Background: an optimization exercise with open tools, aiming at small area. Do not read the settings as production practice.
In this exercise RTL edits were held to simulation tests only and were not proved equivalent to the original.
Not every run is shown, and edits may drop behaviour that the tests do not exercise.

<file path="design/flow/config.mk">
export PLATFORM = sky130hd
export DESIGN_NAME = cic
export DESIGN_NICKNAME = cic
export VERILOG_FILES = /design/flow/design.v
export SDC_FILE = /design/flow/constraint.sdc
export NUM_CORES = 4
export LEC_CHECK = 0
export CAP_MARGIN = 20
export CORE_MARGIN = 2
export CORE_UTILIZATION = 40
export SLEW_MARGIN = 20
</file>
<file path="design/flow/constraint.sdc">
create_clock -name core_clock -period 36.0 [get_ports {i_clk}]
set_input_delay 7.2000 -clock core_clock [delete_from_list [all_inputs] [get_ports {i_clk}]]
set_output_delay 7.2000 -clock core_clock [all_outputs]
set_load 0.01 [all_outputs]
</file>
<file path="design/flow/design.v">
/*verilator lint_off UNOPTFLAT*/
module cic_rca #(parameter W = 8) (
    input  wire [W-1:0] a,
    input  wire [W-1:0] b,
    input  wire         ci,
    output wire [W-1:0] s,
    output wire         co
    );
    wire [W:0] c;
    assign c[0] = ci;
    genvar i;
    generate
        for (i = 0; i < W; i = i + 1) begin : bit_
            assign s[i]   = a[i] ^ b[i] ^ c[i];
            assign c[i+1] = (a[i] & b[i]) | (c[i] & (a[i] ^ b[i]));
        end
    endgenerate
    assign co = c[W];
endmodule
/*verilator lint_on UNOPTFLAT*/
module cic_count #(parameter R = 100) (
    input  wire       i_clk,
    input  wire       i_reset,
    input  wire       i_step,
    output wire       o_first,
    output wire       o_last
    );
    reg [6:0] cnt;
    assign o_first = (cnt == 7'd0);
    assign o_last  = (cnt == R - 1);
    always @(posedge i_clk) begin
        if (i_reset)
            cnt <= 7'd0;
        else if (i_step)
            cnt <= o_last ? 7'd0 : cnt + 7'd1;
    end
endmodule
module cic_comb_ring #(parameter D = 14, P = 5) (
    input  wire         i_clk,
    input  wire         i_proc,     
    input  wire         i_first,    
    input  wire [D-1:0] i_data,     
    output wire [D-1:0] o_data      
    );
    reg [D*P-1:0] ring;
    reg           cy;
    wire [D-1:0]  head = ring[D-1:0];
    wire          co;
    cic_rca #(.W(D)) sub (.a(i_data), .b(~head), .ci(cy | i_first), .s(o_data), .co(co));
    always @(posedge i_clk) begin
        ring <= {(i_proc ? i_data : head), ring[D*P-1:D]};
        cy   <= co;
    end
endmodule
module cic (
    i_clk,
    i_reset,
    i_data,
    i_ready,
    o_data,
    o_ready
    );
    parameter IW = 2, OW = 128, R = 100, M = 10;
    localparam W  = 69;             
    localparam L  = 36;             
    localparam H  = W - L;          
    localparam D  = 14, P = 5;      
    localparam WR = D * P;          
    input  wire i_clk, i_reset;
    input  wire signed [(IW-1):0] i_data;
    input  wire i_ready;
    output wire signed [(OW-1):0] o_data;
    output reg  o_ready;
    wire g = i_ready & ~i_reset;
    wire first, last;
    cic_count #(.R(R)) counter (.i_clk(i_clk), .i_reset(i_reset), .i_step(g),
                                .o_first(first), .o_last(last));
    reg gd, rd, fd, ld, xsd;
    always @(posedge i_clk) begin
        gd  <= g;
        rd  <= i_reset;
        fd  <= g & first;
        ld  <= g & last;
        xsd <= i_data[IW-1];
    end
    reg  [L-1:0] lo [1:M];
    reg  [H-1:0] hi [1:M];
    reg  [M:1]   cy;
    wire [L-1:0] nlo [0:M];
    wire [H-1:0] nhi [0:M];
    wire [M:1]   co;
    assign nlo[0] = {{(L-IW){i_data[IW-1]}}, i_data};
    assign nhi[0] = {H{xsd}};
    genvar k;
    generate
        for (k = 1; k <= M; k = k + 1) begin : integ
            wire clr_lo = (k == M) ? (g & first) : i_reset;
            wire clr_hi = (k == M) ? fd : rd;
            wire [L-1:0] a_lo = lo[k] & {L{~clr_lo}};
            wire [L-1:0] b_lo = nlo[k-1] & {L{g}};
            wire [H-1:0] a_hi = hi[k] & {H{~clr_hi}};
            wire [H-1:0] b_hi = nhi[k-1] & {H{gd}};
            cic_rca #(.W(L)) add_lo (.a(a_lo), .b(b_lo), .ci(1'b0),  .s(nlo[k]), .co(co[k]));
            cic_rca #(.W(H)) add_hi (.a(a_hi), .b(b_hi), .ci(cy[k]), .s(nhi[k]), .co());
            always @(posedge i_clk) begin
                lo[k] <= nlo[k];
                hi[k] <= nhi[k];
                cy[k] <= co[k];
            end
        end
    endgenerate
    reg  [2:0] ph;         
    reg        run;        
    reg        pp;         
    reg  [3:0] cp;         
    wire clr   = (cp != 4'd0);
    wire start = (pp | clr) & (ph == 3'd0);
    wire proc  = start | run;
    always @(posedge i_clk) begin
        if (i_reset) begin
            ph  <= 3'd0;
            run <= 1'b0;
            pp  <= 1'b0;
            cp  <= 4'd9;
        end else begin
            ph  <= (ph == P - 1) ? 3'd0 : ph + 3'd1;
            run <= proc & (ph != P - 1);
            if (ld)
                pp <= 1'b1;
            else if (start & ~clr)
                pp <= 1'b0;
            if (proc & (ph == P - 1) & clr)
                cp <= cp - 4'd1;
        end
    end
    reg  [WR-1:0] O;
    wire [D-1:0] cd [1:M];
    assign cd[1] = O[D-1:0] & {D{~clr}};
    generate
        for (k = 2; k <= M; k = k + 1) begin : comb_
            cic_comb_ring #(.D(D), .P(P)) stage (
                .i_clk(i_clk), .i_proc(proc), .i_first(ph == 3'd0),
                .i_data(cd[k-1]), .o_data(cd[k]));
        end
    endgenerate
    always @(posedge i_clk) begin
        if (g & last)
            O[L-1:0] <= nlo[M];
        else if (proc)
            O[L-1:0] <= {O[L+D-1:D]};
        if (ld)
            O[W-1:L] <= nhi[M];
        else if (proc)
            O[WR-1:L] <= {cd[M], O[WR-1:L+D]};
    end
    reg [3:0] tm;
    always @(posedge i_clk) begin
        if (i_reset) begin
            tm      <= 4'd0;
            o_ready <= 1'b0;
        end else begin
            o_ready <= (tm == 4'd10);
            if (g & last)
                tm <= 4'd1;
            else if (tm == 4'd10)
                tm <= 4'd0;
            else if (tm != 4'd0)
                tm <= tm + 4'd1;
        end
    end
    assign o_data = {{(OW-W){O[W-1]}}, O[W-1:0]};
endmodule
</file>
<file path="design/flow/run.sh">
#!/bin/bash
# synth_recipe.tcl (not shown) runs the flow's synth.tcl, then flattens the netlist and writes it again
# the make line also repeats each setting of config.mk as NAME=value (left out here)
make -C /OpenROAD-flow-scripts/flow DESIGN_CONFIG=/design/flow/config.mk WORK_HOME=/design/flow/orfs CLKGATE_MAP_FILE= SYNTH_SCRIPT=/design/flow/synth_recipe.tcl finish
</file>
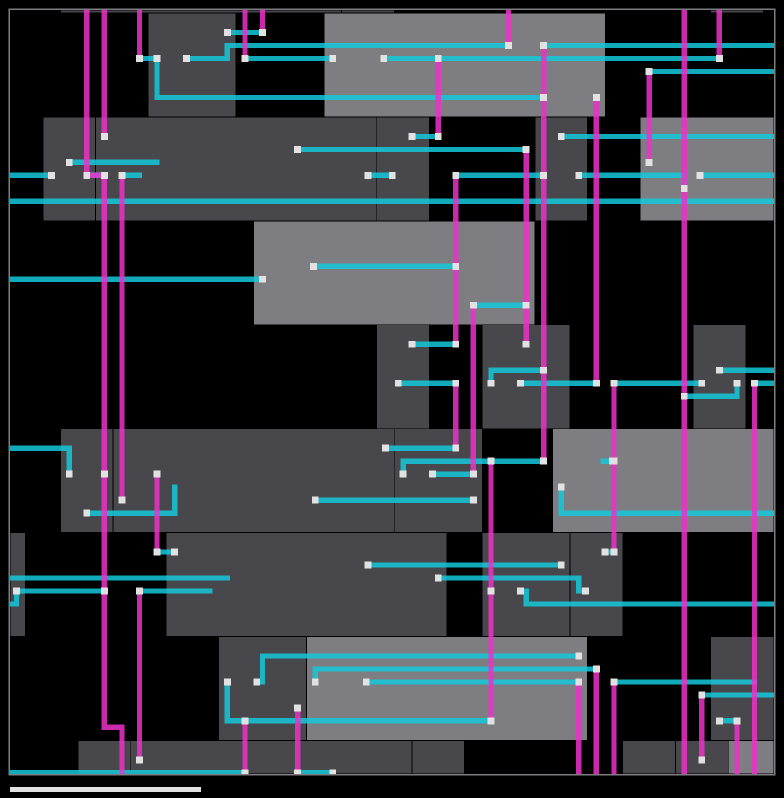
Fig. 1. A small window of the routed layout (run 1).
Scale bar: 5 um. Region (87, 282) to (107, 302) um. Cells in grey, sequential cells in the stronger grey; small squares are vias.
[M1] cyan
[M2] magenta
sequential cells in the window: 4
netlist names of flops here include: hi (4)
cells with their middle in the window: 19
most frequent: nand2b_1 (5), nand2_1 (4), dfxtp_1 (4)

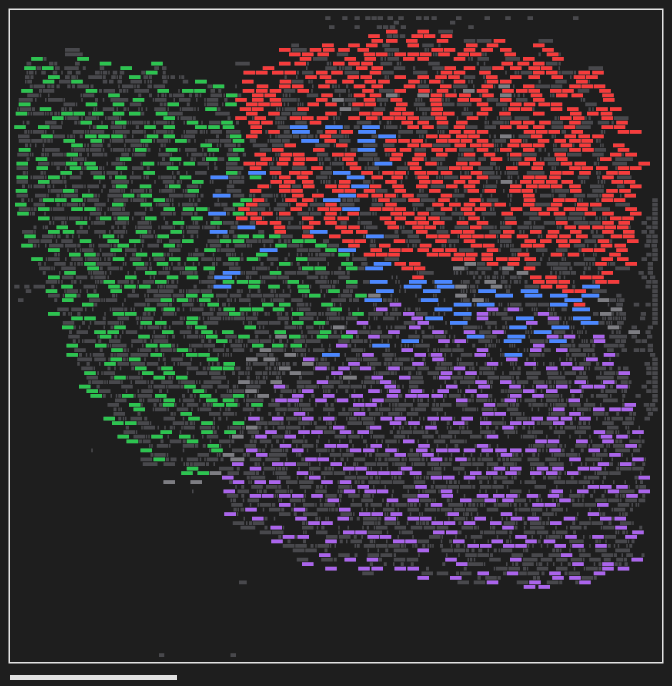
Fig. 2. Where the registers sit (run 1).
Scale bar: 100 um.
[O] blue | flops: 70
[comb_.stage.ring] red | flops: 630
[hi] green | flops: 330
[lo] purple | flops: 360
not coloured: 45

==> results.py, run 1 <==
metrics = {
    "outcome": {
        "status": "finished clean",
    },
    "clocking": {
        "numCtsBuffers": 149,
        "ctsHtreeMaxLevel": 4,
    },
    "cells_and_area": {
        "final-clk-cell-share_pct": 7.74,
        "seq_area_mm2": 0.0294,
        "seq_share_pct": 43.9,
        "seq_cells": 1435,
        "largestRegisters": "comb_.stage.ring: 630 flops, lo: 360 flops, hi: 330 flops",
        "layout-drive-gt1-share_pct": 6.07,
        "inverters": 702,
        "n_clock_buffer": 214,
    },
    "grt": {
        "grt-ovfl-total": 0,
        "grt_pass1_wl_mm": 166,
        "grt_max_degree": 122,
        "antenna_found_initial": 7,
    },
    "logic_synthesis": {
        "ys_ff_latch": 1435,
        "synth.most_common_cell": "dfxtp_1",
        "synthAdderAreaFrac_pct": 27.2,
        "yosysUniqueCellTypes": 37,
        "synth.area.mux_share_pct": 0.696,
        "synth_compound_area_share_pct": 1.22,
        "synthTopCellsByArea": "dfxtp_1, fa_1, nand2b_1",
        "synth_area_leader_cell": "dfxtp_1",
        "synthCells": 5121,
    },
    "timing": {
        "skew_ps": 60.6,
        "period_share_pct": 85.1,
        "fmax_mhz": 32.6,
        "tightest_slew_ps": 960,
        "hold_violations": 0,
    },
    "setup_path": {
        "cp_common_cell": "fa_1",
        "crit_slowest_cell": "buf_4",
    },
    "drt": {
        "ant_nets": 0,
    },
    "floorplan": {
        "dieArea_mm2": 0.152,
        "num_rows": 141,
    },
    "min_path": {
        "hold_path_depth": 0,
    },
}
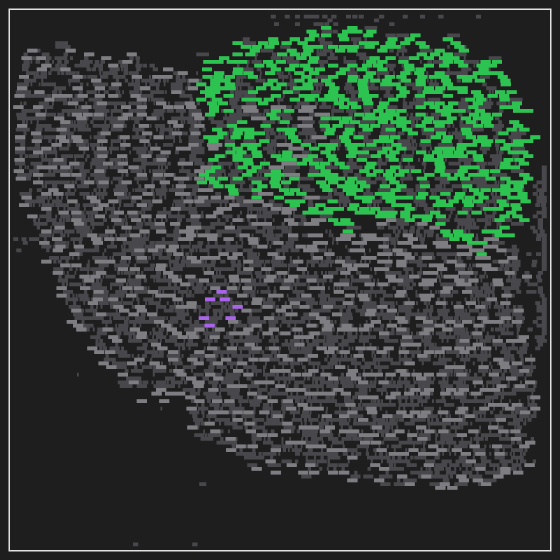
Fig. 3. Flops by top-level scope (run 1).
[comb_] green | flops: 639
[counter] purple | flops: 7 | where: centre
not coloured: 789

-- run 1: layer usage --
metal,vias up,share of wire [%],global-route usage [%]
met5,-,0.018,0
li1,14800,-,-
met1,14900,48,18.8
met2,387,45,21.3
met3,163,4.4,2.76
met4,4,2.5,4.56
-- run 1: logic make-up after synthesis --
kind of cell,count (synthesis)
fa+ha+maj,815
buf+inv,1020
flops,1435
compound gates,143
mux,37
simple gates,1629
xor+xnor,42
-- run 1: worst max-delay path: cells and delay by family --
kind	cells	cell delay (ps)
AOI/OAI and AO/OA	1	90
adders and majority gates	44	20330
buffers and inverters	8	2000
and+or+nand+nor	11	1450
-- run 1: final timing paths --
check                                from                       to  slack, ps
setup / recovery                  i_ready                    O[35]       5360
hold / removal    comb_[8].stage.ring[58]  comb_[8].stage.ring[44]        300
setup reg to reg                       gd                    O[68]      12880
hold reg to reg   comb_[8].stage.ring[58]  comb_[8].stage.ring[44]        300
==> run 2: changes to the inputs <==
--- a/design/flow/config.mk
+++ b/design/flow/config.mk
@@ -5,6 +5,7 @@
 export SDC_FILE = /design/flow/constraint.sdc
 export NUM_CORES = 4
 export LEC_CHECK = 0
+export ABC_AREA = 1
 export CAP_MARGIN = 20
 export CORE_MARGIN = 2
 export CORE_UTILIZATION = 40
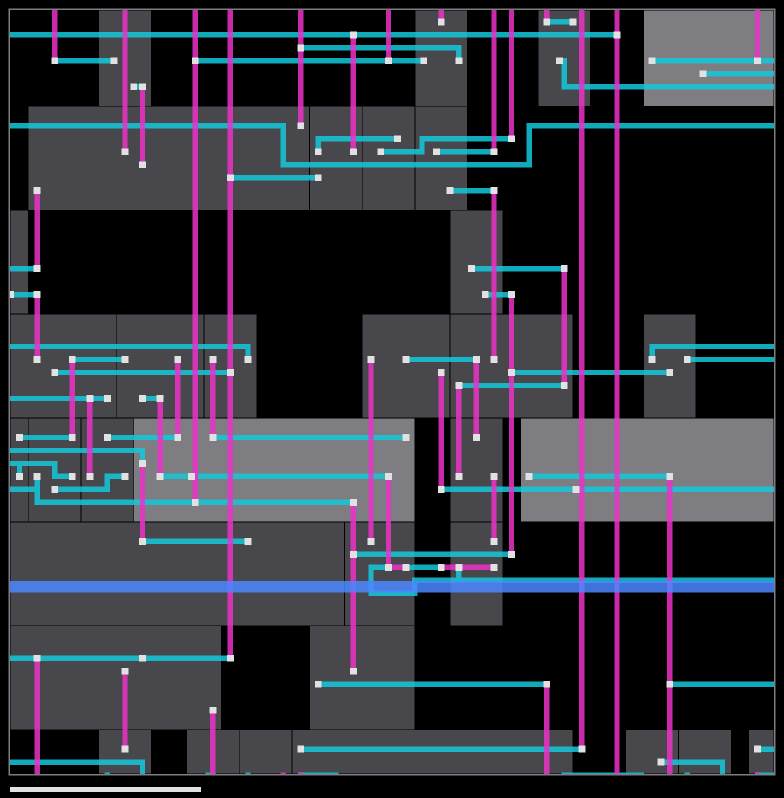
Fig. 4. A small window of the routed layout (run 2).
Scale bar: 5 um. Region (86, 279) to (106, 299) um. Cells in grey, sequential cells in the stronger grey; small squares are vias.
[M2] magenta
[M1] cyan
[M3] blue
cells with their middle in the window: 24
sequential cells in the window: 2
netlist names of flops here include: hi (2)
most frequent: nand2_1 (7), inv_1 (5)

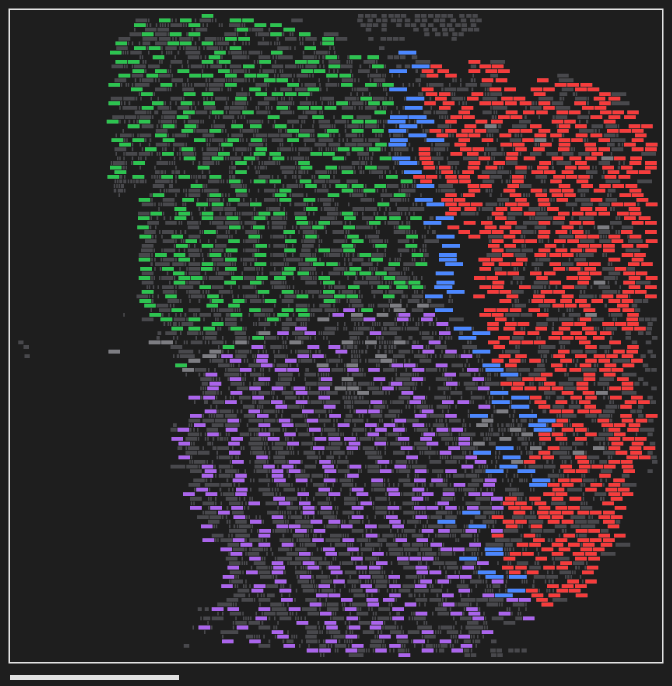
Fig. 5. Where the registers sit (run 2).
Scale bar: 100 um.
storage element area: 0.0294 mm^2
fraction of area in registers: 44.9%
Finished Core Util: 45.2%

==> run 2 against run 1 <==
Effect of this change: synthesized cell count increased by 5.5%; maximum frequency increased by 2.5%; critical path type unchanged; hold slack improved by 12 ps; die area decreased by 2.1%; final cell count increased by 3.8%; critical path depth increased by 4; first-iteration DRC count increased by 31%; clock skew decreased by 30 ps.
==> results.py, run 2 <==
metrics = {
    "outcome": {
        "status": "finished clean",
    },
    "grt": {
        "grt_pass1_wl_mm": 163,
        "grt_max_degree": 182,
        "grt-ovfl-total": 0,
        "antenna_found_initial": 2,
        "grt_busiest_layer": "met2",
        "grt_pass1_vias": 32500,
        "use_met1_pct": 18.8,
        "grt_use_met2_pct": 21.8,
        "grtUsageMet3_pct": 2.34,
    },
    "drt": {
        "ant_nets": 0,
        "wl_met1_mm": 47.6,
        "met2_length_mm": 43.6,
        "wl_met3_mm": 2.97,
    },
    "min_path": {
        "hold_start": "comb_[2].stage.ring[14]",
        "hold_path_end": "comb_[2].stage.ring[0]",
        "hold_path_depth": 0,
    },
    "cells_and_area": {
        "largestRegisters": "comb_.stage.ring: 630 flops, lo: 360 flops, hi: 330 flops",
        "regMostFlops": "comb_.stage.ring",
        "layout-drive-gt1-share_pct": 5.18,
    },
    "setup_path": {
        "rr_startpoint": "lo[1][0]",
        "crit_family": "adder cells",
        "rrSetupSlack_ps": 13080,
        "crit_slowest_cell": "fa_1",
        "cp_max_fo": 6,
        "crit_buf_inv": 11,
        "cp_common_cell": "fa_1",
        "reg2reg_to": "O[35]",
        "path_depth": 68,
    },
    "logic_synthesis": {
        "synth_edf_count": 70,
        "synthCells": 5403,
        "synth.most_common_cell": "nand2_1",
        "ys_ff_latch": 1435,
        "yosysUniqueCellTypes": 26,
        "synthTopCellsByArea": "dfxtp_1, fa_1, nand2_1",
    },
    "timing": {
        "drv_slew": 0,
        "skew_ps": 30.4,
        "hold_violations": 0,
        "fin_tns_setup_ps": 0,
        "fmax_mhz": 33.5,
    },
    "floorplan": {
        "dieArea_mm2": 0.149,
        "start_util_pct": 40.2,
        "num_rows": 140,
    },
    "clocking": {
        "numCtsBuffers": 146,
    },
}
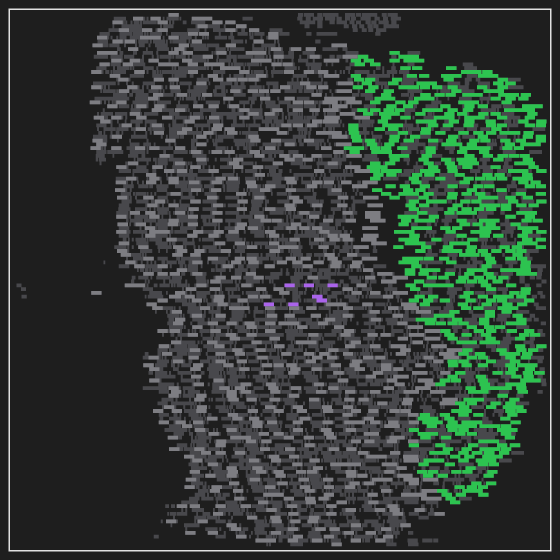
Fig. 6. Flops by top-level scope (run 2).
[comb_] green | flops: 639 | where: a vertical strip on the right
[counter] purple | flops: 7 | where: centre
not coloured: 789

## run 2: cell count changes after synthesis, moves of 26 or more
cell	before	now
xnor2_1	28	2
nor2_1	180	260
mux2_2	35	0
nand2b_1	556	0
nand2_1	686	1452
and2_1	78	0
a21oi_1	93	8
nor2b_1	106	0
o21ai_0	45	139
inv_1	701	917
## run 2: worst max-delay path by stage
stage,startpoint,to
6_report,i_ready,O[35]
3_5_place_dp,i_ready,O[35]
4_1_cts,i_ready,O[35]
5_1_grt,i_ready,O[35]
2_1_floorplan,i_ready,O[35]
3_3_place_gp,i_ready,O[35]
## run 2: area by class of cell
| type | instances | area share (%) |
|---|---|---|
| antenna | 1 | 0.00381 |
| clock buffer | 225 | 6.72 |
| clock inverter | 44 | 0.849 |
| inverter | 919 | 5.28 |
| multi-input combinational | 2731 | 36.2 |
| sequential | 1435 | 44.9 |
| tap | 1917 | 3.66 |
| timing repair buffer | 169 | 2.47 |
## run 2: cells by family after synthesis
kind of cell               count (synthesis)  synth area share (%)
adders and majority gates                815                  27.8
and+or+nand+nor                         1757                  11.5
xor gates and xnor gates                  11                 0.165
buffers and inverters                   1237                  8.81
DFF                                     1435                  50.5
AOI/OAI and AO/OA                        148                  1.28
## Run 3: files that changed since run 2, shown whole
==> design/flow/design.v <==
module cic_fa (
    input  wire a,
    input  wire b,
    input  wire c,
    output wire s,
    output wire co
    );
    assign s  = a ^ b ^ c;
    assign co = (a & b) | (c & (a ^ b));
endmodule
/*verilator lint_off UNOPTFLAT*/
module cic_rca #(parameter W = 8) (
    input  wire [W-1:0] a,
    input  wire [W-1:0] b,
    input  wire         ci,
    output wire [W-1:0] s,
    output wire         co
    );
    wire [W:0] c;
    assign c[0] = ci;
    genvar i;
    generate
        for (i = 0; i < W; i = i + 1) begin : bit_
            cic_fa fa (.a(a[i]), .b(b[i]), .c(c[i]), .s(s[i]), .co(c[i+1]));
        end
    endgenerate
    assign co = c[W];
endmodule
/*verilator lint_on UNOPTFLAT*/
module cic (
    i_clk,
    i_reset,
    i_data,
    i_ready,
    o_data,
    o_ready
    );
    parameter IW = 2, OW = 128, R = 100, M = 10;
    localparam W  = 69;             
    localparam L  = 36;             
    localparam H  = W - L;          
    localparam D  = 14, P = 5;      
    localparam WR = D * P;          
    input  wire i_clk, i_reset;
    input  wire signed [(IW-1):0] i_data;
    input  wire i_ready;
    output wire signed [(OW-1):0] o_data;
    output reg  o_ready;
    wire g = i_ready & ~i_reset;
    reg  [6:0] cnt;
    wire first = (cnt == 7'd0);
    wire last  = (cnt == R - 1);
    always @(posedge i_clk) begin
        if (i_reset)
            cnt <= 7'd0;
        else if (g)
            cnt <= last ? 7'd0 : cnt + 7'd1;
    end
    reg gd, fd, ld, xgd;
    always @(posedge i_clk) begin
        gd  <= g;
        fd  <= g & first;
        ld  <= g & last;
        xgd <= g & i_data[IW-1];
    end
    reg  [L-1:0] lo [1:M];
    reg  [H-1:0] hi [1:M];
    reg  [M:1]   cy;
    wire [L-1:0] nlo [1:M];
    wire [H-1:0] nhi [1:M];
    wire [M:1]   co;
    genvar k;
    generate
        for (k = 1; k <= M; k = k + 1) begin : integ
            localparam NEG = (k % 2 == 0);
            wire [L-1:0] a_lo, b_lo;
            wire [H-1:0] a_hi, b_hi;
            if (k == M) begin : dump           
                assign a_lo = lo[k] | {L{g & first}};
                assign a_hi = hi[k] | {H{fd}};
            end else begin : keep
                assign a_lo = lo[k];
                assign a_hi = hi[k];
            end
            if (k == 1) begin : in_
                assign b_lo = {{(L-1){g & i_data[IW-1]}}, g & i_data[0]};
                assign b_hi = {H{xgd}};
            end else if (NEG) begin : neg_
                assign b_lo = ~(nlo[k-1] & {L{g}});
                assign b_hi = ~(nhi[k-1] & {H{gd}});
            end else begin : pos_
                assign b_lo = ~(nlo[k-1] | {L{~g}});
                assign b_hi = ~(nhi[k-1] | {H{~gd}});
            end
            cic_rca #(.W(L)) add_lo (.a(a_lo), .b(b_lo), .ci(NEG ? 1'b1 : 1'b0),
                                     .s(nlo[k]), .co(co[k]));
            cic_rca #(.W(H)) add_hi (.a(a_hi), .b(b_hi), .ci(cy[k]),
                                     .s(nhi[k]), .co());
            always @(posedge i_clk)
                cy[k] <= co[k];
            if (k == M) begin : noreset
                always @(posedge i_clk) begin
                    lo[k] <= nlo[k];
                    hi[k] <= nhi[k];
                end
            end else begin : areset
                always @(posedge i_clk or posedge i_reset) begin
                    if (i_reset) begin
                        lo[k] <= {L{NEG ? 1'b1 : 1'b0}};
                        hi[k] <= {H{NEG ? 1'b1 : 1'b0}};
                    end else begin
                        lo[k] <= nlo[k];
                        hi[k] <= nhi[k];
                    end
                end
            end
        end
    endgenerate
    reg  [2:0] ph;         
    reg        run;        
    reg        pp;         
    reg  [3:0] cp;         
    wire clr   = (cp != 4'd0);
    wire start = (pp | clr) & (ph == 3'd0);
    wire proc  = start | run;
    always @(posedge i_clk) begin
        if (i_reset) begin
            ph  <= 3'd0;
            run <= 1'b0;
            pp  <= 1'b0;
            cp  <= 4'd9;
        end else begin
            ph  <= (ph == P - 1) ? 3'd0 : ph + 3'd1;
            run <= proc & (ph != P - 1);
            if (ld)
                pp <= 1'b1;
            else if (start & ~clr)
                pp <= 1'b0;
            if (proc & (ph == P - 1) & clr)
                cp <= cp - 4'd1;
        end
    end
    reg  [WR-1:0] O;
    wire [D-1:0] cq [1:M];
    assign cq[1] = O[D-1:0] | {D{clr}};    
    wire dig0 = (ph == 3'd0);
    generate
        for (k = 2; k <= M; k = k + 1) begin : comb_
            reg  [WR-1:0] ring;
            reg           ccy;
            wire [D-1:0]  head = ring[D-1:0];
            wire          cco;
            cic_rca #(.W(D)) add (.a(cq[k-1]), .b(head), .ci(ccy & ~dig0),
                                  .s(cq[k]), .co(cco));
            always @(posedge i_clk) begin
                ring <= {(proc ? ~cq[k-1] : head), ring[WR-1:D]};
                ccy  <= cco;
            end
        end
    endgenerate
    always @(posedge i_clk) begin
        if (g & last)
            O[L-1:0] <= nlo[M];
        else if (proc)
            O[L-1:0] <= O[L+D-1:D];
        if (ld)
            O[W-1:L] <= nhi[M];
        else if (proc)
            O[WR-1:L] <= {~cq[M], O[WR-1:L+D]};
    end
    reg [3:0] tm;
    always @(posedge i_clk) begin
        if (i_reset) begin
            tm      <= 4'd0;
            o_ready <= 1'b0;
        end else begin
            o_ready <= (tm == 4'd10);
            if (g & last)
                tm <= 4'd1;
            else if (tm == 4'd10)
                tm <= 4'd0;
            else if (tm != 4'd0)
                tm <= tm + 4'd1;
        end
    end
    assign o_data = {{(OW-W){O[W-1]}}, O[W-1:0]};
endmodule
==> design/flow/config.mk <==
export PLATFORM = sky130hd
export DESIGN_NAME = cic
export DESIGN_NICKNAME = cic
export VERILOG_FILES = /design/flow/design.v
export SDC_FILE = /design/flow/constraint.sdc
export NUM_CORES = 4
export LEC_CHECK = 0
export ABC_AREA = 1
export CAP_MARGIN = 20
export CORE_MARGIN = 2
export CORE_UTILIZATION = 60
export CTS_BUF_LIST = sky130_fd_sc_hd__clkbuf_16
export CTS_CLUSTER_DIAMETER = 60
export CTS_CLUSTER_SIZE = 30
export SLEW_MARGIN = 20
export SYNTH_HIERARCHICAL = 1
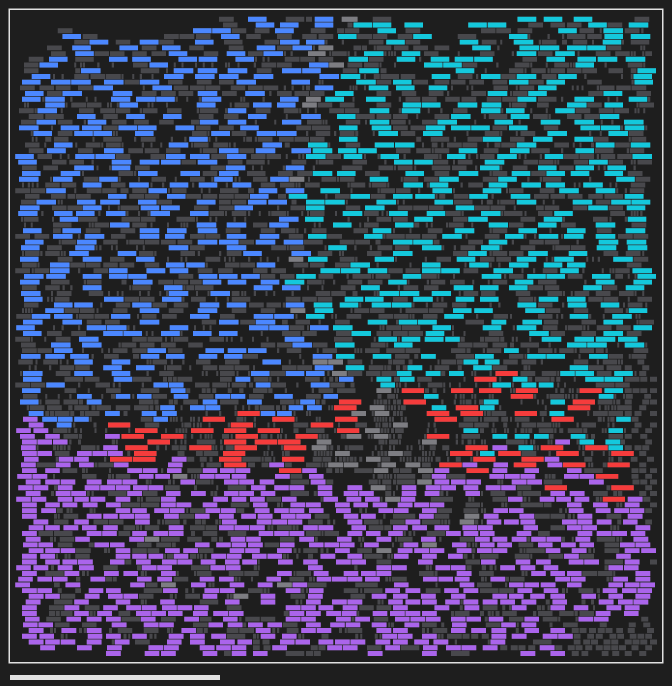
Fig. 7. Where the registers sit (run 3).
Scale bar: 100 um.
[comb_.ring] purple | flops: 630 | where: a horizontal strip, bottom
[hi] blue | flops: 330
[O] red | flops: 70
[lo] cyan | flops: 360
not coloured: 44

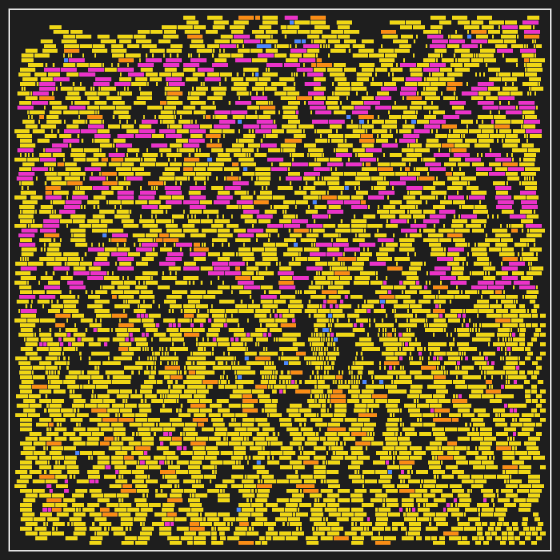
Fig. 8. Sizing map (run 3).
[x2] magenta | cells: 389 | share: 10%
[x6 and larger] orange | cells: 162 | share: 4.2%
[x3 and x4] blue | cells: 30 | share: 0.77%
[x1 and smaller] yellow | cells: 3312 | share: 85%

==> run 3 against run 2 <==
Effect of this change: still clean on timing, DRC and antenna; wire length shrank 6.7%; clock-buffer cell count shrank 127; sequential cell count shrank 1; largest cell class unchanged; highest routed layer unchanged.
==> results.py, run 3 <==
metrics = {
    "cells_and_area": {
        "seq_area_mm2": 0.0329,
        "layout-drive-gt1-share_pct": 14.9,
        "regMostFlops": "comb_.ring",
        "largestRegisters": "comb_.ring: 630 flops, lo: 360 flops, hi: 330 flops",
    },
    "setup_path": {
        "reg2reg_to": "O[35]",
        "crit_family": "adder cells",
        "cp_max_fo": 183,
        "rrSetupSlack_ps": 14760,
        "crit_buf_inv": 4,
        "cp_common_cell": "fa_1",
        "rr_startpoint": "lo[1][0]",
    },
    "floorplan": {
        "num_rows": 112,
        "dieArea_mm2": 0.0964,
    },
    "grt": {
        "grt-ovfl-total": 0,
        "grt_max_degree": 200,
        "grt_pass1_vias": 29700,
        "antenna_found_initial": 1,
        "grt_pass1_wl_mm": 156,
    },
    "logic_synthesis": {
        "synth-xor-area-share_pct": 0.109,
        "synthTopCellsByArea": "fa_1, dfxtp_1, dfrtp_1",
        "synth_compound_area_share_pct": 1.41,
        "yosysUniqueCellTypes": 34,
        "synthSimpleGateAreaFrac_pct": 7.74,
        "synth_top_family_by_area": "adder cells",
        "synthAdderAreaFrac_pct": 29.2,
        "synth_edf_count": 70,
        "ys_ff_latch": 1434,
        "synth.most_common_cell": "fa_1",
    },
    "timing": {
        "drv_slew": 0,
        "skew_ps": 43.3,
        "fin_tns_setup_ps": 0,
        "tightest_slew_ps": 967,
    },
    "min_path": {
        "hold_path_end": "comb_[7].ring[32]",
        "hold_start": "comb_[7].ring[46]",
    },
    "outcome": {
        "status": "finished clean",
    },
}
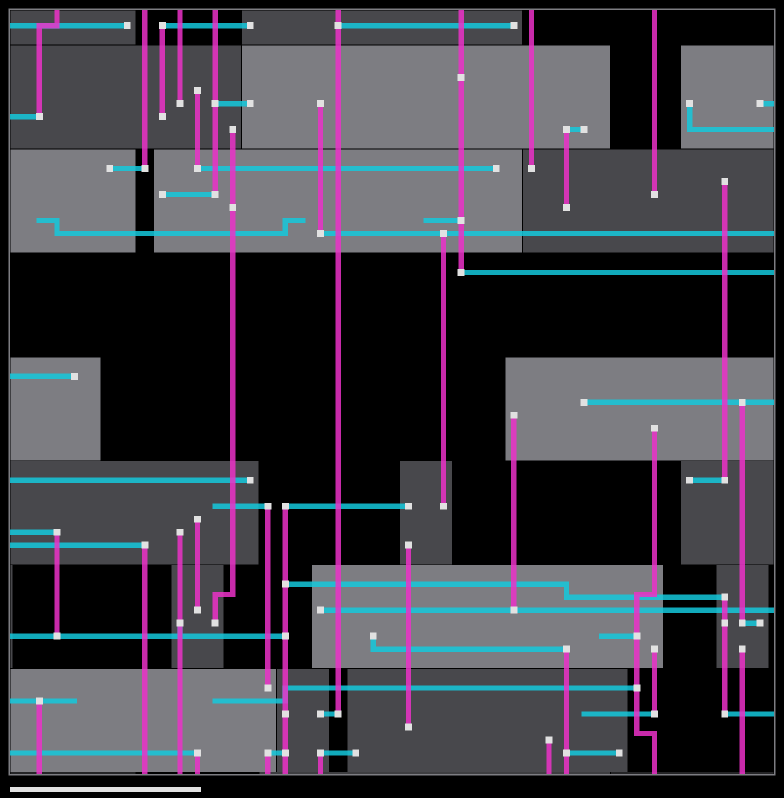
Fig. 9. A small window of the routed layout (run 3).
Scale bar: 5 um. Region (68, 223) to (88, 243) um. Cells in grey, sequential cells in the stronger grey; small squares are vias.

run 3: worst max-delay path by stage:
stage          cells past startpoint     to  slack (ps)  startpoint
2_1_floorplan                     60  O[35]        2450     i_reset
3_3_place_gp                      62  O[35]        5440     i_reset
3_5_place_dp                      62  O[35]        5100     i_reset
4_1_cts                           62  O[35]        5850     i_reset
5_1_grt                           62  O[35]        5090     i_reset
6_report                          62  O[35]        6070     i_reset
run 3: layer usage:
metal / global-route usage (%) / vias to the layer above / part of all wire [%]
li1: - / 11500 / -
met1: 30.3 / 13900 / 44
met2: 32.8 / 310 / 50
met3: 3.08 / 132 / 3.6
met4: 5.16 / 0 / 2.2
met5: 0 / - / 0
run 3: layout make-up:
class / instances / area share, %
Timing Repair Buffer: 154 / 2.49
Antenna cell: 1 / 0.00408
Tap cell: 1254 / 2.56
Clock buffer: 98 / 4.00
Multi-Input combinational cell: 2082 / 35.4
Inverter: 39 / 0.290
Clock inverter: 86 / 1.67
Sequential cell: 1434 / 53.6
==> run 4: changes to the inputs <==
--- a/design/flow/config.mk
+++ b/design/flow/config.mk
@@ -9,8 +9,8 @@
 export CAP_MARGIN = 20
 export CORE_MARGIN = 2
 export CORE_UTILIZATION = 60
-export CTS_BUF_LIST = sky130_fd_sc_hd__clkbuf_16
-export CTS_CLUSTER_DIAMETER = 60
-export CTS_CLUSTER_SIZE = 30
+export CTS_BUF_LIST = sky130_fd_sc_hd__clkbuf_8
+export CTS_CLUSTER_DIAMETER = 50
+export CTS_CLUSTER_SIZE = 20
 export SLEW_MARGIN = 20
 export SYNTH_HIERARCHICAL = 1
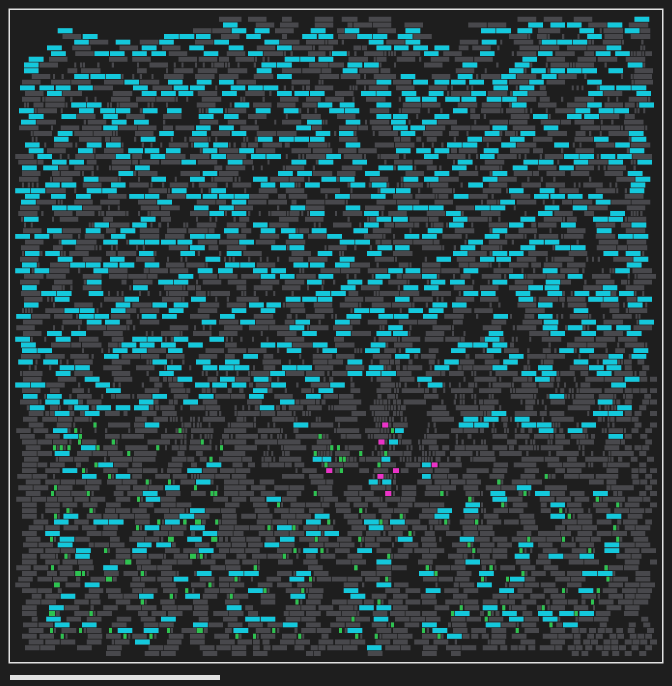
Fig. 10. Gate families picked out (run 4).
Scale bar: 100 um.
[xor and xnor cells] magenta | cells: 7 | most used: xor2_1
[fa/ha/maj cells] cyan | cells: 825 | most used: fa_1 | where: widely spread
[aoi and oai cells] green | cells: 151 | most used: o21ai_1

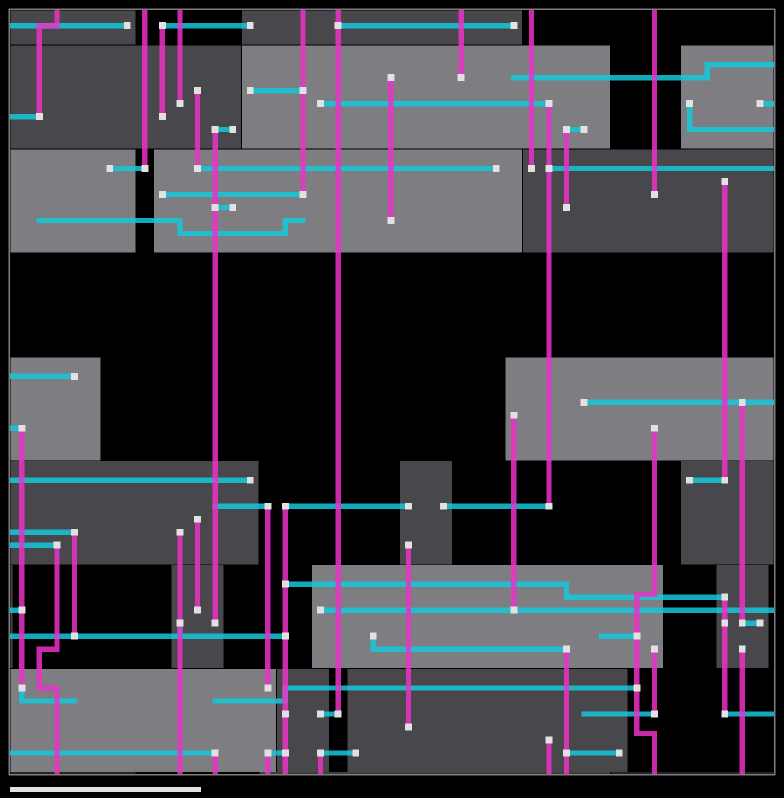
Fig. 11. A small window of the routed layout (run 4).
Scale bar: 5 um. Region (68, 223) to (88, 243) um. Cells in grey, sequential cells in the stronger grey; small squares are vias.
[M2] magenta
[M1] cyan
cells with their middle in the window: 13
most frequent: nor2_1 (4), fa_1 (4), dfstp_2 (3)
sequential cells in the window: 5
netlist names of flops here include: hi (5)

==> run 4 against run 3 <==
Effect of this change: sequential cell count is the same; synthesized cell count stayed put; area after synthesis did not move; largest cell class unchanged; highest routed layer unchanged.
==> results.py, run 4 <==
metrics = {
    "timing": {
        "hold_violations": 0,
        "skew_ps": 43.1,
        "fin_tns_setup_ps": 0,
        "tightest_slew_ps": 966,
        "setup_slack_ps": 6190,
        "fmax_mhz": 33.5,
        "period_share_pct": 82.8,
    },
    "logic_synthesis": {
        "synthTopCellsByCount": "fa_1, dfxtp_1, nand2_1",
        "yosysUniqueCellTypes": 34,
        "synthCells": 3795,
        "synthTopCellsByArea": "fa_1, dfxtp_1, dfrtp_1",
        "ys_ff_latch": 1434,
        "synth.most_common_cell": "fa_1",
        "synth_edf_count": 70,
        "synth_area_leader_cell": "fa_1",
    },
    "cells_and_area": {
        "n_clock_buffer": 151,
        "seq_share_pct": 54.0,
        "num-multi-input-gates": 2082,
        "final-clk-cell-share_pct": 4.93,
        "seq_cells": 1434,
        "largestRegisters": "comb_.ring: 630 flops, lo: 360 flops, hi: 330 flops",
        "dominant_cells": "sequential cells",
        "layout-drive-gt1-share_pct": 16.1,
        "multi_input_area_share_pct": 35.7,
        "inverters": 39,
        "buffer_area_share_pct": 2.51,
        "diodes": 2,
    },
    "floorplan": {
        "num_rows": 112,
        "start_util_pct": 60.5,
        "num_tap_cells": 1254,
    },
    "drt": {
        "met2_length_mm": 44.9,
        "top_layer_used": "met4",
        "wl_met1_mm": 40.2,
        "wl_met3_mm": 3.46,
        "ant_nets": 0,
    },
    "setup_path": {
        "crit_slowest_cell": "clkdlybuf4s50_1",
        "cp_common_cell": "fa_1",
        "crit_family": "adder cells",
        "path_class": "input pin to flip-flop",
        "cp_max_fo": 183,
        "crit_buf_inv": 4,
    },
    "grt": {
        "grtUsageMet3_pct": 3.57,
        "grt_busiest_layer": "met2",
        "antenna_found_initial": 3,
        "grt-ovfl-total": 0,
        "grt_max_degree": 200,
        "grt_use_met2_pct": 32.8,
        "grt_pass1_wl_mm": 157,
    },
    "clocking": {
        "numCtsBuffers": 134,
        "ctsHtreeMaxLevel": 4,
    },
    "outcome": {
        "status": "finished clean",
    },
}
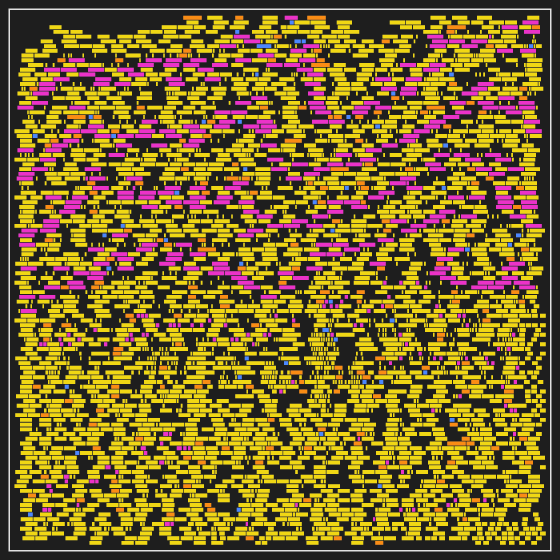
Fig. 12. Sizing map (run 4).
Non-clk bufs: 154
design area: 0.0609 mm^2

[run 4: kinds of logic (layout without fill, tap and decap cells)]
family / Yosys count / in the layout / synth area share [%]
AO/OA/AOI/OAI: 151 / 151 / 1.41
XOR/XNOR: 7 / 7 / 0.109
adder cells (fa/ha/maj): 825 / 825 / 29.2
buffers and inverters: 287 / 432 / 3.21
flip-flops: 1434 / 1434 / 58.3
other: 2 / 12 / 0.0133
AND/OR/NAND/NOR: 1089 / 1089 / 7.74
[run 4: path summary, 6_finish.rpt]
path	from	to	slack, ps	cells past startpoint
max in group asynchronous	i_reset	lo[2][18]	25780	6
worst min register to register	comb_[6].ring[41]	comb_[6].ring[27]	320	0
worst max register to register	lo[1][0]	O[35]	14770	56
worst min-delay path	comb_[6].ring[41]	comb_[6].ring[27]	320	0
worst max-delay path	i_reset	O[35]	6190	62
min in group asynchronous	i_reset	hi[9][1]	7290	2
==> run 5: changes to the inputs <==
--- a/design/flow/config.mk
+++ b/design/flow/config.mk
@@ -8,9 +8,10 @@
 export ABC_AREA = 1
 export CAP_MARGIN = 20
 export CORE_MARGIN = 2
-export CORE_UTILIZATION = 60
+export CORE_UTILIZATION = 75
 export CTS_BUF_LIST = sky130_fd_sc_hd__clkbuf_8
-export CTS_CLUSTER_DIAMETER = 50
-export CTS_CLUSTER_SIZE = 20
+export CTS_CLUSTER_DIAMETER = 40
+export CTS_CLUSTER_SIZE = 25
+export PLACE_DENSITY = 0.8
 export SLEW_MARGIN = 20
 export SYNTH_HIERARCHICAL = 1
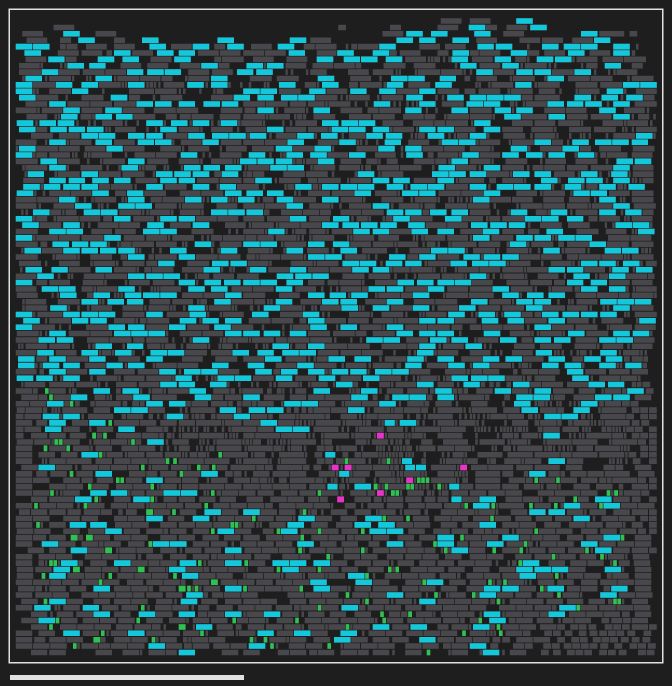
Fig. 13. Gate families picked out (run 5).
Scale bar: 100 um.
[aoi and oai cells] green | cells: 151 | most used: o21ai_1
[xor and xnor cells] magenta | cells: 7 | most used: xor2_1
[fa/ha/maj cells] cyan | cells: 825 | most used: fa_1 | where: widely spread

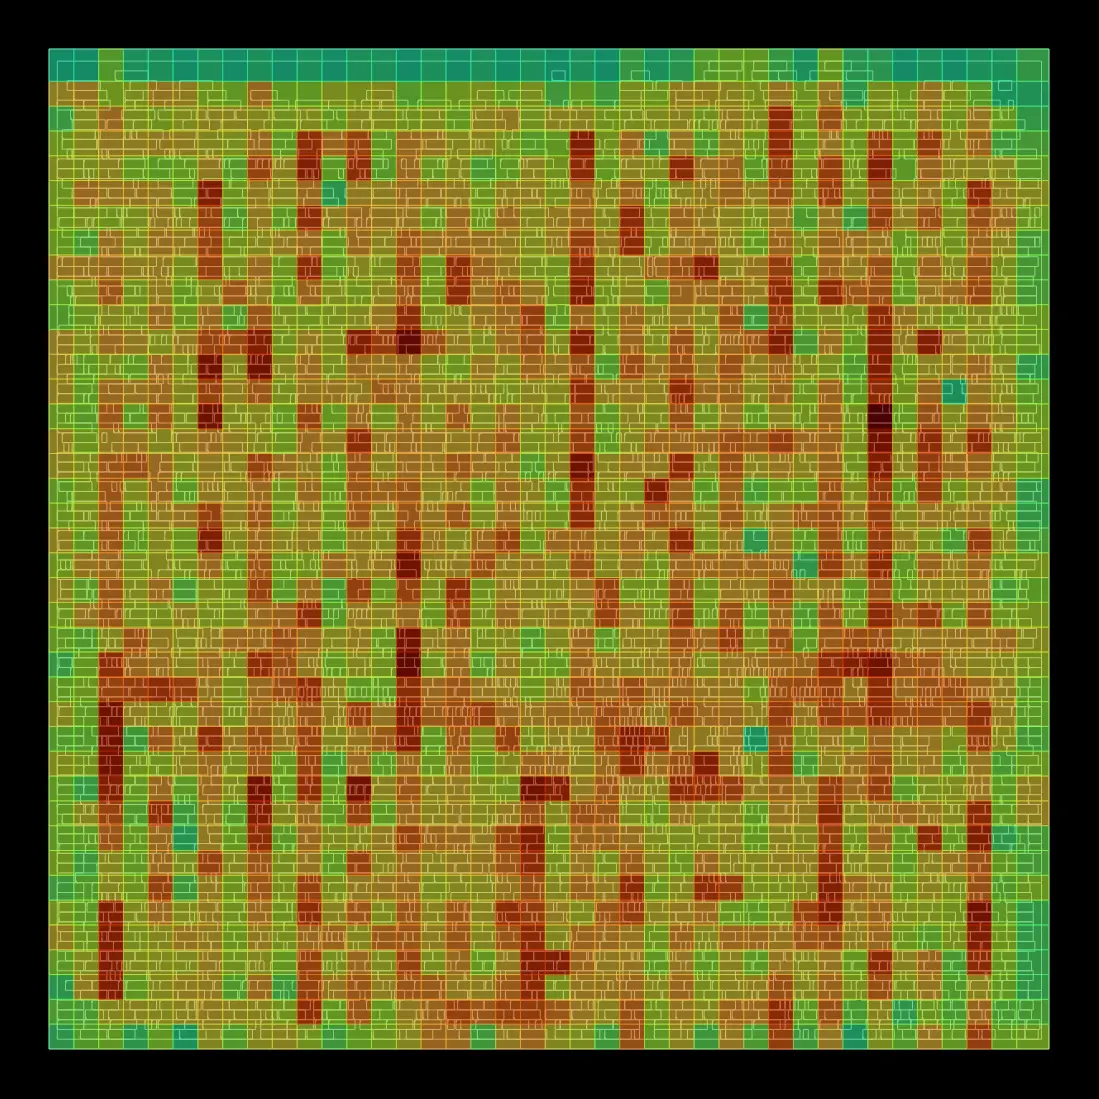
Fig. 14. Routing congestion (run 5).
routed len/inst: 19.1 um
GRT met1 Usage: 38.4%
met2 Resource Use GR: 44.5%
met3 Use GR: 4.23%
global route hottest layer: met2

==> run 5 against run 4 <==
Effect of this change: non-clock buffer count fell by 1; die area fell by 20%; clock skew rose by 24 ps; register-to-register slack improved by 50 ps; final cell count fell by 4.9%; largest cell class unchanged; area after synthesis did not move; setup slack improved by 200 ps; first-iteration DRC count rose by 27%; synthesized cell count did not move; still clean; via count rose by 2.8%.
==> results.py, run 5 <==
metrics = {
    "timing": {
        "hold_violations": 0,
        "period_share_pct": 82.3,
    },
    "floorplan": {
        "dieArea_mm2": 0.0773,
        "start_util_pct": 75.7,
    },
    "cells_and_area": {
        "buffer_area_share_pct": 2.53,
        "layout-drive-gt1-share_pct": 16.9,
        "regMostFlops": "comb_.ring",
        "seq_share_pct": 54.0,
        "num-multi-input-gates": 2082,
    },
    "logic_synthesis": {
        "synthTopCellsByArea": "fa_1, dfxtp_1, dfrtp_1",
        "synthSimpleGateAreaFrac_pct": 7.74,
        "ys_ff_latch": 1434,
        "synthCells": 3795,
        "yosysUniqueCellTypes": 34,
    },
    "grt": {
        "grt-ovfl-total": 0,
        "antenna_found_initial": 1,
        "grt_pass1_vias": 31500,
        "grt_max_degree": 217,
    },
    "outcome": {
        "status": "finished clean",
    },
    "setup_path": {
        "reg2reg_to": "O[35]",
        "cp_common_cell": "fa_1",
        "crit_family": "adder cells",
    },
    "clocking": {
        "ctsHtreeMaxLevel": 4,
    },
    "drt": {
        "wl_met3_mm": 3.86,
    },
}
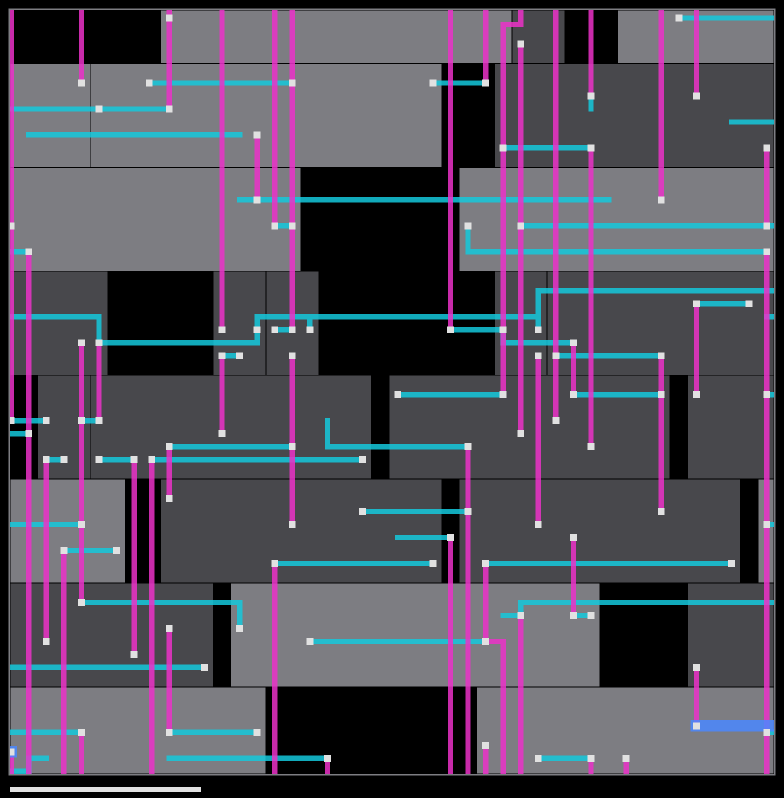
Fig. 15. A small window of the routed layout (run 5).
Scale bar: 5 um. Region (60, 199) to (80, 219) um. Cells in grey, sequential cells in the stronger grey; small squares are vias.

-- run 5: changes by cell type in the layout (fill, tap and decap cells not counted), moves of 3 or more --
| cell | change |
|---|---|
| bufinv_16 | +4 |
| inv_1 | -4 |
| clkbuf_8 | +5 |
| clkinv_8 | +3 |
| inv_6 | +17 |
| clkinvlp_4 | +5 |
| inv_4 | +3 |
-- run 5: logic make-up (layout without fill, tap and decap cells) --
logic type | after synthesis | after routing
other cells | 2 | 11
compound gates | 151 | 151
flops | 1434 | 1434
xor+xnor | 7 | 7
simple gates | 1089 | 1089
buf+inv | 287 | 462
fa+ha+maj | 825 | 825
-- run 5: how the worst min path moves through the flow --
stage	startpoint	endpoint	slack, ps	cells past startpoint
after global routing	comb_[10].ring[15]	comb_[10].ring[1]	290	0
final	comb_[10].ring[15]	comb_[10].ring[1]	280	0
after detailed placement	comb_[4].ring[33]	comb_[4].ring[19]	310	0
after CTS	comb_[10].ring[15]	comb_[10].ring[1]	280	0
after floorplan	comb_[10].ring[14]	comb_[10].ring[0]	310	0
after global placement	comb_[10].ring[43]	comb_[10].ring[29]	310	0
==> run 6: changes to the inputs <==
==> design/flow/flow/run.sh (new file) <==
#!/bin/bash
# The standard layout (standard.sh: the ORFS flow with the standard
# synthesis), with two changes made through ORFS's own variables:
#  - clock tree synthesis without dummy loads, with clkbuf_8 buffers;
#  - port buffers use buf_1 (every input and output still gets a buffer).
# The full make output goes to standard.log in the work folder; each
# tool's own log is under orfs/logs/.
set -euo pipefail
export CTS_ARGS="-sink_clustering_enable -repair_clock_nets -dont_use_dummy_load -sink_clustering_size 10 -sink_clustering_max_diameter 30 -buf_list sky130_fd_sc_hd__clkbuf_4"
export BUFFER_PORTS_ARGS="-buffer_cell sky130_fd_sc_hd__buf_1"
bash standard.sh > standard.log 2>&1
==> design/flow/standard.sh (new file) <==
#!/bin/bash
# synth_recipe.tcl (not shown) runs the flow's synth.tcl, then flattens the netlist and writes it again
# the make line also repeats each setting of config.mk as NAME=value (left out here)
make -C /OpenROAD-flow-scripts/flow DESIGN_CONFIG=/design/flow/config.mk WORK_HOME=/design/flow/orfs CLKGATE_MAP_FILE= SYNTH_SCRIPT=/design/flow/synth_recipe.tcl "${@:-finish}"
--- a/design/flow/config.mk
+++ b/design/flow/config.mk
@@ -8,10 +8,9 @@
 export ABC_AREA = 1
 export CAP_MARGIN = 20
 export CORE_MARGIN = 2
-export CORE_UTILIZATION = 75
+export CORE_UTILIZATION = 60
 export CTS_BUF_LIST = sky130_fd_sc_hd__clkbuf_8
-export CTS_CLUSTER_DIAMETER = 40
-export CTS_CLUSTER_SIZE = 25
-export PLACE_DENSITY = 0.8
+export CTS_CLUSTER_DIAMETER = 50
+export CTS_CLUSTER_SIZE = 20
 export SLEW_MARGIN = 20
 export SYNTH_HIERARCHICAL = 1
removed: design/flow/run.sh
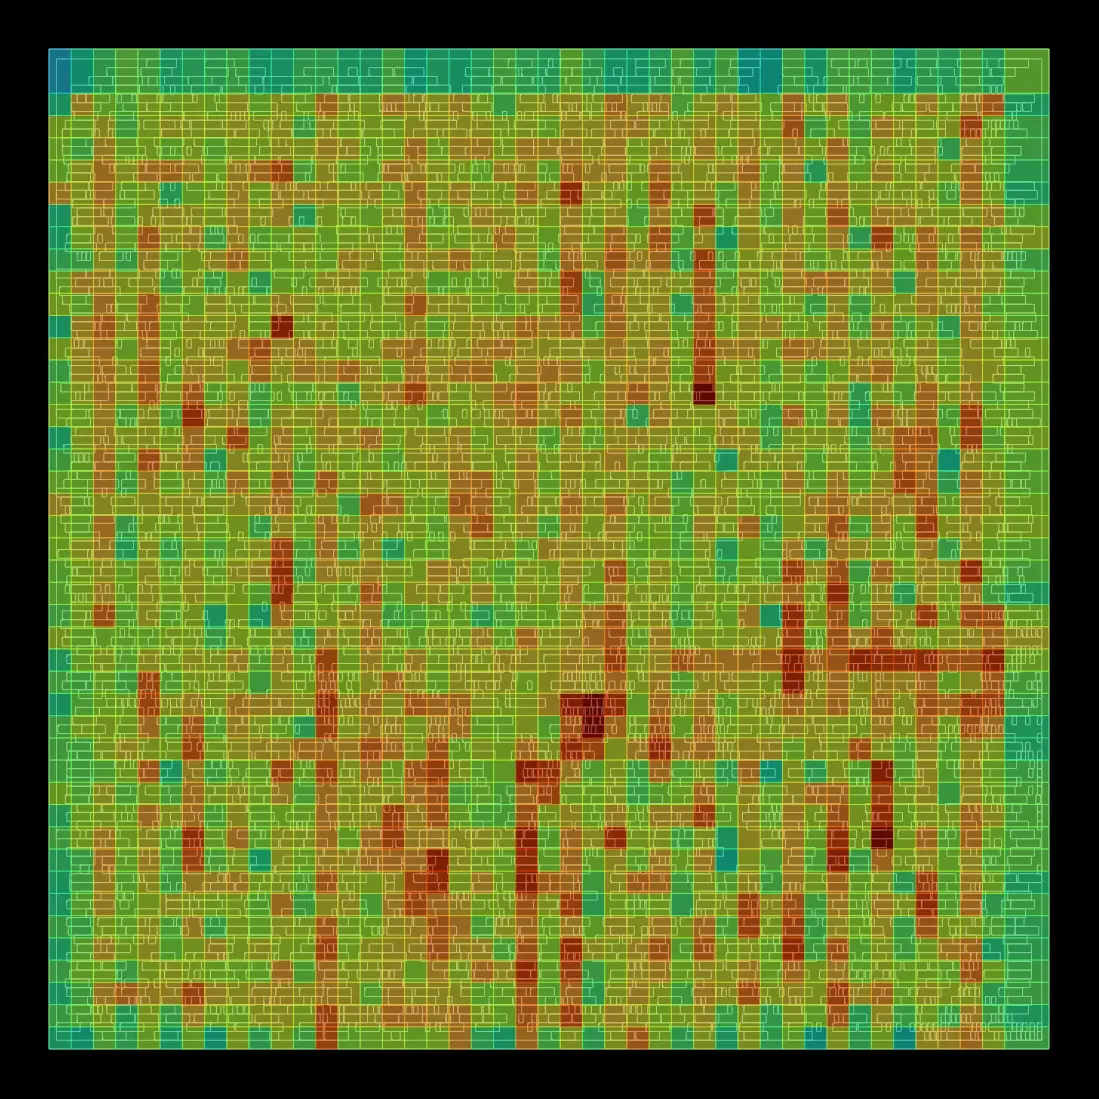
Fig. 16. Routing congestion (run 6).
routed len/inst: 17.4 um
GRT met1 Usage: 30.1%
met3 Use GR: 4.29%
All-Layer GR Usage: 21.1%

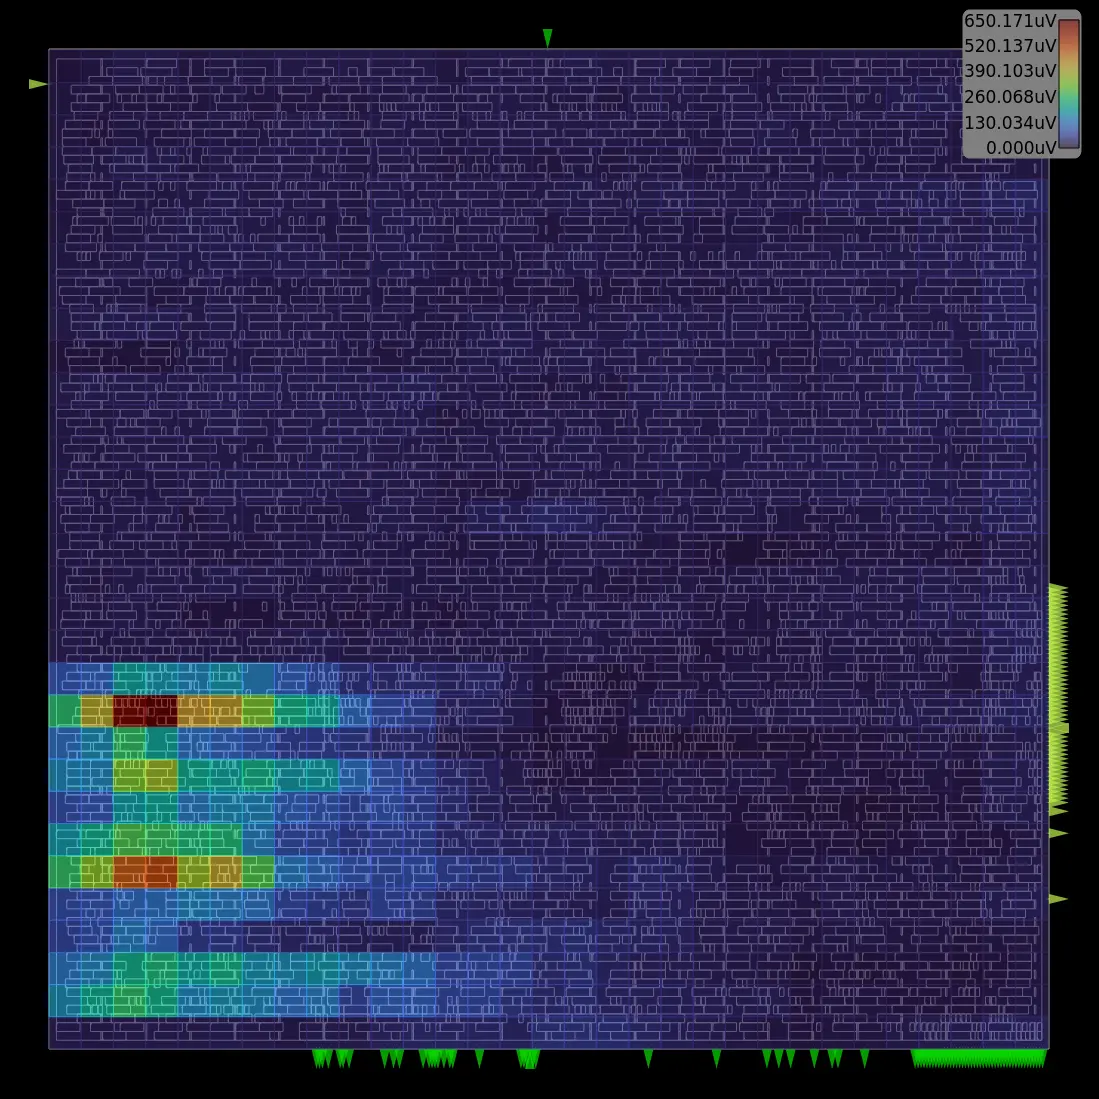
Fig. 17. IR drop map (run 6).

==> run 6 against run 5 <==
Effect of this change: clock-buffer cell count grew 128; non-clock buffer count decreased by 1; critical path depth shrank 1; hold slack worse by 12 ps; maximum frequency rose by 0.55%; wire length down 3.3%; global-route usage shrank 5.9 points; core utilization fell by 18 points.
==> results.py, run 6 <==
metrics = {
    "outcome": {
        "status": "finished clean",
    },
    "setup_path": {
        "worstSetupStartpoint": "i_reset",
        "cp_max_fo": 187,
        "crit_slowest_cell": "inv_6",
        "rr_startpoint": "lo[1][0]",
        "crit_family": "adder cells",
        "rr_worst_depth": 56,
        "path_depth": 60,
        "rrSetupSlack_ps": 14890,
        "path_class": "input pin to flip-flop",
    },
    "cells_and_area": {
        "design_area_mm2": 0.0592,
        "finish.utilization_pct": 63.5,
        "diodes": 7,
        "seq_area_mm2": 0.0329,
        "seq_share_pct": 55.5,
        "seq_cells": 1434,
        "buffer_area_share_pct": 1.19,
        "n_clock_buffer": 284,
        "n_all_buffers": 152,
        "multi_input_area_share_pct": 36.7,
        "num-multi-input-gates": 2082,
    },
    "logic_synthesis": {
        "synth.most_common_cell": "fa_1",
        "synth_area_leader_cell": "fa_1",
        "synthTopCellsByArea": "fa_1, dfxtp_1, dfrtp_1",
        "synthTopCellsByCount": "fa_1, dfxtp_1, nand2_1",
    },
    "grt": {
        "grt-ovfl-total": 0,
        "grt_pass1_vias": 31100,
        "antenna_found_initial": 3,
    },
    "floorplan": {
        "num_rows": 112,
        "start_util_pct": 60.5,
        "num_tap_cells": 1254,
        "dieArea_mm2": 0.0964,
    },
    "drt": {
        "top_layer_used": "met4",
        "wl_met3_mm": 3.88,
        "wl_met1_mm": 39.9,
        "ant_nets": 0,
        "met2_length_mm": 44.9,
    },
    "timing": {
        "fin_tns_setup_ps": 0,
        "tightest_slew_ps": 944,
    },
}
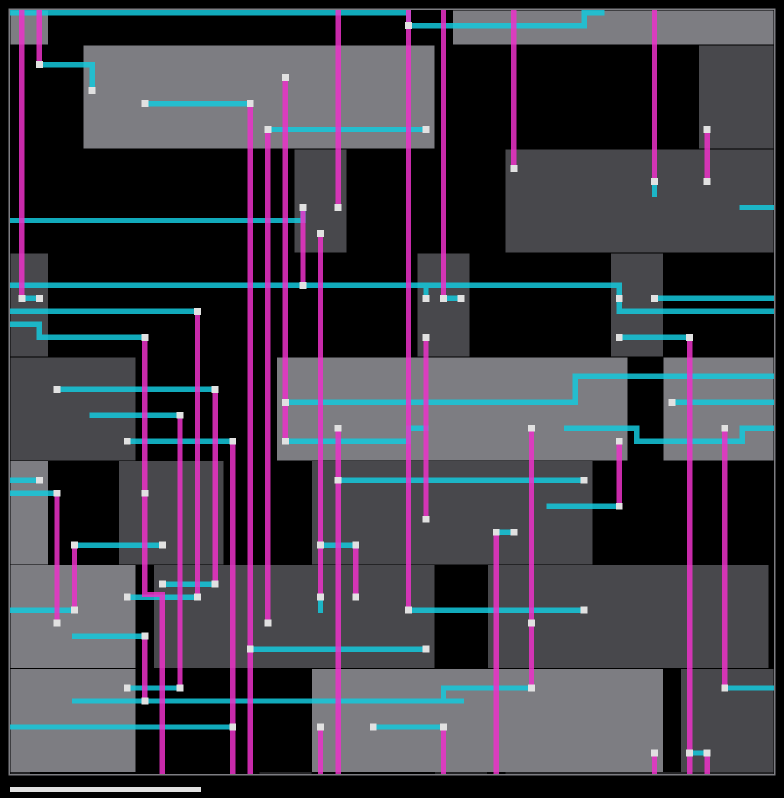
Fig. 18. A small window of the routed layout (run 6).
Scale bar: 5 um. Region (68, 223) to (88, 243) um. Cells in grey, sequential cells in the stronger grey; small squares are vias.
[M1] cyan
[M2] magenta
most frequent: nor2_1 (4), fa_1 (3), dfrtp_1 (3)
sequential cells in the window: 3
netlist names of flops here include: hi (3)
cells with their middle in the window: 12

run 6: cell types whose count changed in the layout (fill, tap and decap cells not counted), sizes merged:
cell / change
clkbuf: +128
bufinv: -13
buf: +132
diode: +6
clkdlybuf4s50: -133
clkinvlp: -20
inv: -46
clkinv: -35
run 6: Yosys stat by module (local to each module, per instance), excerpt:
module / times used / area (um^2)
cic: 1 / 40000
cic_fa: 816 / 20.0
run 6: kinds of logic after synthesis:
logic type	count (synthesis)	share of synthesized area, %
compound gates	151	1.41
xor+xnor	7	0.109
fa+ha+maj	825	29.2
buf+inv	287	3.21
flops	1434	58.3
other cells	2	0.0133
simple gates	1089	7.74
run 6: routing by layer:
metal	global-route usage (%)	vias up
met1	30.1	13900
met5	0	-
met3	4.29	200
li1	-	11900
met2	32.7	444
met4	8.20	0
==> run 7: changes to the inputs <==
--- a/design/flow/flow/run.sh
+++ b/design/flow/flow/run.sh
@@ -6,6 +6,6 @@
 # The full make output goes to standard.log in the work folder; each
 # tool's own log is under orfs/logs/.
 set -euo pipefail
-export CTS_ARGS="-sink_clustering_enable -repair_clock_nets -dont_use_dummy_load -sink_clustering_size 10 -sink_clustering_max_diameter 30 -buf_list sky130_fd_sc_hd__clkbuf_4"
+export CTS_ARGS="-sink_clustering_enable -repair_clock_nets -dont_use_dummy_load -sink_clustering_size 16 -sink_clustering_max_diameter 100 -buf_list sky130_fd_sc_hd__clkbuf_8"
 export BUFFER_PORTS_ARGS="-buffer_cell sky130_fd_sc_hd__buf_1"
 bash standard.sh > standard.log 2>&1
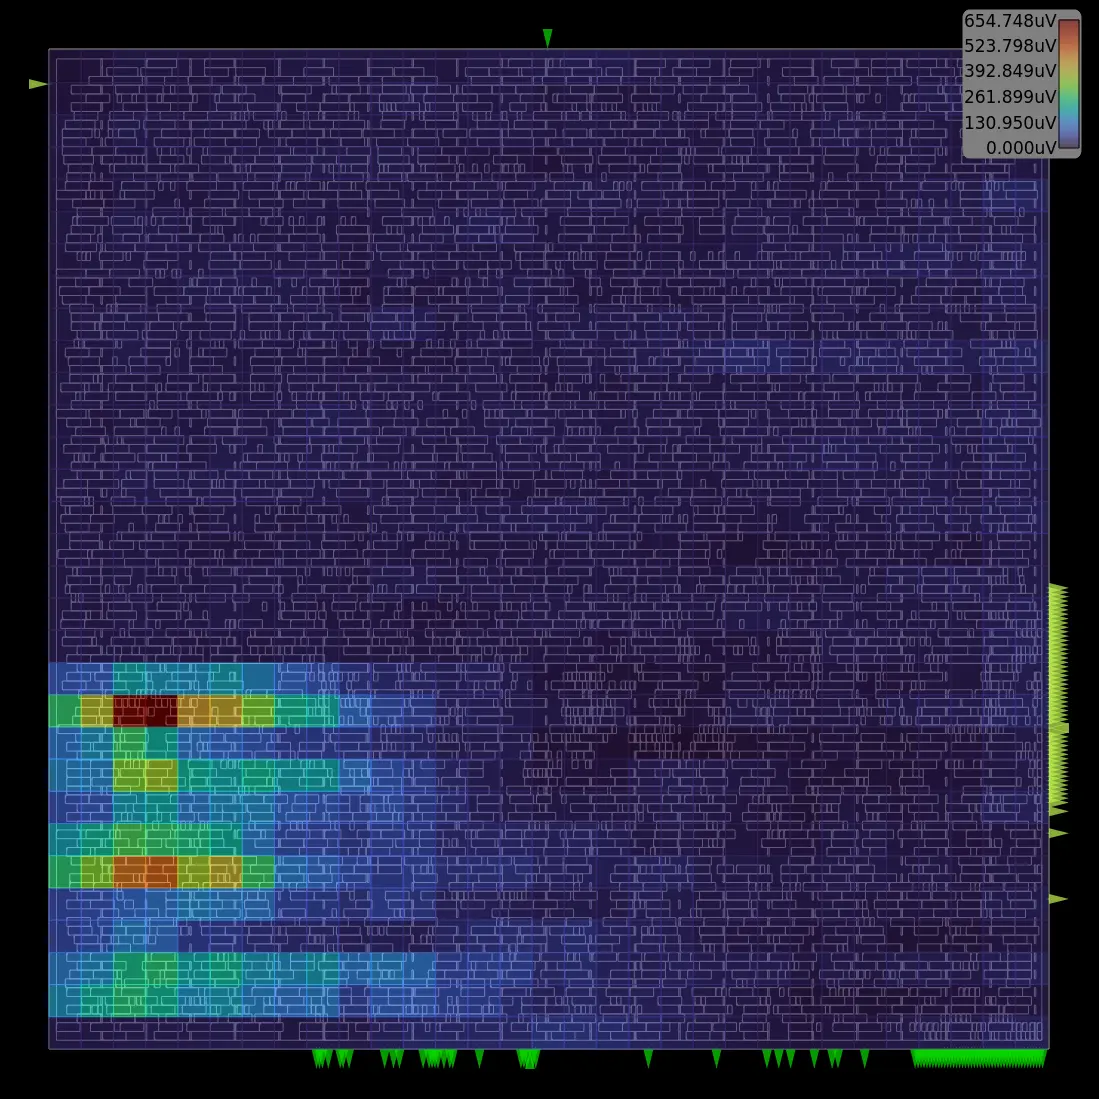
Fig. 19. IR drop map (run 7).

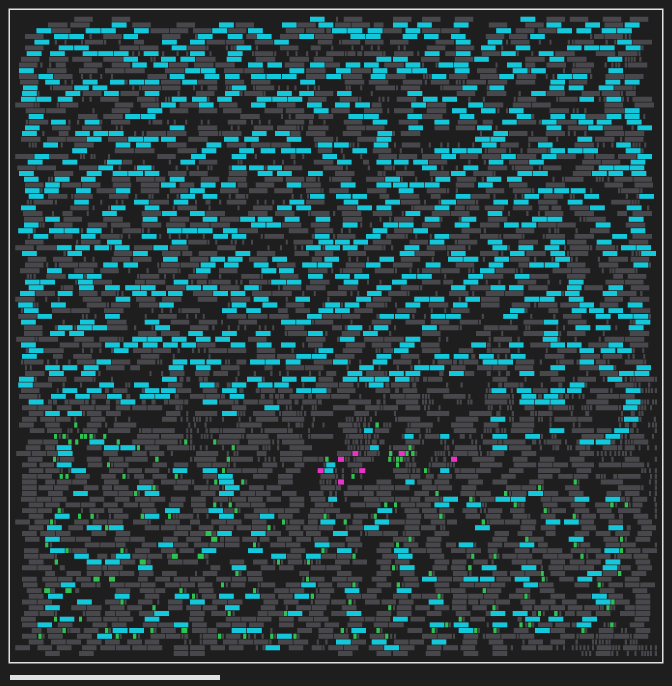
Fig. 20. Gate families picked out (run 7).
Scale bar: 100 um.
[aoi and oai cells] green | cells: 151 | most used: o21ai_1
[xor and xnor cells] magenta | cells: 7 | most used: xor2_1
[fa/ha/maj cells] cyan | cells: 825 | most used: fa_1 | where: widely spread

==> run 7 against run 6 <==
Effect of this change: still clean on timing, DRC and antenna; area after synthesis is the same; cell area fell by 1.3%; critical path type unchanged.
==> results.py, run 7 <==
metrics = {
    "floorplan": {
        "start_util_pct": 60.5,
        "dieArea_mm2": 0.0964,
        "num_rows": 112,
    },
    "grt": {
        "grt.total_usage_pct": 20.5,
        "grt_pass1_wl_mm": 155,
        "antenna_found_initial": 2,
        "grt_max_degree": 218,
    },
    "logic_synthesis": {
        "synthTopCellsByCount": "fa_1, dfxtp_1, nand2_1",
        "synthSimpleGateAreaFrac_pct": 7.74,
        "synth-xor-area-share_pct": 0.109,
        "yosysUniqueCellTypes": 34,
        "synth.area.mux_share_pct": 0,
        "synth_edf_count": 70,
        "synth_top_family_by_area": "adder cells",
        "synth.most_common_cell": "fa_1",
        "synthCells": 3795,
    },
    "setup_path": {
        "crit_buf_inv": 4,
        "rr_startpoint": "lo[1][0]",
        "rrSetupSlack_ps": 14890,
        "crit_slowest_cell": "inv_6",
        "worstSetupStartpoint": "i_reset",
        "path_class": "input pin to flip-flop",
        "cp_max_fo": 187,
        "cp_common_cell": "fa_1",
        "endpoint": "O[35]",
        "rr_worst_depth": 56,
    },
    "outcome": {
        "status": "finished clean",
    },
    "cells_and_area": {
        "design_area_mm2": 0.0584,
        "regMostFlops": "comb_.ring",
        "largestRegisters": "comb_.ring: 630 flops, lo: 360 flops, hi: 330 flops",
        "finish.utilization_pct": 62.7,
    },
    "min_path": {
        "hold_start": "comb_[8].ring[38]",
    },
    "drt": {
        "routedWlPerCell_um": 17.6,
    },
    "clocking": {
        "ctsHtreeMaxLevel": 3,
    },
    "timing": {
        "drv_slew": 0,
        "skew_ps": 63.8,
        "fmax_mhz": 33.5,
        "tightest_slew_ps": 943,
    },
}
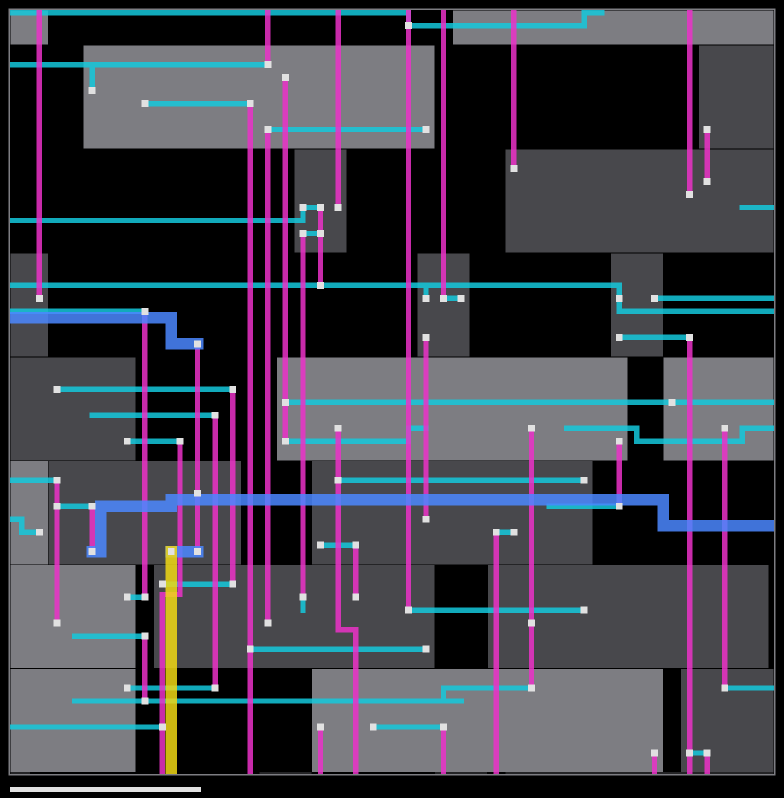
Fig. 21. A small window of the routed layout (run 7).
Scale bar: 5 um. Region (68, 223) to (88, 243) um. Cells in grey, sequential cells in the stronger grey; small squares are vias.
[M4] yellow
[M1] cyan
[M3] blue
[M2] magenta
netlist names of flops here include: hi (3)
most frequent: nor2_1 (4), fa_1 (3), dfrtp_1 (3)
cells with their middle in the window: 12
sequential cells in the window: 3

[run 7: layout make-up]
class	instances	area [um^2]	share of cell area (%)
Sequential cell	1434	32900	56.3
Multi-Input combinational cell	2082	21700	37.2
Tap cell	1254	1570	2.69
Clock buffer	99	1360	2.33
Timing Repair Buffer	152	703	1.20
Inverter	39	178	0.304
Antenna cell	2	5.00	0.00857
[run 7: logic make-up after synthesis]
group | after synthesis
AO/OA/AOI/OAI | 151
AND/OR/NAND/NOR | 1089
adder cells (fa/ha/maj) | 825
buffers and inverters | 287
other | 2
XOR/XNOR | 7
flip-flops | 1434
[run 7: per-layer routing]
layer | GRT usage [%] | vias to the layer above | share of wire (%)
met3 | 3.15 | 129 | 3.9
met2 | 32.6 | 328 | 50
met4 | 5.26 | 0 | 2.6
met1 | 30.1 | 13600 | 44
met5 | 0 | - | 0
li1 | - | 11400 | -
==> run 8: changes to the inputs <==
--- a/design/flow/config.mk
+++ b/design/flow/config.mk
@@ -8,7 +8,7 @@
 export ABC_AREA = 1
 export CAP_MARGIN = 20
 export CORE_MARGIN = 2
-export CORE_UTILIZATION = 60
+export CORE_UTILIZATION = 50
 export CTS_BUF_LIST = sky130_fd_sc_hd__clkbuf_8
 export CTS_CLUSTER_DIAMETER = 50
 export CTS_CLUSTER_SIZE = 20
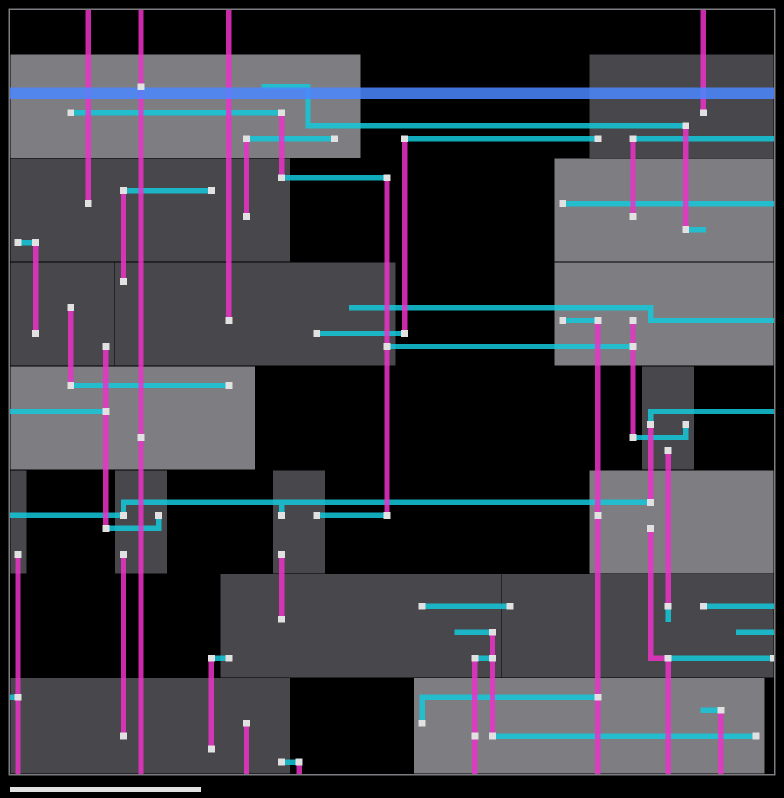
Fig. 22. A small window of the routed layout (run 8).
Scale bar: 5 um. Region (75, 245) to (95, 265) um. Cells in grey, sequential cells in the stronger grey; small squares are vias.

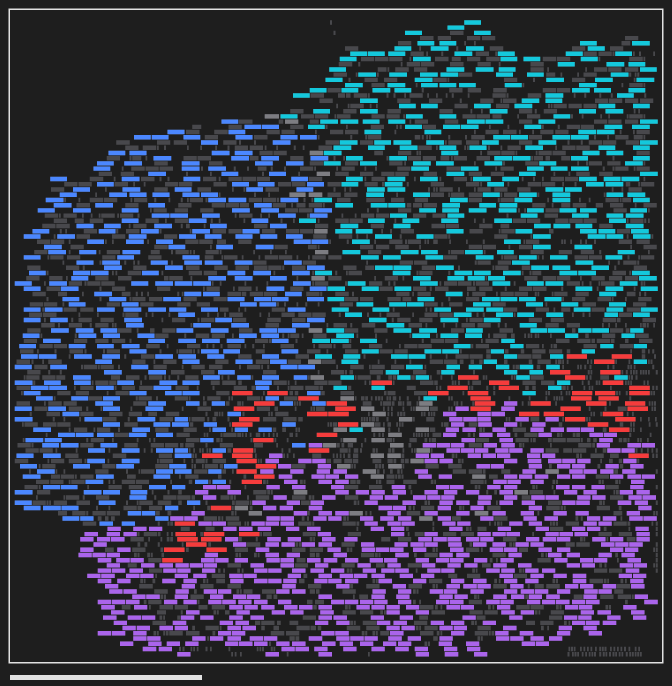
Fig. 23. Where the registers sit (run 8).
Scale bar: 100 um.
storage element area: 0.0329 mm^2
Finished Core Util: 52.4%

==> run 8 against run 7 <==
Effect of this change: area after synthesis is the same; die area grew 20%; register-to-register slack gained 200 ps; core utilization shrank 10 points; critical path type unchanged; highest routed layer unchanged.
==> results.py, run 8 <==
metrics = {
    "logic_synthesis": {
        "synth_compound_area_share_pct": 1.41,
        "synth_area_leader_cell": "fa_1",
        "synth.most_common_cell": "fa_1",
        "synthTopCellsByCount": "fa_1, dfxtp_1, nand2_1",
        "yosysUniqueCellTypes": 34,
        "synth_edf_count": 70,
        "synthTopCellsByArea": "fa_1, dfxtp_1, dfrtp_1",
        "synth.area.mux_share_pct": 0,
        "ys_ff_latch": 1434,
    },
    "setup_path": {
        "reg2reg_to": "O[35]",
        "endpoint": "O[35]",
        "cp_common_cell": "fa_1",
        "crit_buf_inv": 3,
        "rrSetupSlack_ps": 15090,
        "crit_slowest_cell": "buf_1",
        "path_depth": 61,
        "crit_family": "adder cells",
        "worstSetupStartpoint": "i_reset",
        "rr_startpoint": "lo[1][0]",
        "cp_max_fo": 139,
    },
    "grt": {
        "antenna_found_initial": 3,
        "grt_pass1_vias": 28700,
        "grt.total_usage_pct": 16.3,
    },
    "timing": {
        "skew_ps": 119,
        "fmax_mhz": 34.4,
        "hold_violations": 0,
        "fin_tns_setup_ps": 0,
        "drv_slew": 0,
    },
    "cells_and_area": {
        "layout-drive-gt1-share_pct": 13.5,
        "regMostFlops": "comb_.ring",
        "design_area_mm2": 0.0587,
    },
    "clocking": {
        "ctsHtreeMaxLevel": 3,
    },
    "outcome": {
        "status": "finished clean",
    },
    "drt": {
        "routedWlPerCell_um": 16.2,
        "ant_nets": 0,
    },
    "min_path": {
        "hold_start": "comb_[7].ring[26]",
    },
    "floorplan": {
        "dieArea_mm2": 0.115,
        "start_util_pct": 50.2,
    },
}
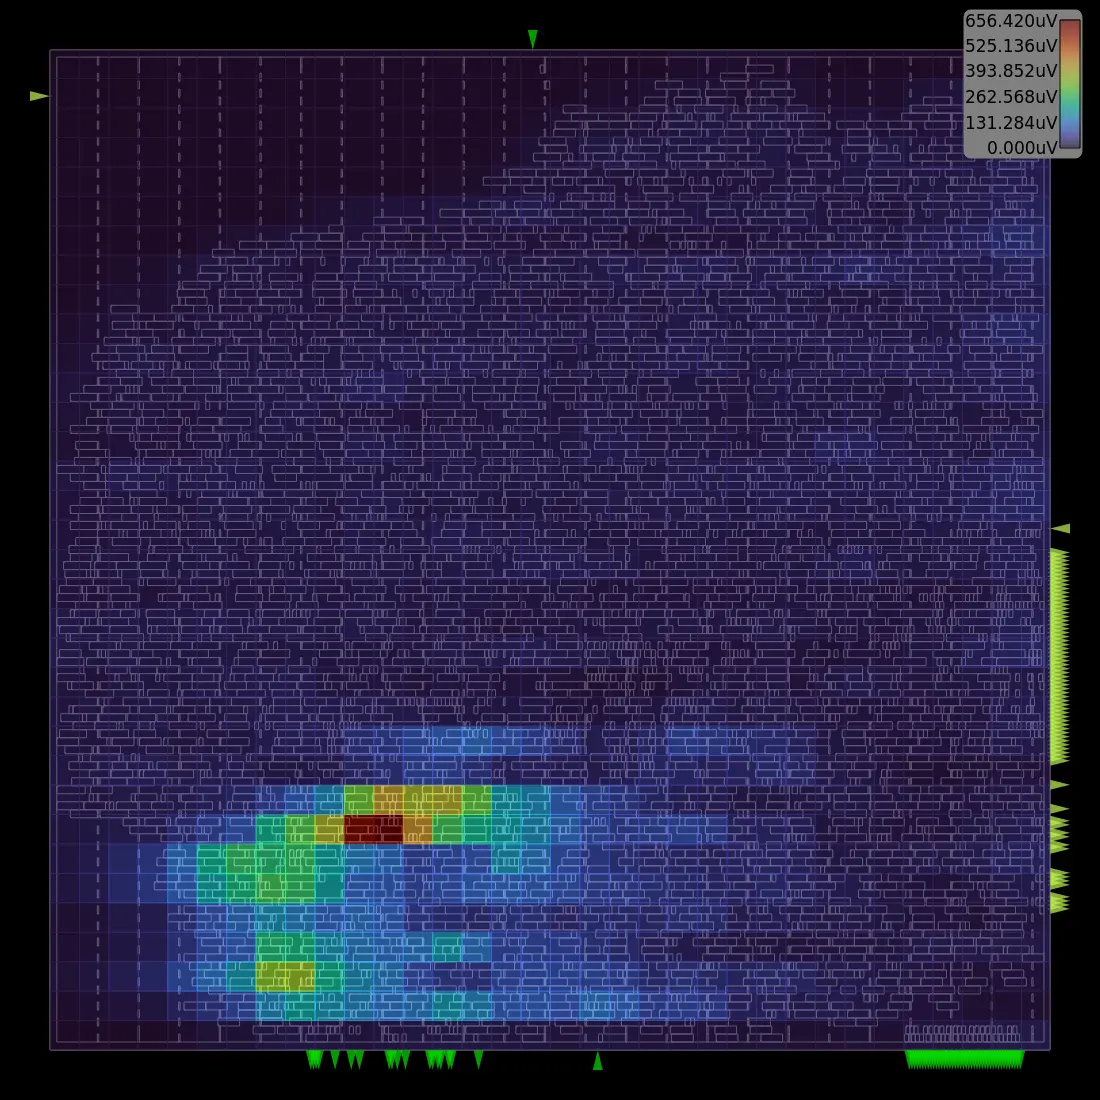
Fig. 24. IR drop map (run 8).

-- run 8: cell counts after synthesis --
Identical to the previous run, type by type.
-- run 8: worst register-to-register path: cells and delay by family, from the launching register on --
family,cells,cell delay (ps)
fa+ha+maj,45,19380
simple gates,11,910
flops,1,410
-- run 8: layout make-up --
| class | count | area (um^2) |
|---|---|---|
| Fill cell | 9435 | 53500 |
| Antenna cell | 1 | 2.50 |
| Inverter | 39 | 178 |
| Multi-Input combinational cell | 2082 | 21700 |
| Clock buffer | 100 | 1380 |
| Sequential cell | 1434 | 32900 |
| Tap cell | 1500 | 1880 |
| Timing Repair Buffer | 157 | 719 |
-- run 8: per-layer routing --
layer | share of wire, % | vias to the layer above | GRT usage [%]
met3 | 4.4 | 100 | 2.62
met4 | 1.8 | 0 | 3.99
li1 | - | 11400 | -
met1 | 47 | 13400 | 24.9
met5 | 0 | - | 0
met2 | 46 | 301 | 24.8
-- run 8: logic make-up after synthesis --
kind of cell / Yosys count
other: 2
AOI/OAI and AO/OA: 151
and+or+nand+nor: 1089
adders and majority gates: 825
xor gates and xnor gates: 7
buffers and inverters: 287
DFF: 1434
==> run 9: changes to the inputs <==
--- a/design/flow/flow/run.sh
+++ b/design/flow/flow/run.sh
@@ -6,6 +6,6 @@
 # The full make output goes to standard.log in the work folder; each
 # tool's own log is under orfs/logs/.
 set -euo pipefail
-export CTS_ARGS="-sink_clustering_enable -repair_clock_nets -dont_use_dummy_load -sink_clustering_size 16 -sink_clustering_max_diameter 100 -buf_list sky130_fd_sc_hd__clkbuf_8"
+export CTS_ARGS="-sink_clustering_enable -repair_clock_nets -dont_use_dummy_load -sink_clustering_size 17 -sink_clustering_max_diameter 150 -buf_list sky130_fd_sc_hd__clkbuf_8"
 export BUFFER_PORTS_ARGS="-buffer_cell sky130_fd_sc_hd__buf_1"
 bash standard.sh > standard.log 2>&1
--- a/design/flow/config.mk
+++ b/design/flow/config.mk
@@ -8,7 +8,7 @@
 export ABC_AREA = 1
 export CAP_MARGIN = 20
 export CORE_MARGIN = 2
-export CORE_UTILIZATION = 50
+export CORE_UTILIZATION = 60
 export CTS_BUF_LIST = sky130_fd_sc_hd__clkbuf_8
 export CTS_CLUSTER_DIAMETER = 50
 export CTS_CLUSTER_SIZE = 20
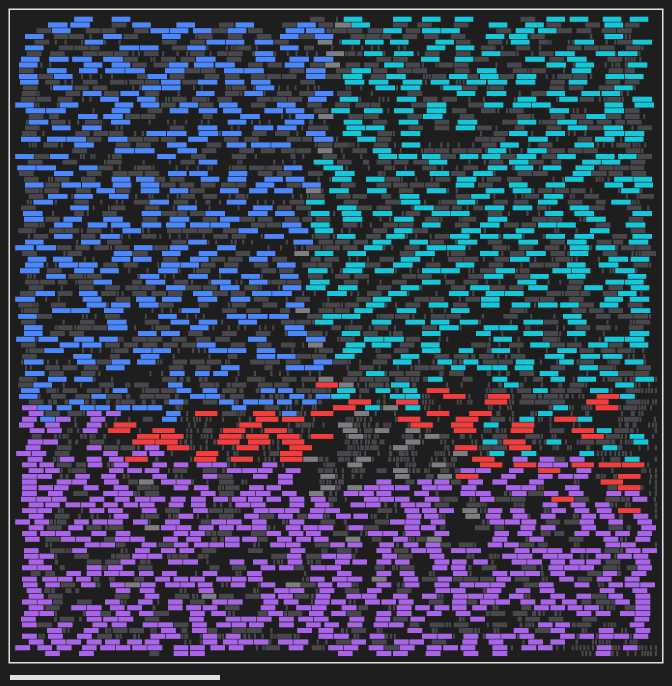
Fig. 25. Where the registers sit (run 9).
Scale bar: 100 um.
[lo] cyan | flops: 360
[hi] blue | flops: 330
[O] red | flops: 70
[comb_.ring] purple | flops: 630 | where: a horizontal strip, bottom
not coloured: 44

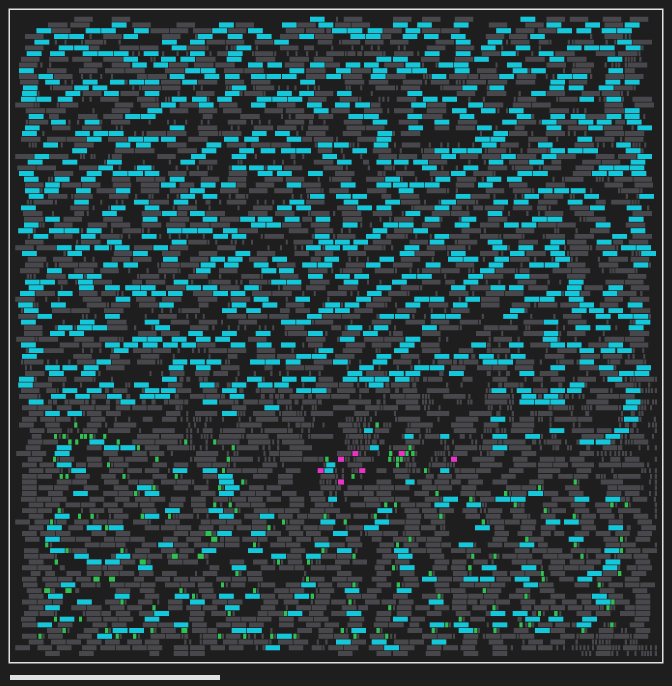
Fig. 26. Gate families picked out (run 9).
Scale bar: 100 um.
[xor and xnor cells] magenta | cells: 7 | most used: xor2_1
[fa/ha/maj cells] cyan | cells: 825 | most used: fa_1 | where: widely spread
[aoi and oai cells] green | cells: 151 | most used: o21ai_1

==> run 9 against run 8 <==
Effect of this change: area after synthesis unchanged; sequential share of layout area increased by 0.40 points; setup slack got worse by 760 ps; wire length increased by 3.9%; synthesized cell count unchanged; global-route usage increased by 4.1 points; highest routed layer unchanged; critical path type unchanged; die area decreased by 16%.
==> results.py, run 9 <==
metrics = {
    "setup_path": {
        "rr_worst_depth": 56,
        "crit_family": "adder cells",
        "endpoint": "O[35]",
        "worstSetupStartpoint": "i_reset",
        "crit_slowest_cell": "inv_6",
        "cp_max_fo": 187,
        "path_class": "input pin to flip-flop",
        "path_depth": 60,
        "rr_startpoint": "lo[1][0]",
    },
    "grt": {
        "grt_use_met2_pct": 32.5,
        "antenna_found_initial": 2,
        "use_met1_pct": 30.2,
        "grt_pass1_vias": 29400,
    },
    "timing": {
        "period_share_pct": 82.9,
        "skew_ps": 82.2,
        "fmax_mhz": 33.5,
        "hold_violations": 0,
    },
    "logic_synthesis": {
        "yosysUniqueCellTypes": 34,
        "synthTopCellsByCount": "fa_1, dfxtp_1, nand2_1",
        "ys_ff_latch": 1434,
        "synth_area_leader_cell": "fa_1",
    },
    "min_path": {
        "hold_path_depth": 0,
        "hold_path_end": "comb_[8].ring[9]",
    },
    "drt": {
        "met2_length_mm": 44.0,
    },
    "cells_and_area": {
        "regMostFlops": "comb_.ring",
        "largestRegisters": "comb_.ring: 630 flops, lo: 360 flops, hi: 330 flops",
    },
    "outcome": {
        "status": "finished clean",
    },
    "floorplan": {
        "dieArea_mm2": 0.0964,
    },
}
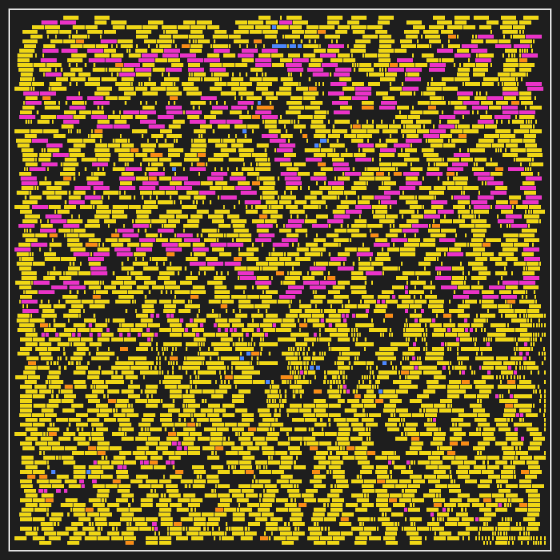
Fig. 27. Sizing map (run 9).
[x6 and larger] orange | cells: 102 | share: 2.7%
[x2] magenta | cells: 384 | share: 10%
[x1 and smaller] yellow | cells: 3297 | share: 87%
[x3 and x4] blue | cells: 18 | share: 0.47%

## run 9: cell counts after synthesis
Identical to the previous run, type by type.
## run 9: area by class of cell
| type | count | area, um^2 |
|---|---|---|
| tap | 1254 | 1570 |
| sequential | 1434 | 32900 |
| clock buffer | 94 | 1290 |
| timing repair buffer | 152 | 703 |
| multi-input combinational | 2082 | 21700 |
| fill | 7165 | 34900 |
| antenna | 1 | 2.50 |
| inverter | 39 | 178 |
## run 9: cell families (layout without fill, tap and decap cells)
group                    count (synthesis)  count (layout)  share of synthesized area [%]
other                                    2              11                         0.0133
AO/OA/AOI/OAI                          151             151                           1.41
adder cells (fa/ha/maj)                825             825                           29.2
XOR/XNOR                                 7               7                          0.109
AND/OR/NAND/NOR                       1089            1089                           7.74
flip-flops                            1434            1434                           58.3
buffers and inverters                  287             285                           3.21
## run 9: per-stage QoR
stage | hold WS (ps) | utilization (%) | area, um^2 | instances
floorplan | 310 | - | 56400 | 3803
global route | 276 | 62.6 | 58300 | 5056
finish | 278 | 62.6 | 58300 | 5056
detailed placement | 312 | 61.2 | 57000 | 4960
CTS | 276 | 62.6 | 58300 | 5054
global placement | 310 | 61.2 | 57000 | 4960
==> run 10: changes to the inputs <==
--- a/design/flow/flow/run.sh
+++ b/design/flow/flow/run.sh
@@ -6,6 +6,6 @@
 # The full make output goes to standard.log in the work folder; each
 # tool's own log is under orfs/logs/.
 set -euo pipefail
-export CTS_ARGS="-sink_clustering_enable -repair_clock_nets -dont_use_dummy_load -sink_clustering_size 17 -sink_clustering_max_diameter 150 -buf_list sky130_fd_sc_hd__clkbuf_8"
+export CTS_ARGS="-sink_clustering_enable -repair_clock_nets -dont_use_dummy_load -sink_clustering_size 20 -sink_clustering_max_diameter 50 -buf_list sky130_fd_sc_hd__clkbuf_8"
 export BUFFER_PORTS_ARGS="-buffer_cell sky130_fd_sc_hd__buf_1"
 bash standard.sh > standard.log 2>&1
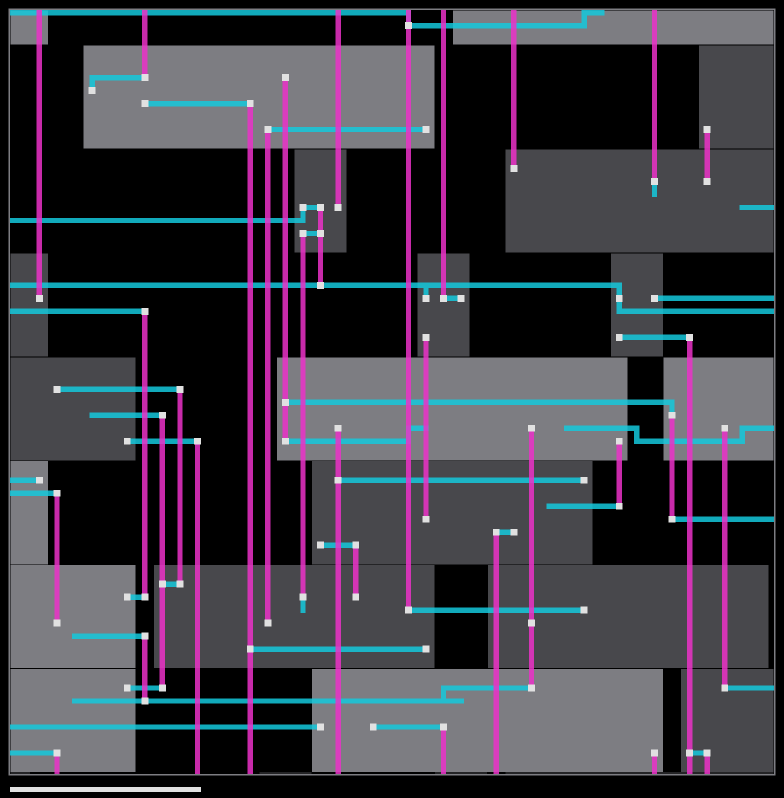
Fig. 28. A small window of the routed layout (run 10).
Scale bar: 5 um. Region (68, 223) to (88, 243) um. Cells in grey, sequential cells in the stronger grey; small squares are vias.

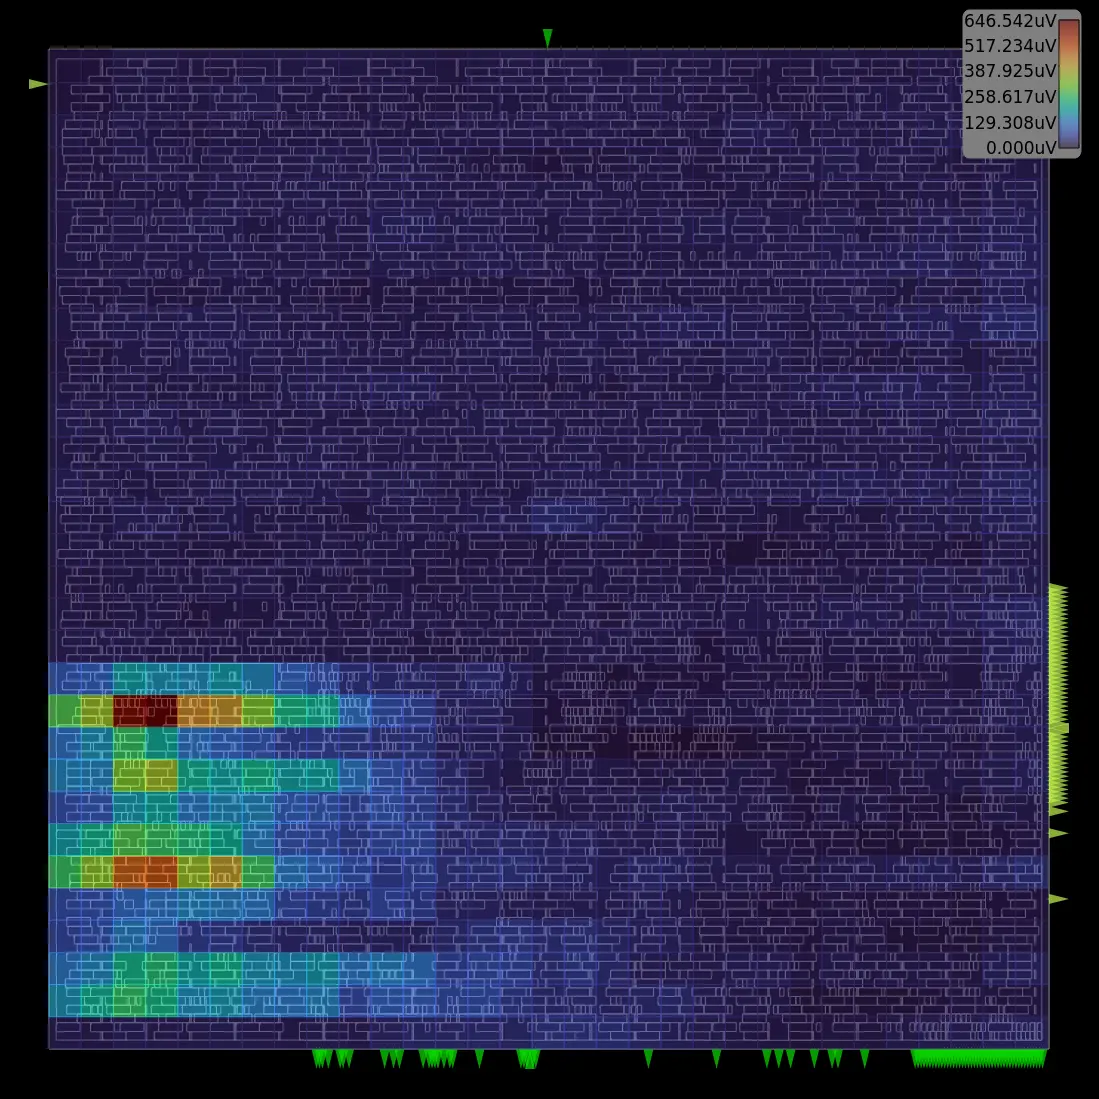
Fig. 29. IR drop map (run 10).

==> run 10 against run 9 <==
Effect of this change: first-iteration DRC count is 0.93% lower; sequential cell count stayed put; global-route usage is 0.32 points higher; die area stayed put; area after synthesis stayed put; via count is 1.2% higher; clock skew is 5.9 ps lower; register-to-register slack better by 50 ps.
==> results.py, run 10 <==
metrics = {
    "outcome": {
        "status": "finished clean",
    },
    "logic_synthesis": {
        "synthCells": 3795,
        "synthAdderAreaFrac_pct": 29.2,
        "synth.area.mux_share_pct": 0,
        "synth_compound_area_share_pct": 1.41,
        "synthSimpleGateAreaFrac_pct": 7.74,
        "synth-xor-area-share_pct": 0.109,
        "synth_top_family_by_area": "adder cells",
        "synth_area_leader_cell": "fa_1",
    },
    "grt": {
        "grtUsageMet3_pct": 3.62,
        "grt_busiest_layer": "met2",
        "grt-ovfl-total": 0,
        "antenna_found_initial": 3,
        "grt_pass1_wl_mm": 156,
        "grt_use_met2_pct": 32.7,
        "grt.total_usage_pct": 20.8,
    },
    "setup_path": {
        "cp_common_cell": "fa_1",
        "rr_startpoint": "lo[1][0]",
        "rr_worst_depth": 56,
        "path_class": "input pin to flip-flop",
        "reg2reg_to": "O[35]",
        "crit_slowest_cell": "inv_6",
        "crit_buf_inv": 4,
        "cp_max_fo": 187,
    },
    "cells_and_area": {
        "layout-drive-gt1-share_pct": 14.3,
        "num-fill-cells": 7103,
        "seq_area_mm2": 0.0329,
        "regMostFlops": "comb_.ring",
        "largestRegisters": "comb_.ring: 630 flops, lo: 360 flops, hi: 330 flops",
    },
    "timing": {
        "skew_ps": 76.4,
        "period_share_pct": 82.4,
        "worst_hold_slack_ps": 262,
        "drv_slew": 0,
        "fin_tns_setup_ps": 0,
        "tightest_slew_ps": 941,
        "fmax_mhz": 33.7,
    },
    "min_path": {
        "hold_path_depth": 0,
        "hold_path_end": "comb_[8].ring[34]",
    },
    "drt": {
        "ant_nets": 0,
        "met2_length_mm": 44.5,
        "wl_met1_mm": 39.5,
    },
    "floorplan": {
        "dieArea_mm2": 0.0964,
        "num_rows": 112,
    },
    "clocking": {
        "numCtsBuffers": 139,
        "ctsHtreeMaxLevel": 4,
    },
}
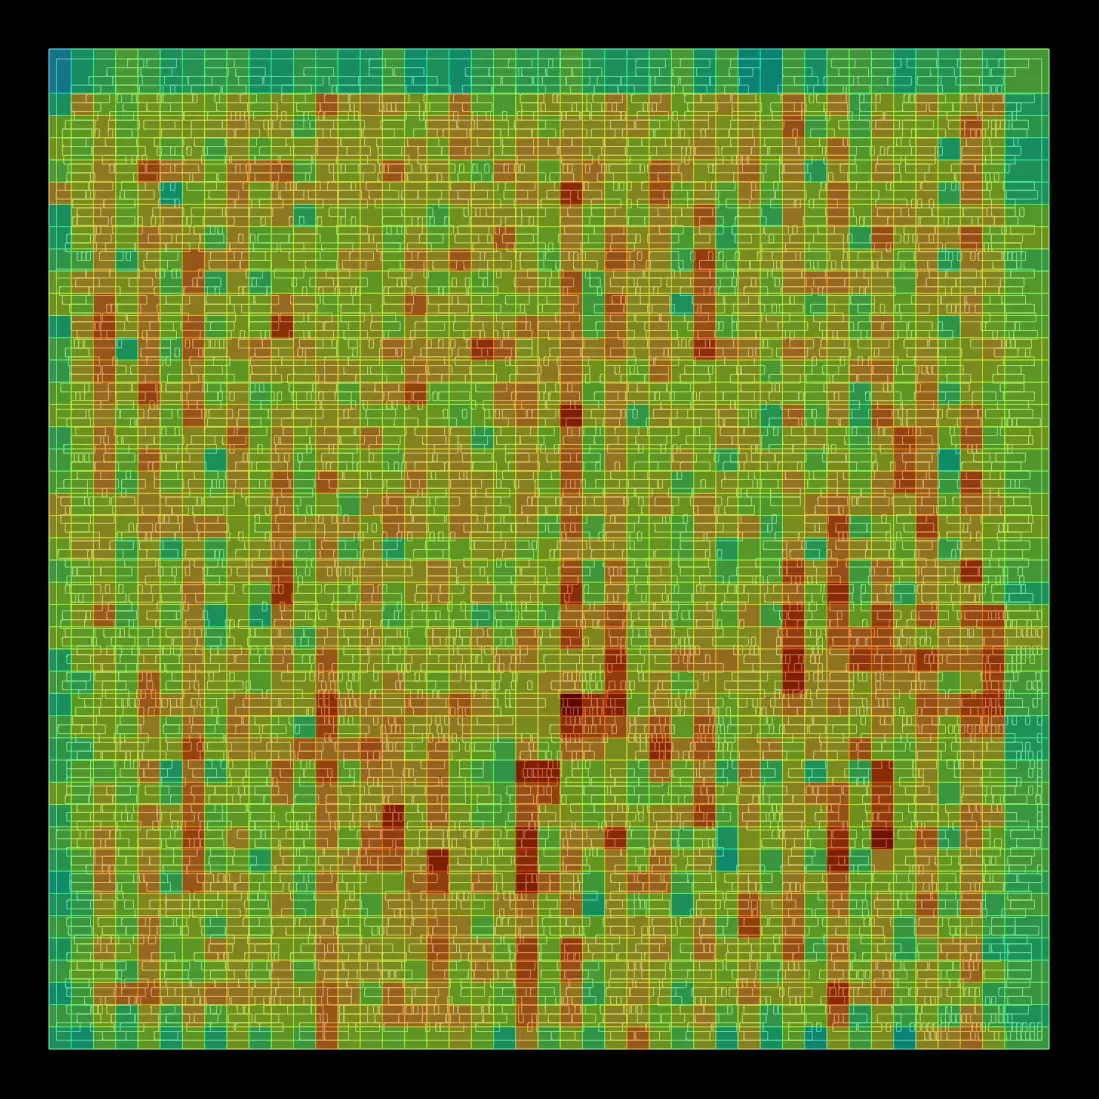
Fig. 30. Routing congestion (run 10).
GRT met1 Usage: 30.3%
routed len/inst: 17.6 um
Finished Core Util: 63.3%

[run 10: cell types whose count changed in the layout (fill, tap and decap cells not counted), sizes merged]
cell    change
clkbuf     +45
diode       +5
[run 10: worst max-delay path by stage]
stage / from / to / slack, ps / cells after the start
2_1_floorplan: i_reset / O[35] / 2450 / 60
3_3_place_gp: i_reset / O[35] / 5560 / 60
3_5_place_dp: i_reset / O[35] / 5220 / 60
4_1_cts: i_reset / O[35] / 6130 / 60
5_1_grt: i_reset / O[35] / 5040 / 60
6_report: i_reset / O[35] / 6320 / 60
[run 10: area by class of cell]
| class | instances | area share, % |
|---|---|---|
| Multi-Input combinational cell | 2082 | 36.8 |
| Clock buffer | 139 | 3.25 |
| Tap cell | 1254 | 2.66 |
| Sequential cell | 1434 | 55.8 |
| Inverter | 39 | 0.301 |
| Antenna cell | 6 | 0.0255 |
| Timing Repair Buffer | 152 | 1.19 |
[run 10: through the flow]
stage	instance area [um^2]	setup slack (ps)	util, %	std cells
floorplan	56400	2450	-	3803
global placement	57000	5560	61.2	4960
detailed placement	57000	5220	61.2	4960
CTS	58900	6130	63.2	5099
global route	59000	5040	63.3	5105
finish	59000	6320	63.3	5106
==> run 11: changes to the inputs <==
--- a/design/flow/flow/run.sh
+++ b/design/flow/flow/run.sh
@@ -6,6 +6,6 @@
 # The full make output goes to standard.log in the work folder; each
 # tool's own log is under orfs/logs/.
 set -euo pipefail
-export CTS_ARGS="-sink_clustering_enable -repair_clock_nets -dont_use_dummy_load -sink_clustering_size 20 -sink_clustering_max_diameter 50 -buf_list sky130_fd_sc_hd__clkbuf_8"
+export CTS_ARGS="-sink_clustering_enable -repair_clock_nets -dont_use_dummy_load -sink_clustering_size 18 -sink_clustering_max_diameter 100 -buf_list sky130_fd_sc_hd__clkbuf_8"
 export BUFFER_PORTS_ARGS="-buffer_cell sky130_fd_sc_hd__buf_1"
 bash standard.sh > standard.log 2>&1
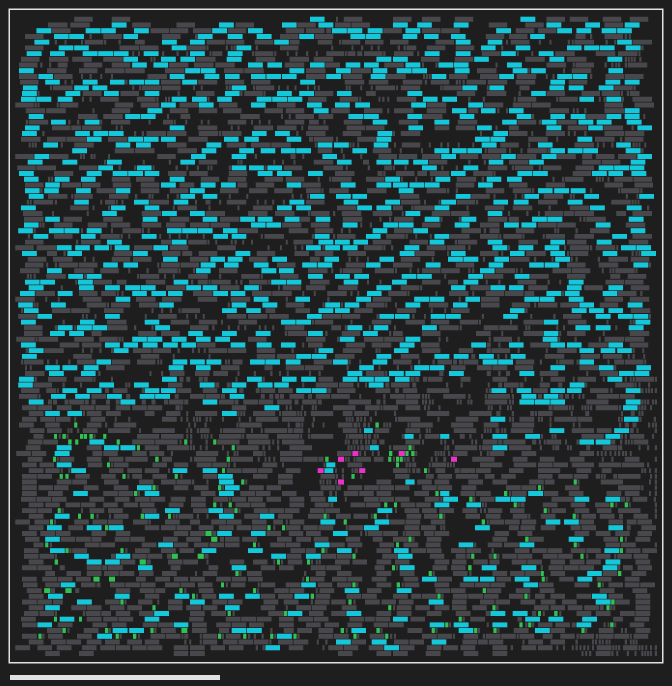
Fig. 31. Gate families picked out (run 11).
Scale bar: 100 um.
[aoi and oai cells] green | cells: 151 | most used: o21ai_1
[xor and xnor cells] magenta | cells: 7 | most used: xor2_1
[fa/ha/maj cells] cyan | cells: 825 | most used: fa_1 | where: widely spread

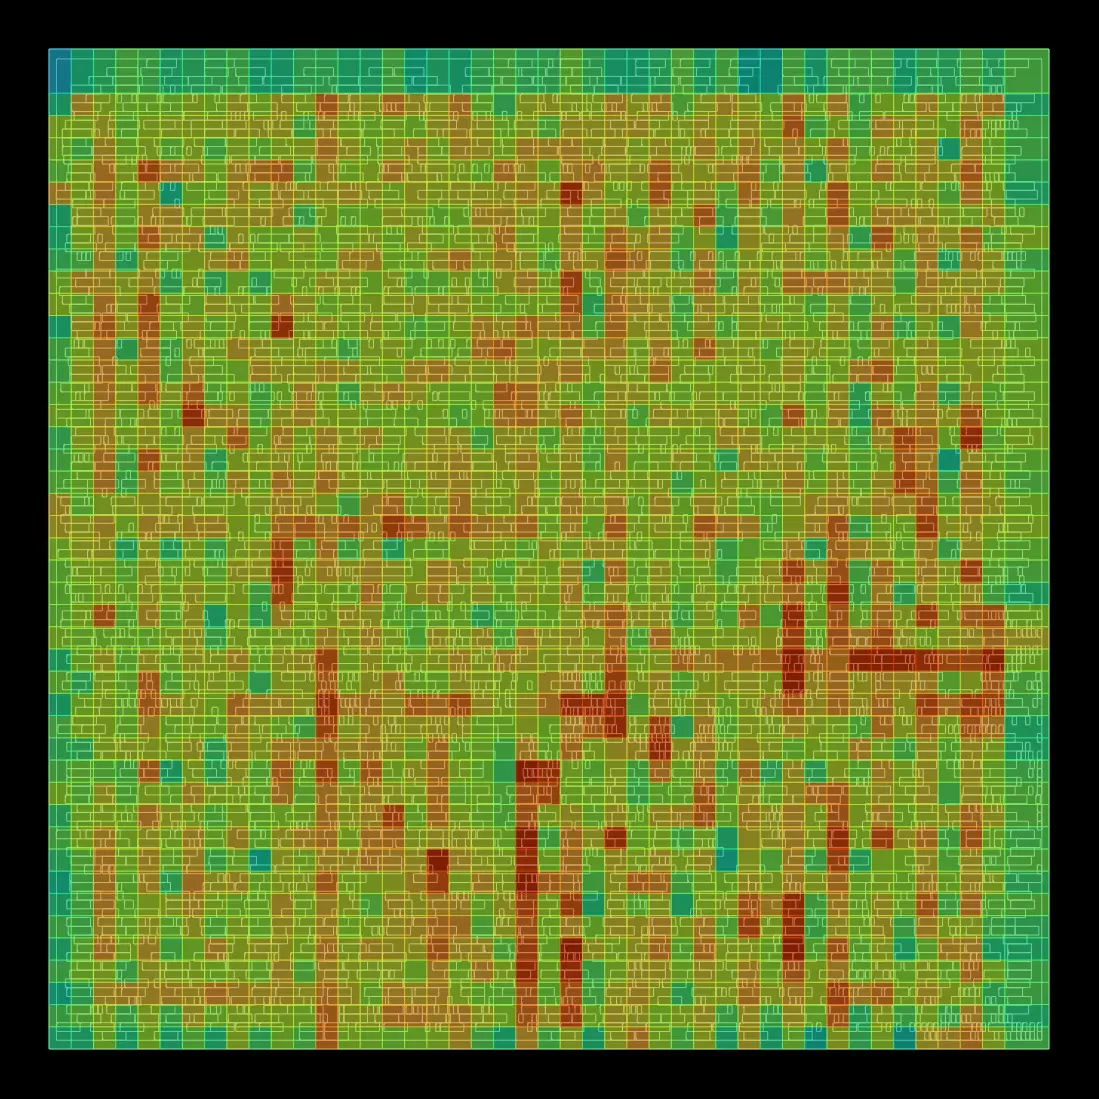
Fig. 32. Routing congestion (run 11).
All-Layer GR Usage: 20.4%
routed len/inst: 17.6 um
met2 Resource Use GR: 32.5%
met3 Use GR: 2.93%

==> run 11 against run 10 <==
Effect of this change: still clean; clock-buffer cell count is 50 lower; register-to-register slack worse by 40 ps; setup slack got worse by 160 ps; critical path type unchanged; largest cell class unchanged.
==> results.py, run 11 <==
metrics = {
    "cells_and_area": {
        "inverters": 39,
        "stdcell_count": 5053,
        "multi_input_area_share_pct": 37.3,
        "dominant_cells": "sequential cells",
        "n_clock_buffer": 89,
        "regMostFlops": "comb_.ring",
        "multi_input_area_mm2": 0.0217,
        "final-clk-cell-share_pct": 2.10,
        "diodes": 3,
        "finish.utilization_pct": 62.5,
        "seq_area_mm2": 0.0329,
        "num-multi-input-gates": 2082,
        "layout-drive-gt1-share_pct": 13.1,
        "buffer_area_share_pct": 1.21,
    },
    "setup_path": {
        "rrSetupSlack_ps": 14880,
        "crit_buf_inv": 4,
        "path_class": "input pin to flip-flop",
        "cp_max_fo": 187,
        "crit_slowest_cell": "inv_6",
        "path_depth": 60,
    },
    "timing": {
        "setup_slack_ps": 6170,
        "worst_hold_slack_ps": 294,
        "fin_tns_setup_ps": 0,
        "hold_violations": 0,
        "fmax_mhz": 33.5,
    },
    "min_path": {
        "hold_path_depth": 0,
    },
    "drt": {
        "wl_met3_mm": 3.46,
        "met2_length_mm": 44.1,
    },
    "grt": {
        "grt_busiest_layer": "met2",
        "grt_max_degree": 218,
        "grt_pass1_wl_mm": 155,
        "use_met1_pct": 30.2,
    },
    "logic_synthesis": {
        "synthTopCellsByCount": "fa_1, dfxtp_1, nand2_1",
        "synthCells": 3795,
        "ys_ff_latch": 1434,
        "synth_edf_count": 70,
        "synth_area_leader_cell": "fa_1",
    },
    "floorplan": {
        "dieArea_mm2": 0.0964,
        "num_rows": 112,
    },
    "placed_design": {
        "place_ws_ps": 5220,
        "place_area_mm2": 0.0570,
    },
    "outcome": {
        "status": "finished clean",
    },
}
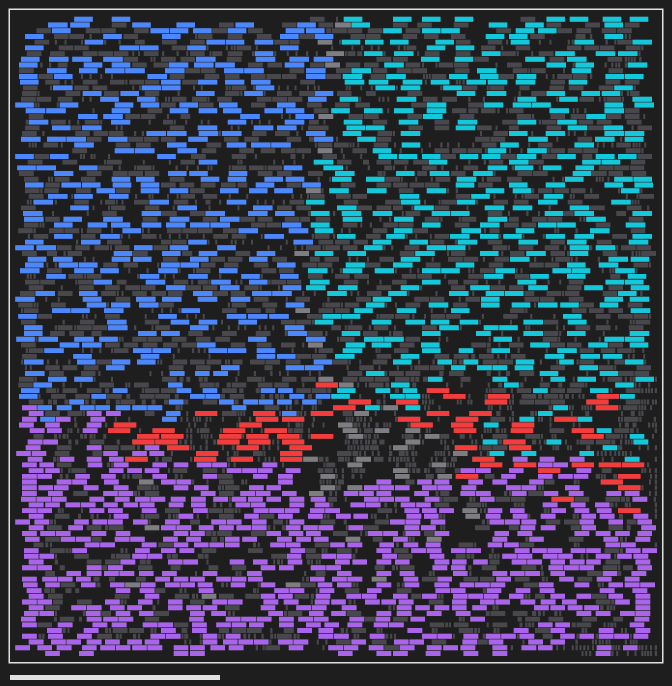
Fig. 33. Where the registers sit (run 11).
Scale bar: 100 um.
[hi] blue | flops: 330
[O] red | flops: 70
[lo] cyan | flops: 360
[comb_.ring] purple | flops: 630 | where: a horizontal strip, bottom

==> run 11: cell types whose count changed in the layout (fill, tap and decap cells not counted) <==
| cell | delta |
|---|---|
| diode_2 | -3 |
| clkbuf_8 | -50 |
==> run 11: worst paths after layout <==
kind,startpoint,end
worst min-delay path,comb_[4].ring[59],comb_[4].ring[45]
worst min register to register,comb_[4].ring[59],comb_[4].ring[45]
worst max-delay path,i_reset,O[35]
min in group asynchronous,i_reset,hi[9][2]
max in group asynchronous,i_reset,lo[3][9]
worst max register to register,lo[1][0],O[35]
==> run 11: Yosys stat by module (local to each module, per instance), a selection <==
module,flops+latches,copies in the design,cell area [um^2],cells
cic,1434,1,40000,2979
cic_fa,0,816,20.0,1
==> run 11: cells by family (layout without fill, tap and decap cells) <==
family / count (synthesis) / in the layout / synth area share (%)
fa+ha+maj: 825 / 825 / 29.2
flops: 1434 / 1434 / 58.3
compound gates: 151 / 151 / 1.41
simple gates: 1089 / 1089 / 7.74
buf+inv: 287 / 280 / 3.21
xor+xnor: 7 / 7 / 0.109
other cells: 2 / 13 / 0.0133

[re-timing with driven ports]
The flow's constraints put no driver on any port. The routed layouts listed below were extracted and timed again, unchanged, in two steps. Step 1, drivers: a clkbuf_16 drives i_clk and a buf_2 each remaining input, both assumed. Step 2 times the ports against the registers' clock, not the clock port: input delays grow and output delays shrink by t, the midpoint of the rising clock arrivals with the driver on. Slacks: ideal ports / drivers / drivers and shift; pairs: ideal ports / drivers.
| run | shift t [ns] | slack for setup (ns) | worst setup path after step 2 |
|---|---|---|---|
| run 1 | 0.817 | 5.356 / 5.316 / 4.499 | input to register |
| run 2 | 0.836 | 6.106 / 6.160 / 5.324 | input to register |
| run 3 | 0.756 | 6.074 / 6.053 / 5.297 | input to register |
| run 4 | 0.849 | 6.187 / 6.163 / 5.314 | input to register |
| run 5 | 0.877 | 6.385 / 6.370 / 5.494 | input to register |
| run 6 | 1.166 | 6.548 / 6.587 / 5.421 | input to register |
| run 7 | 0.807 | 6.177 / 6.216 / 5.409 | input to register |
| run 8 | 0.777 | 6.903 / 6.938 / 6.161 | input to register |
| run 9 | 0.800 | 6.143 / 6.182 / 5.382 | input to register |
| run 10 | 0.849 | 6.325 / 6.362 / 5.513 | input to register |
| run 11 | 0.796 | 6.168 / 6.205 / 5.409 | input to register |
After both steps every run listed still meets setup and hold. The setup slack of run 6, which loses most, moves by +0.039 ns with the drivers and by -1.127 ns with both steps.
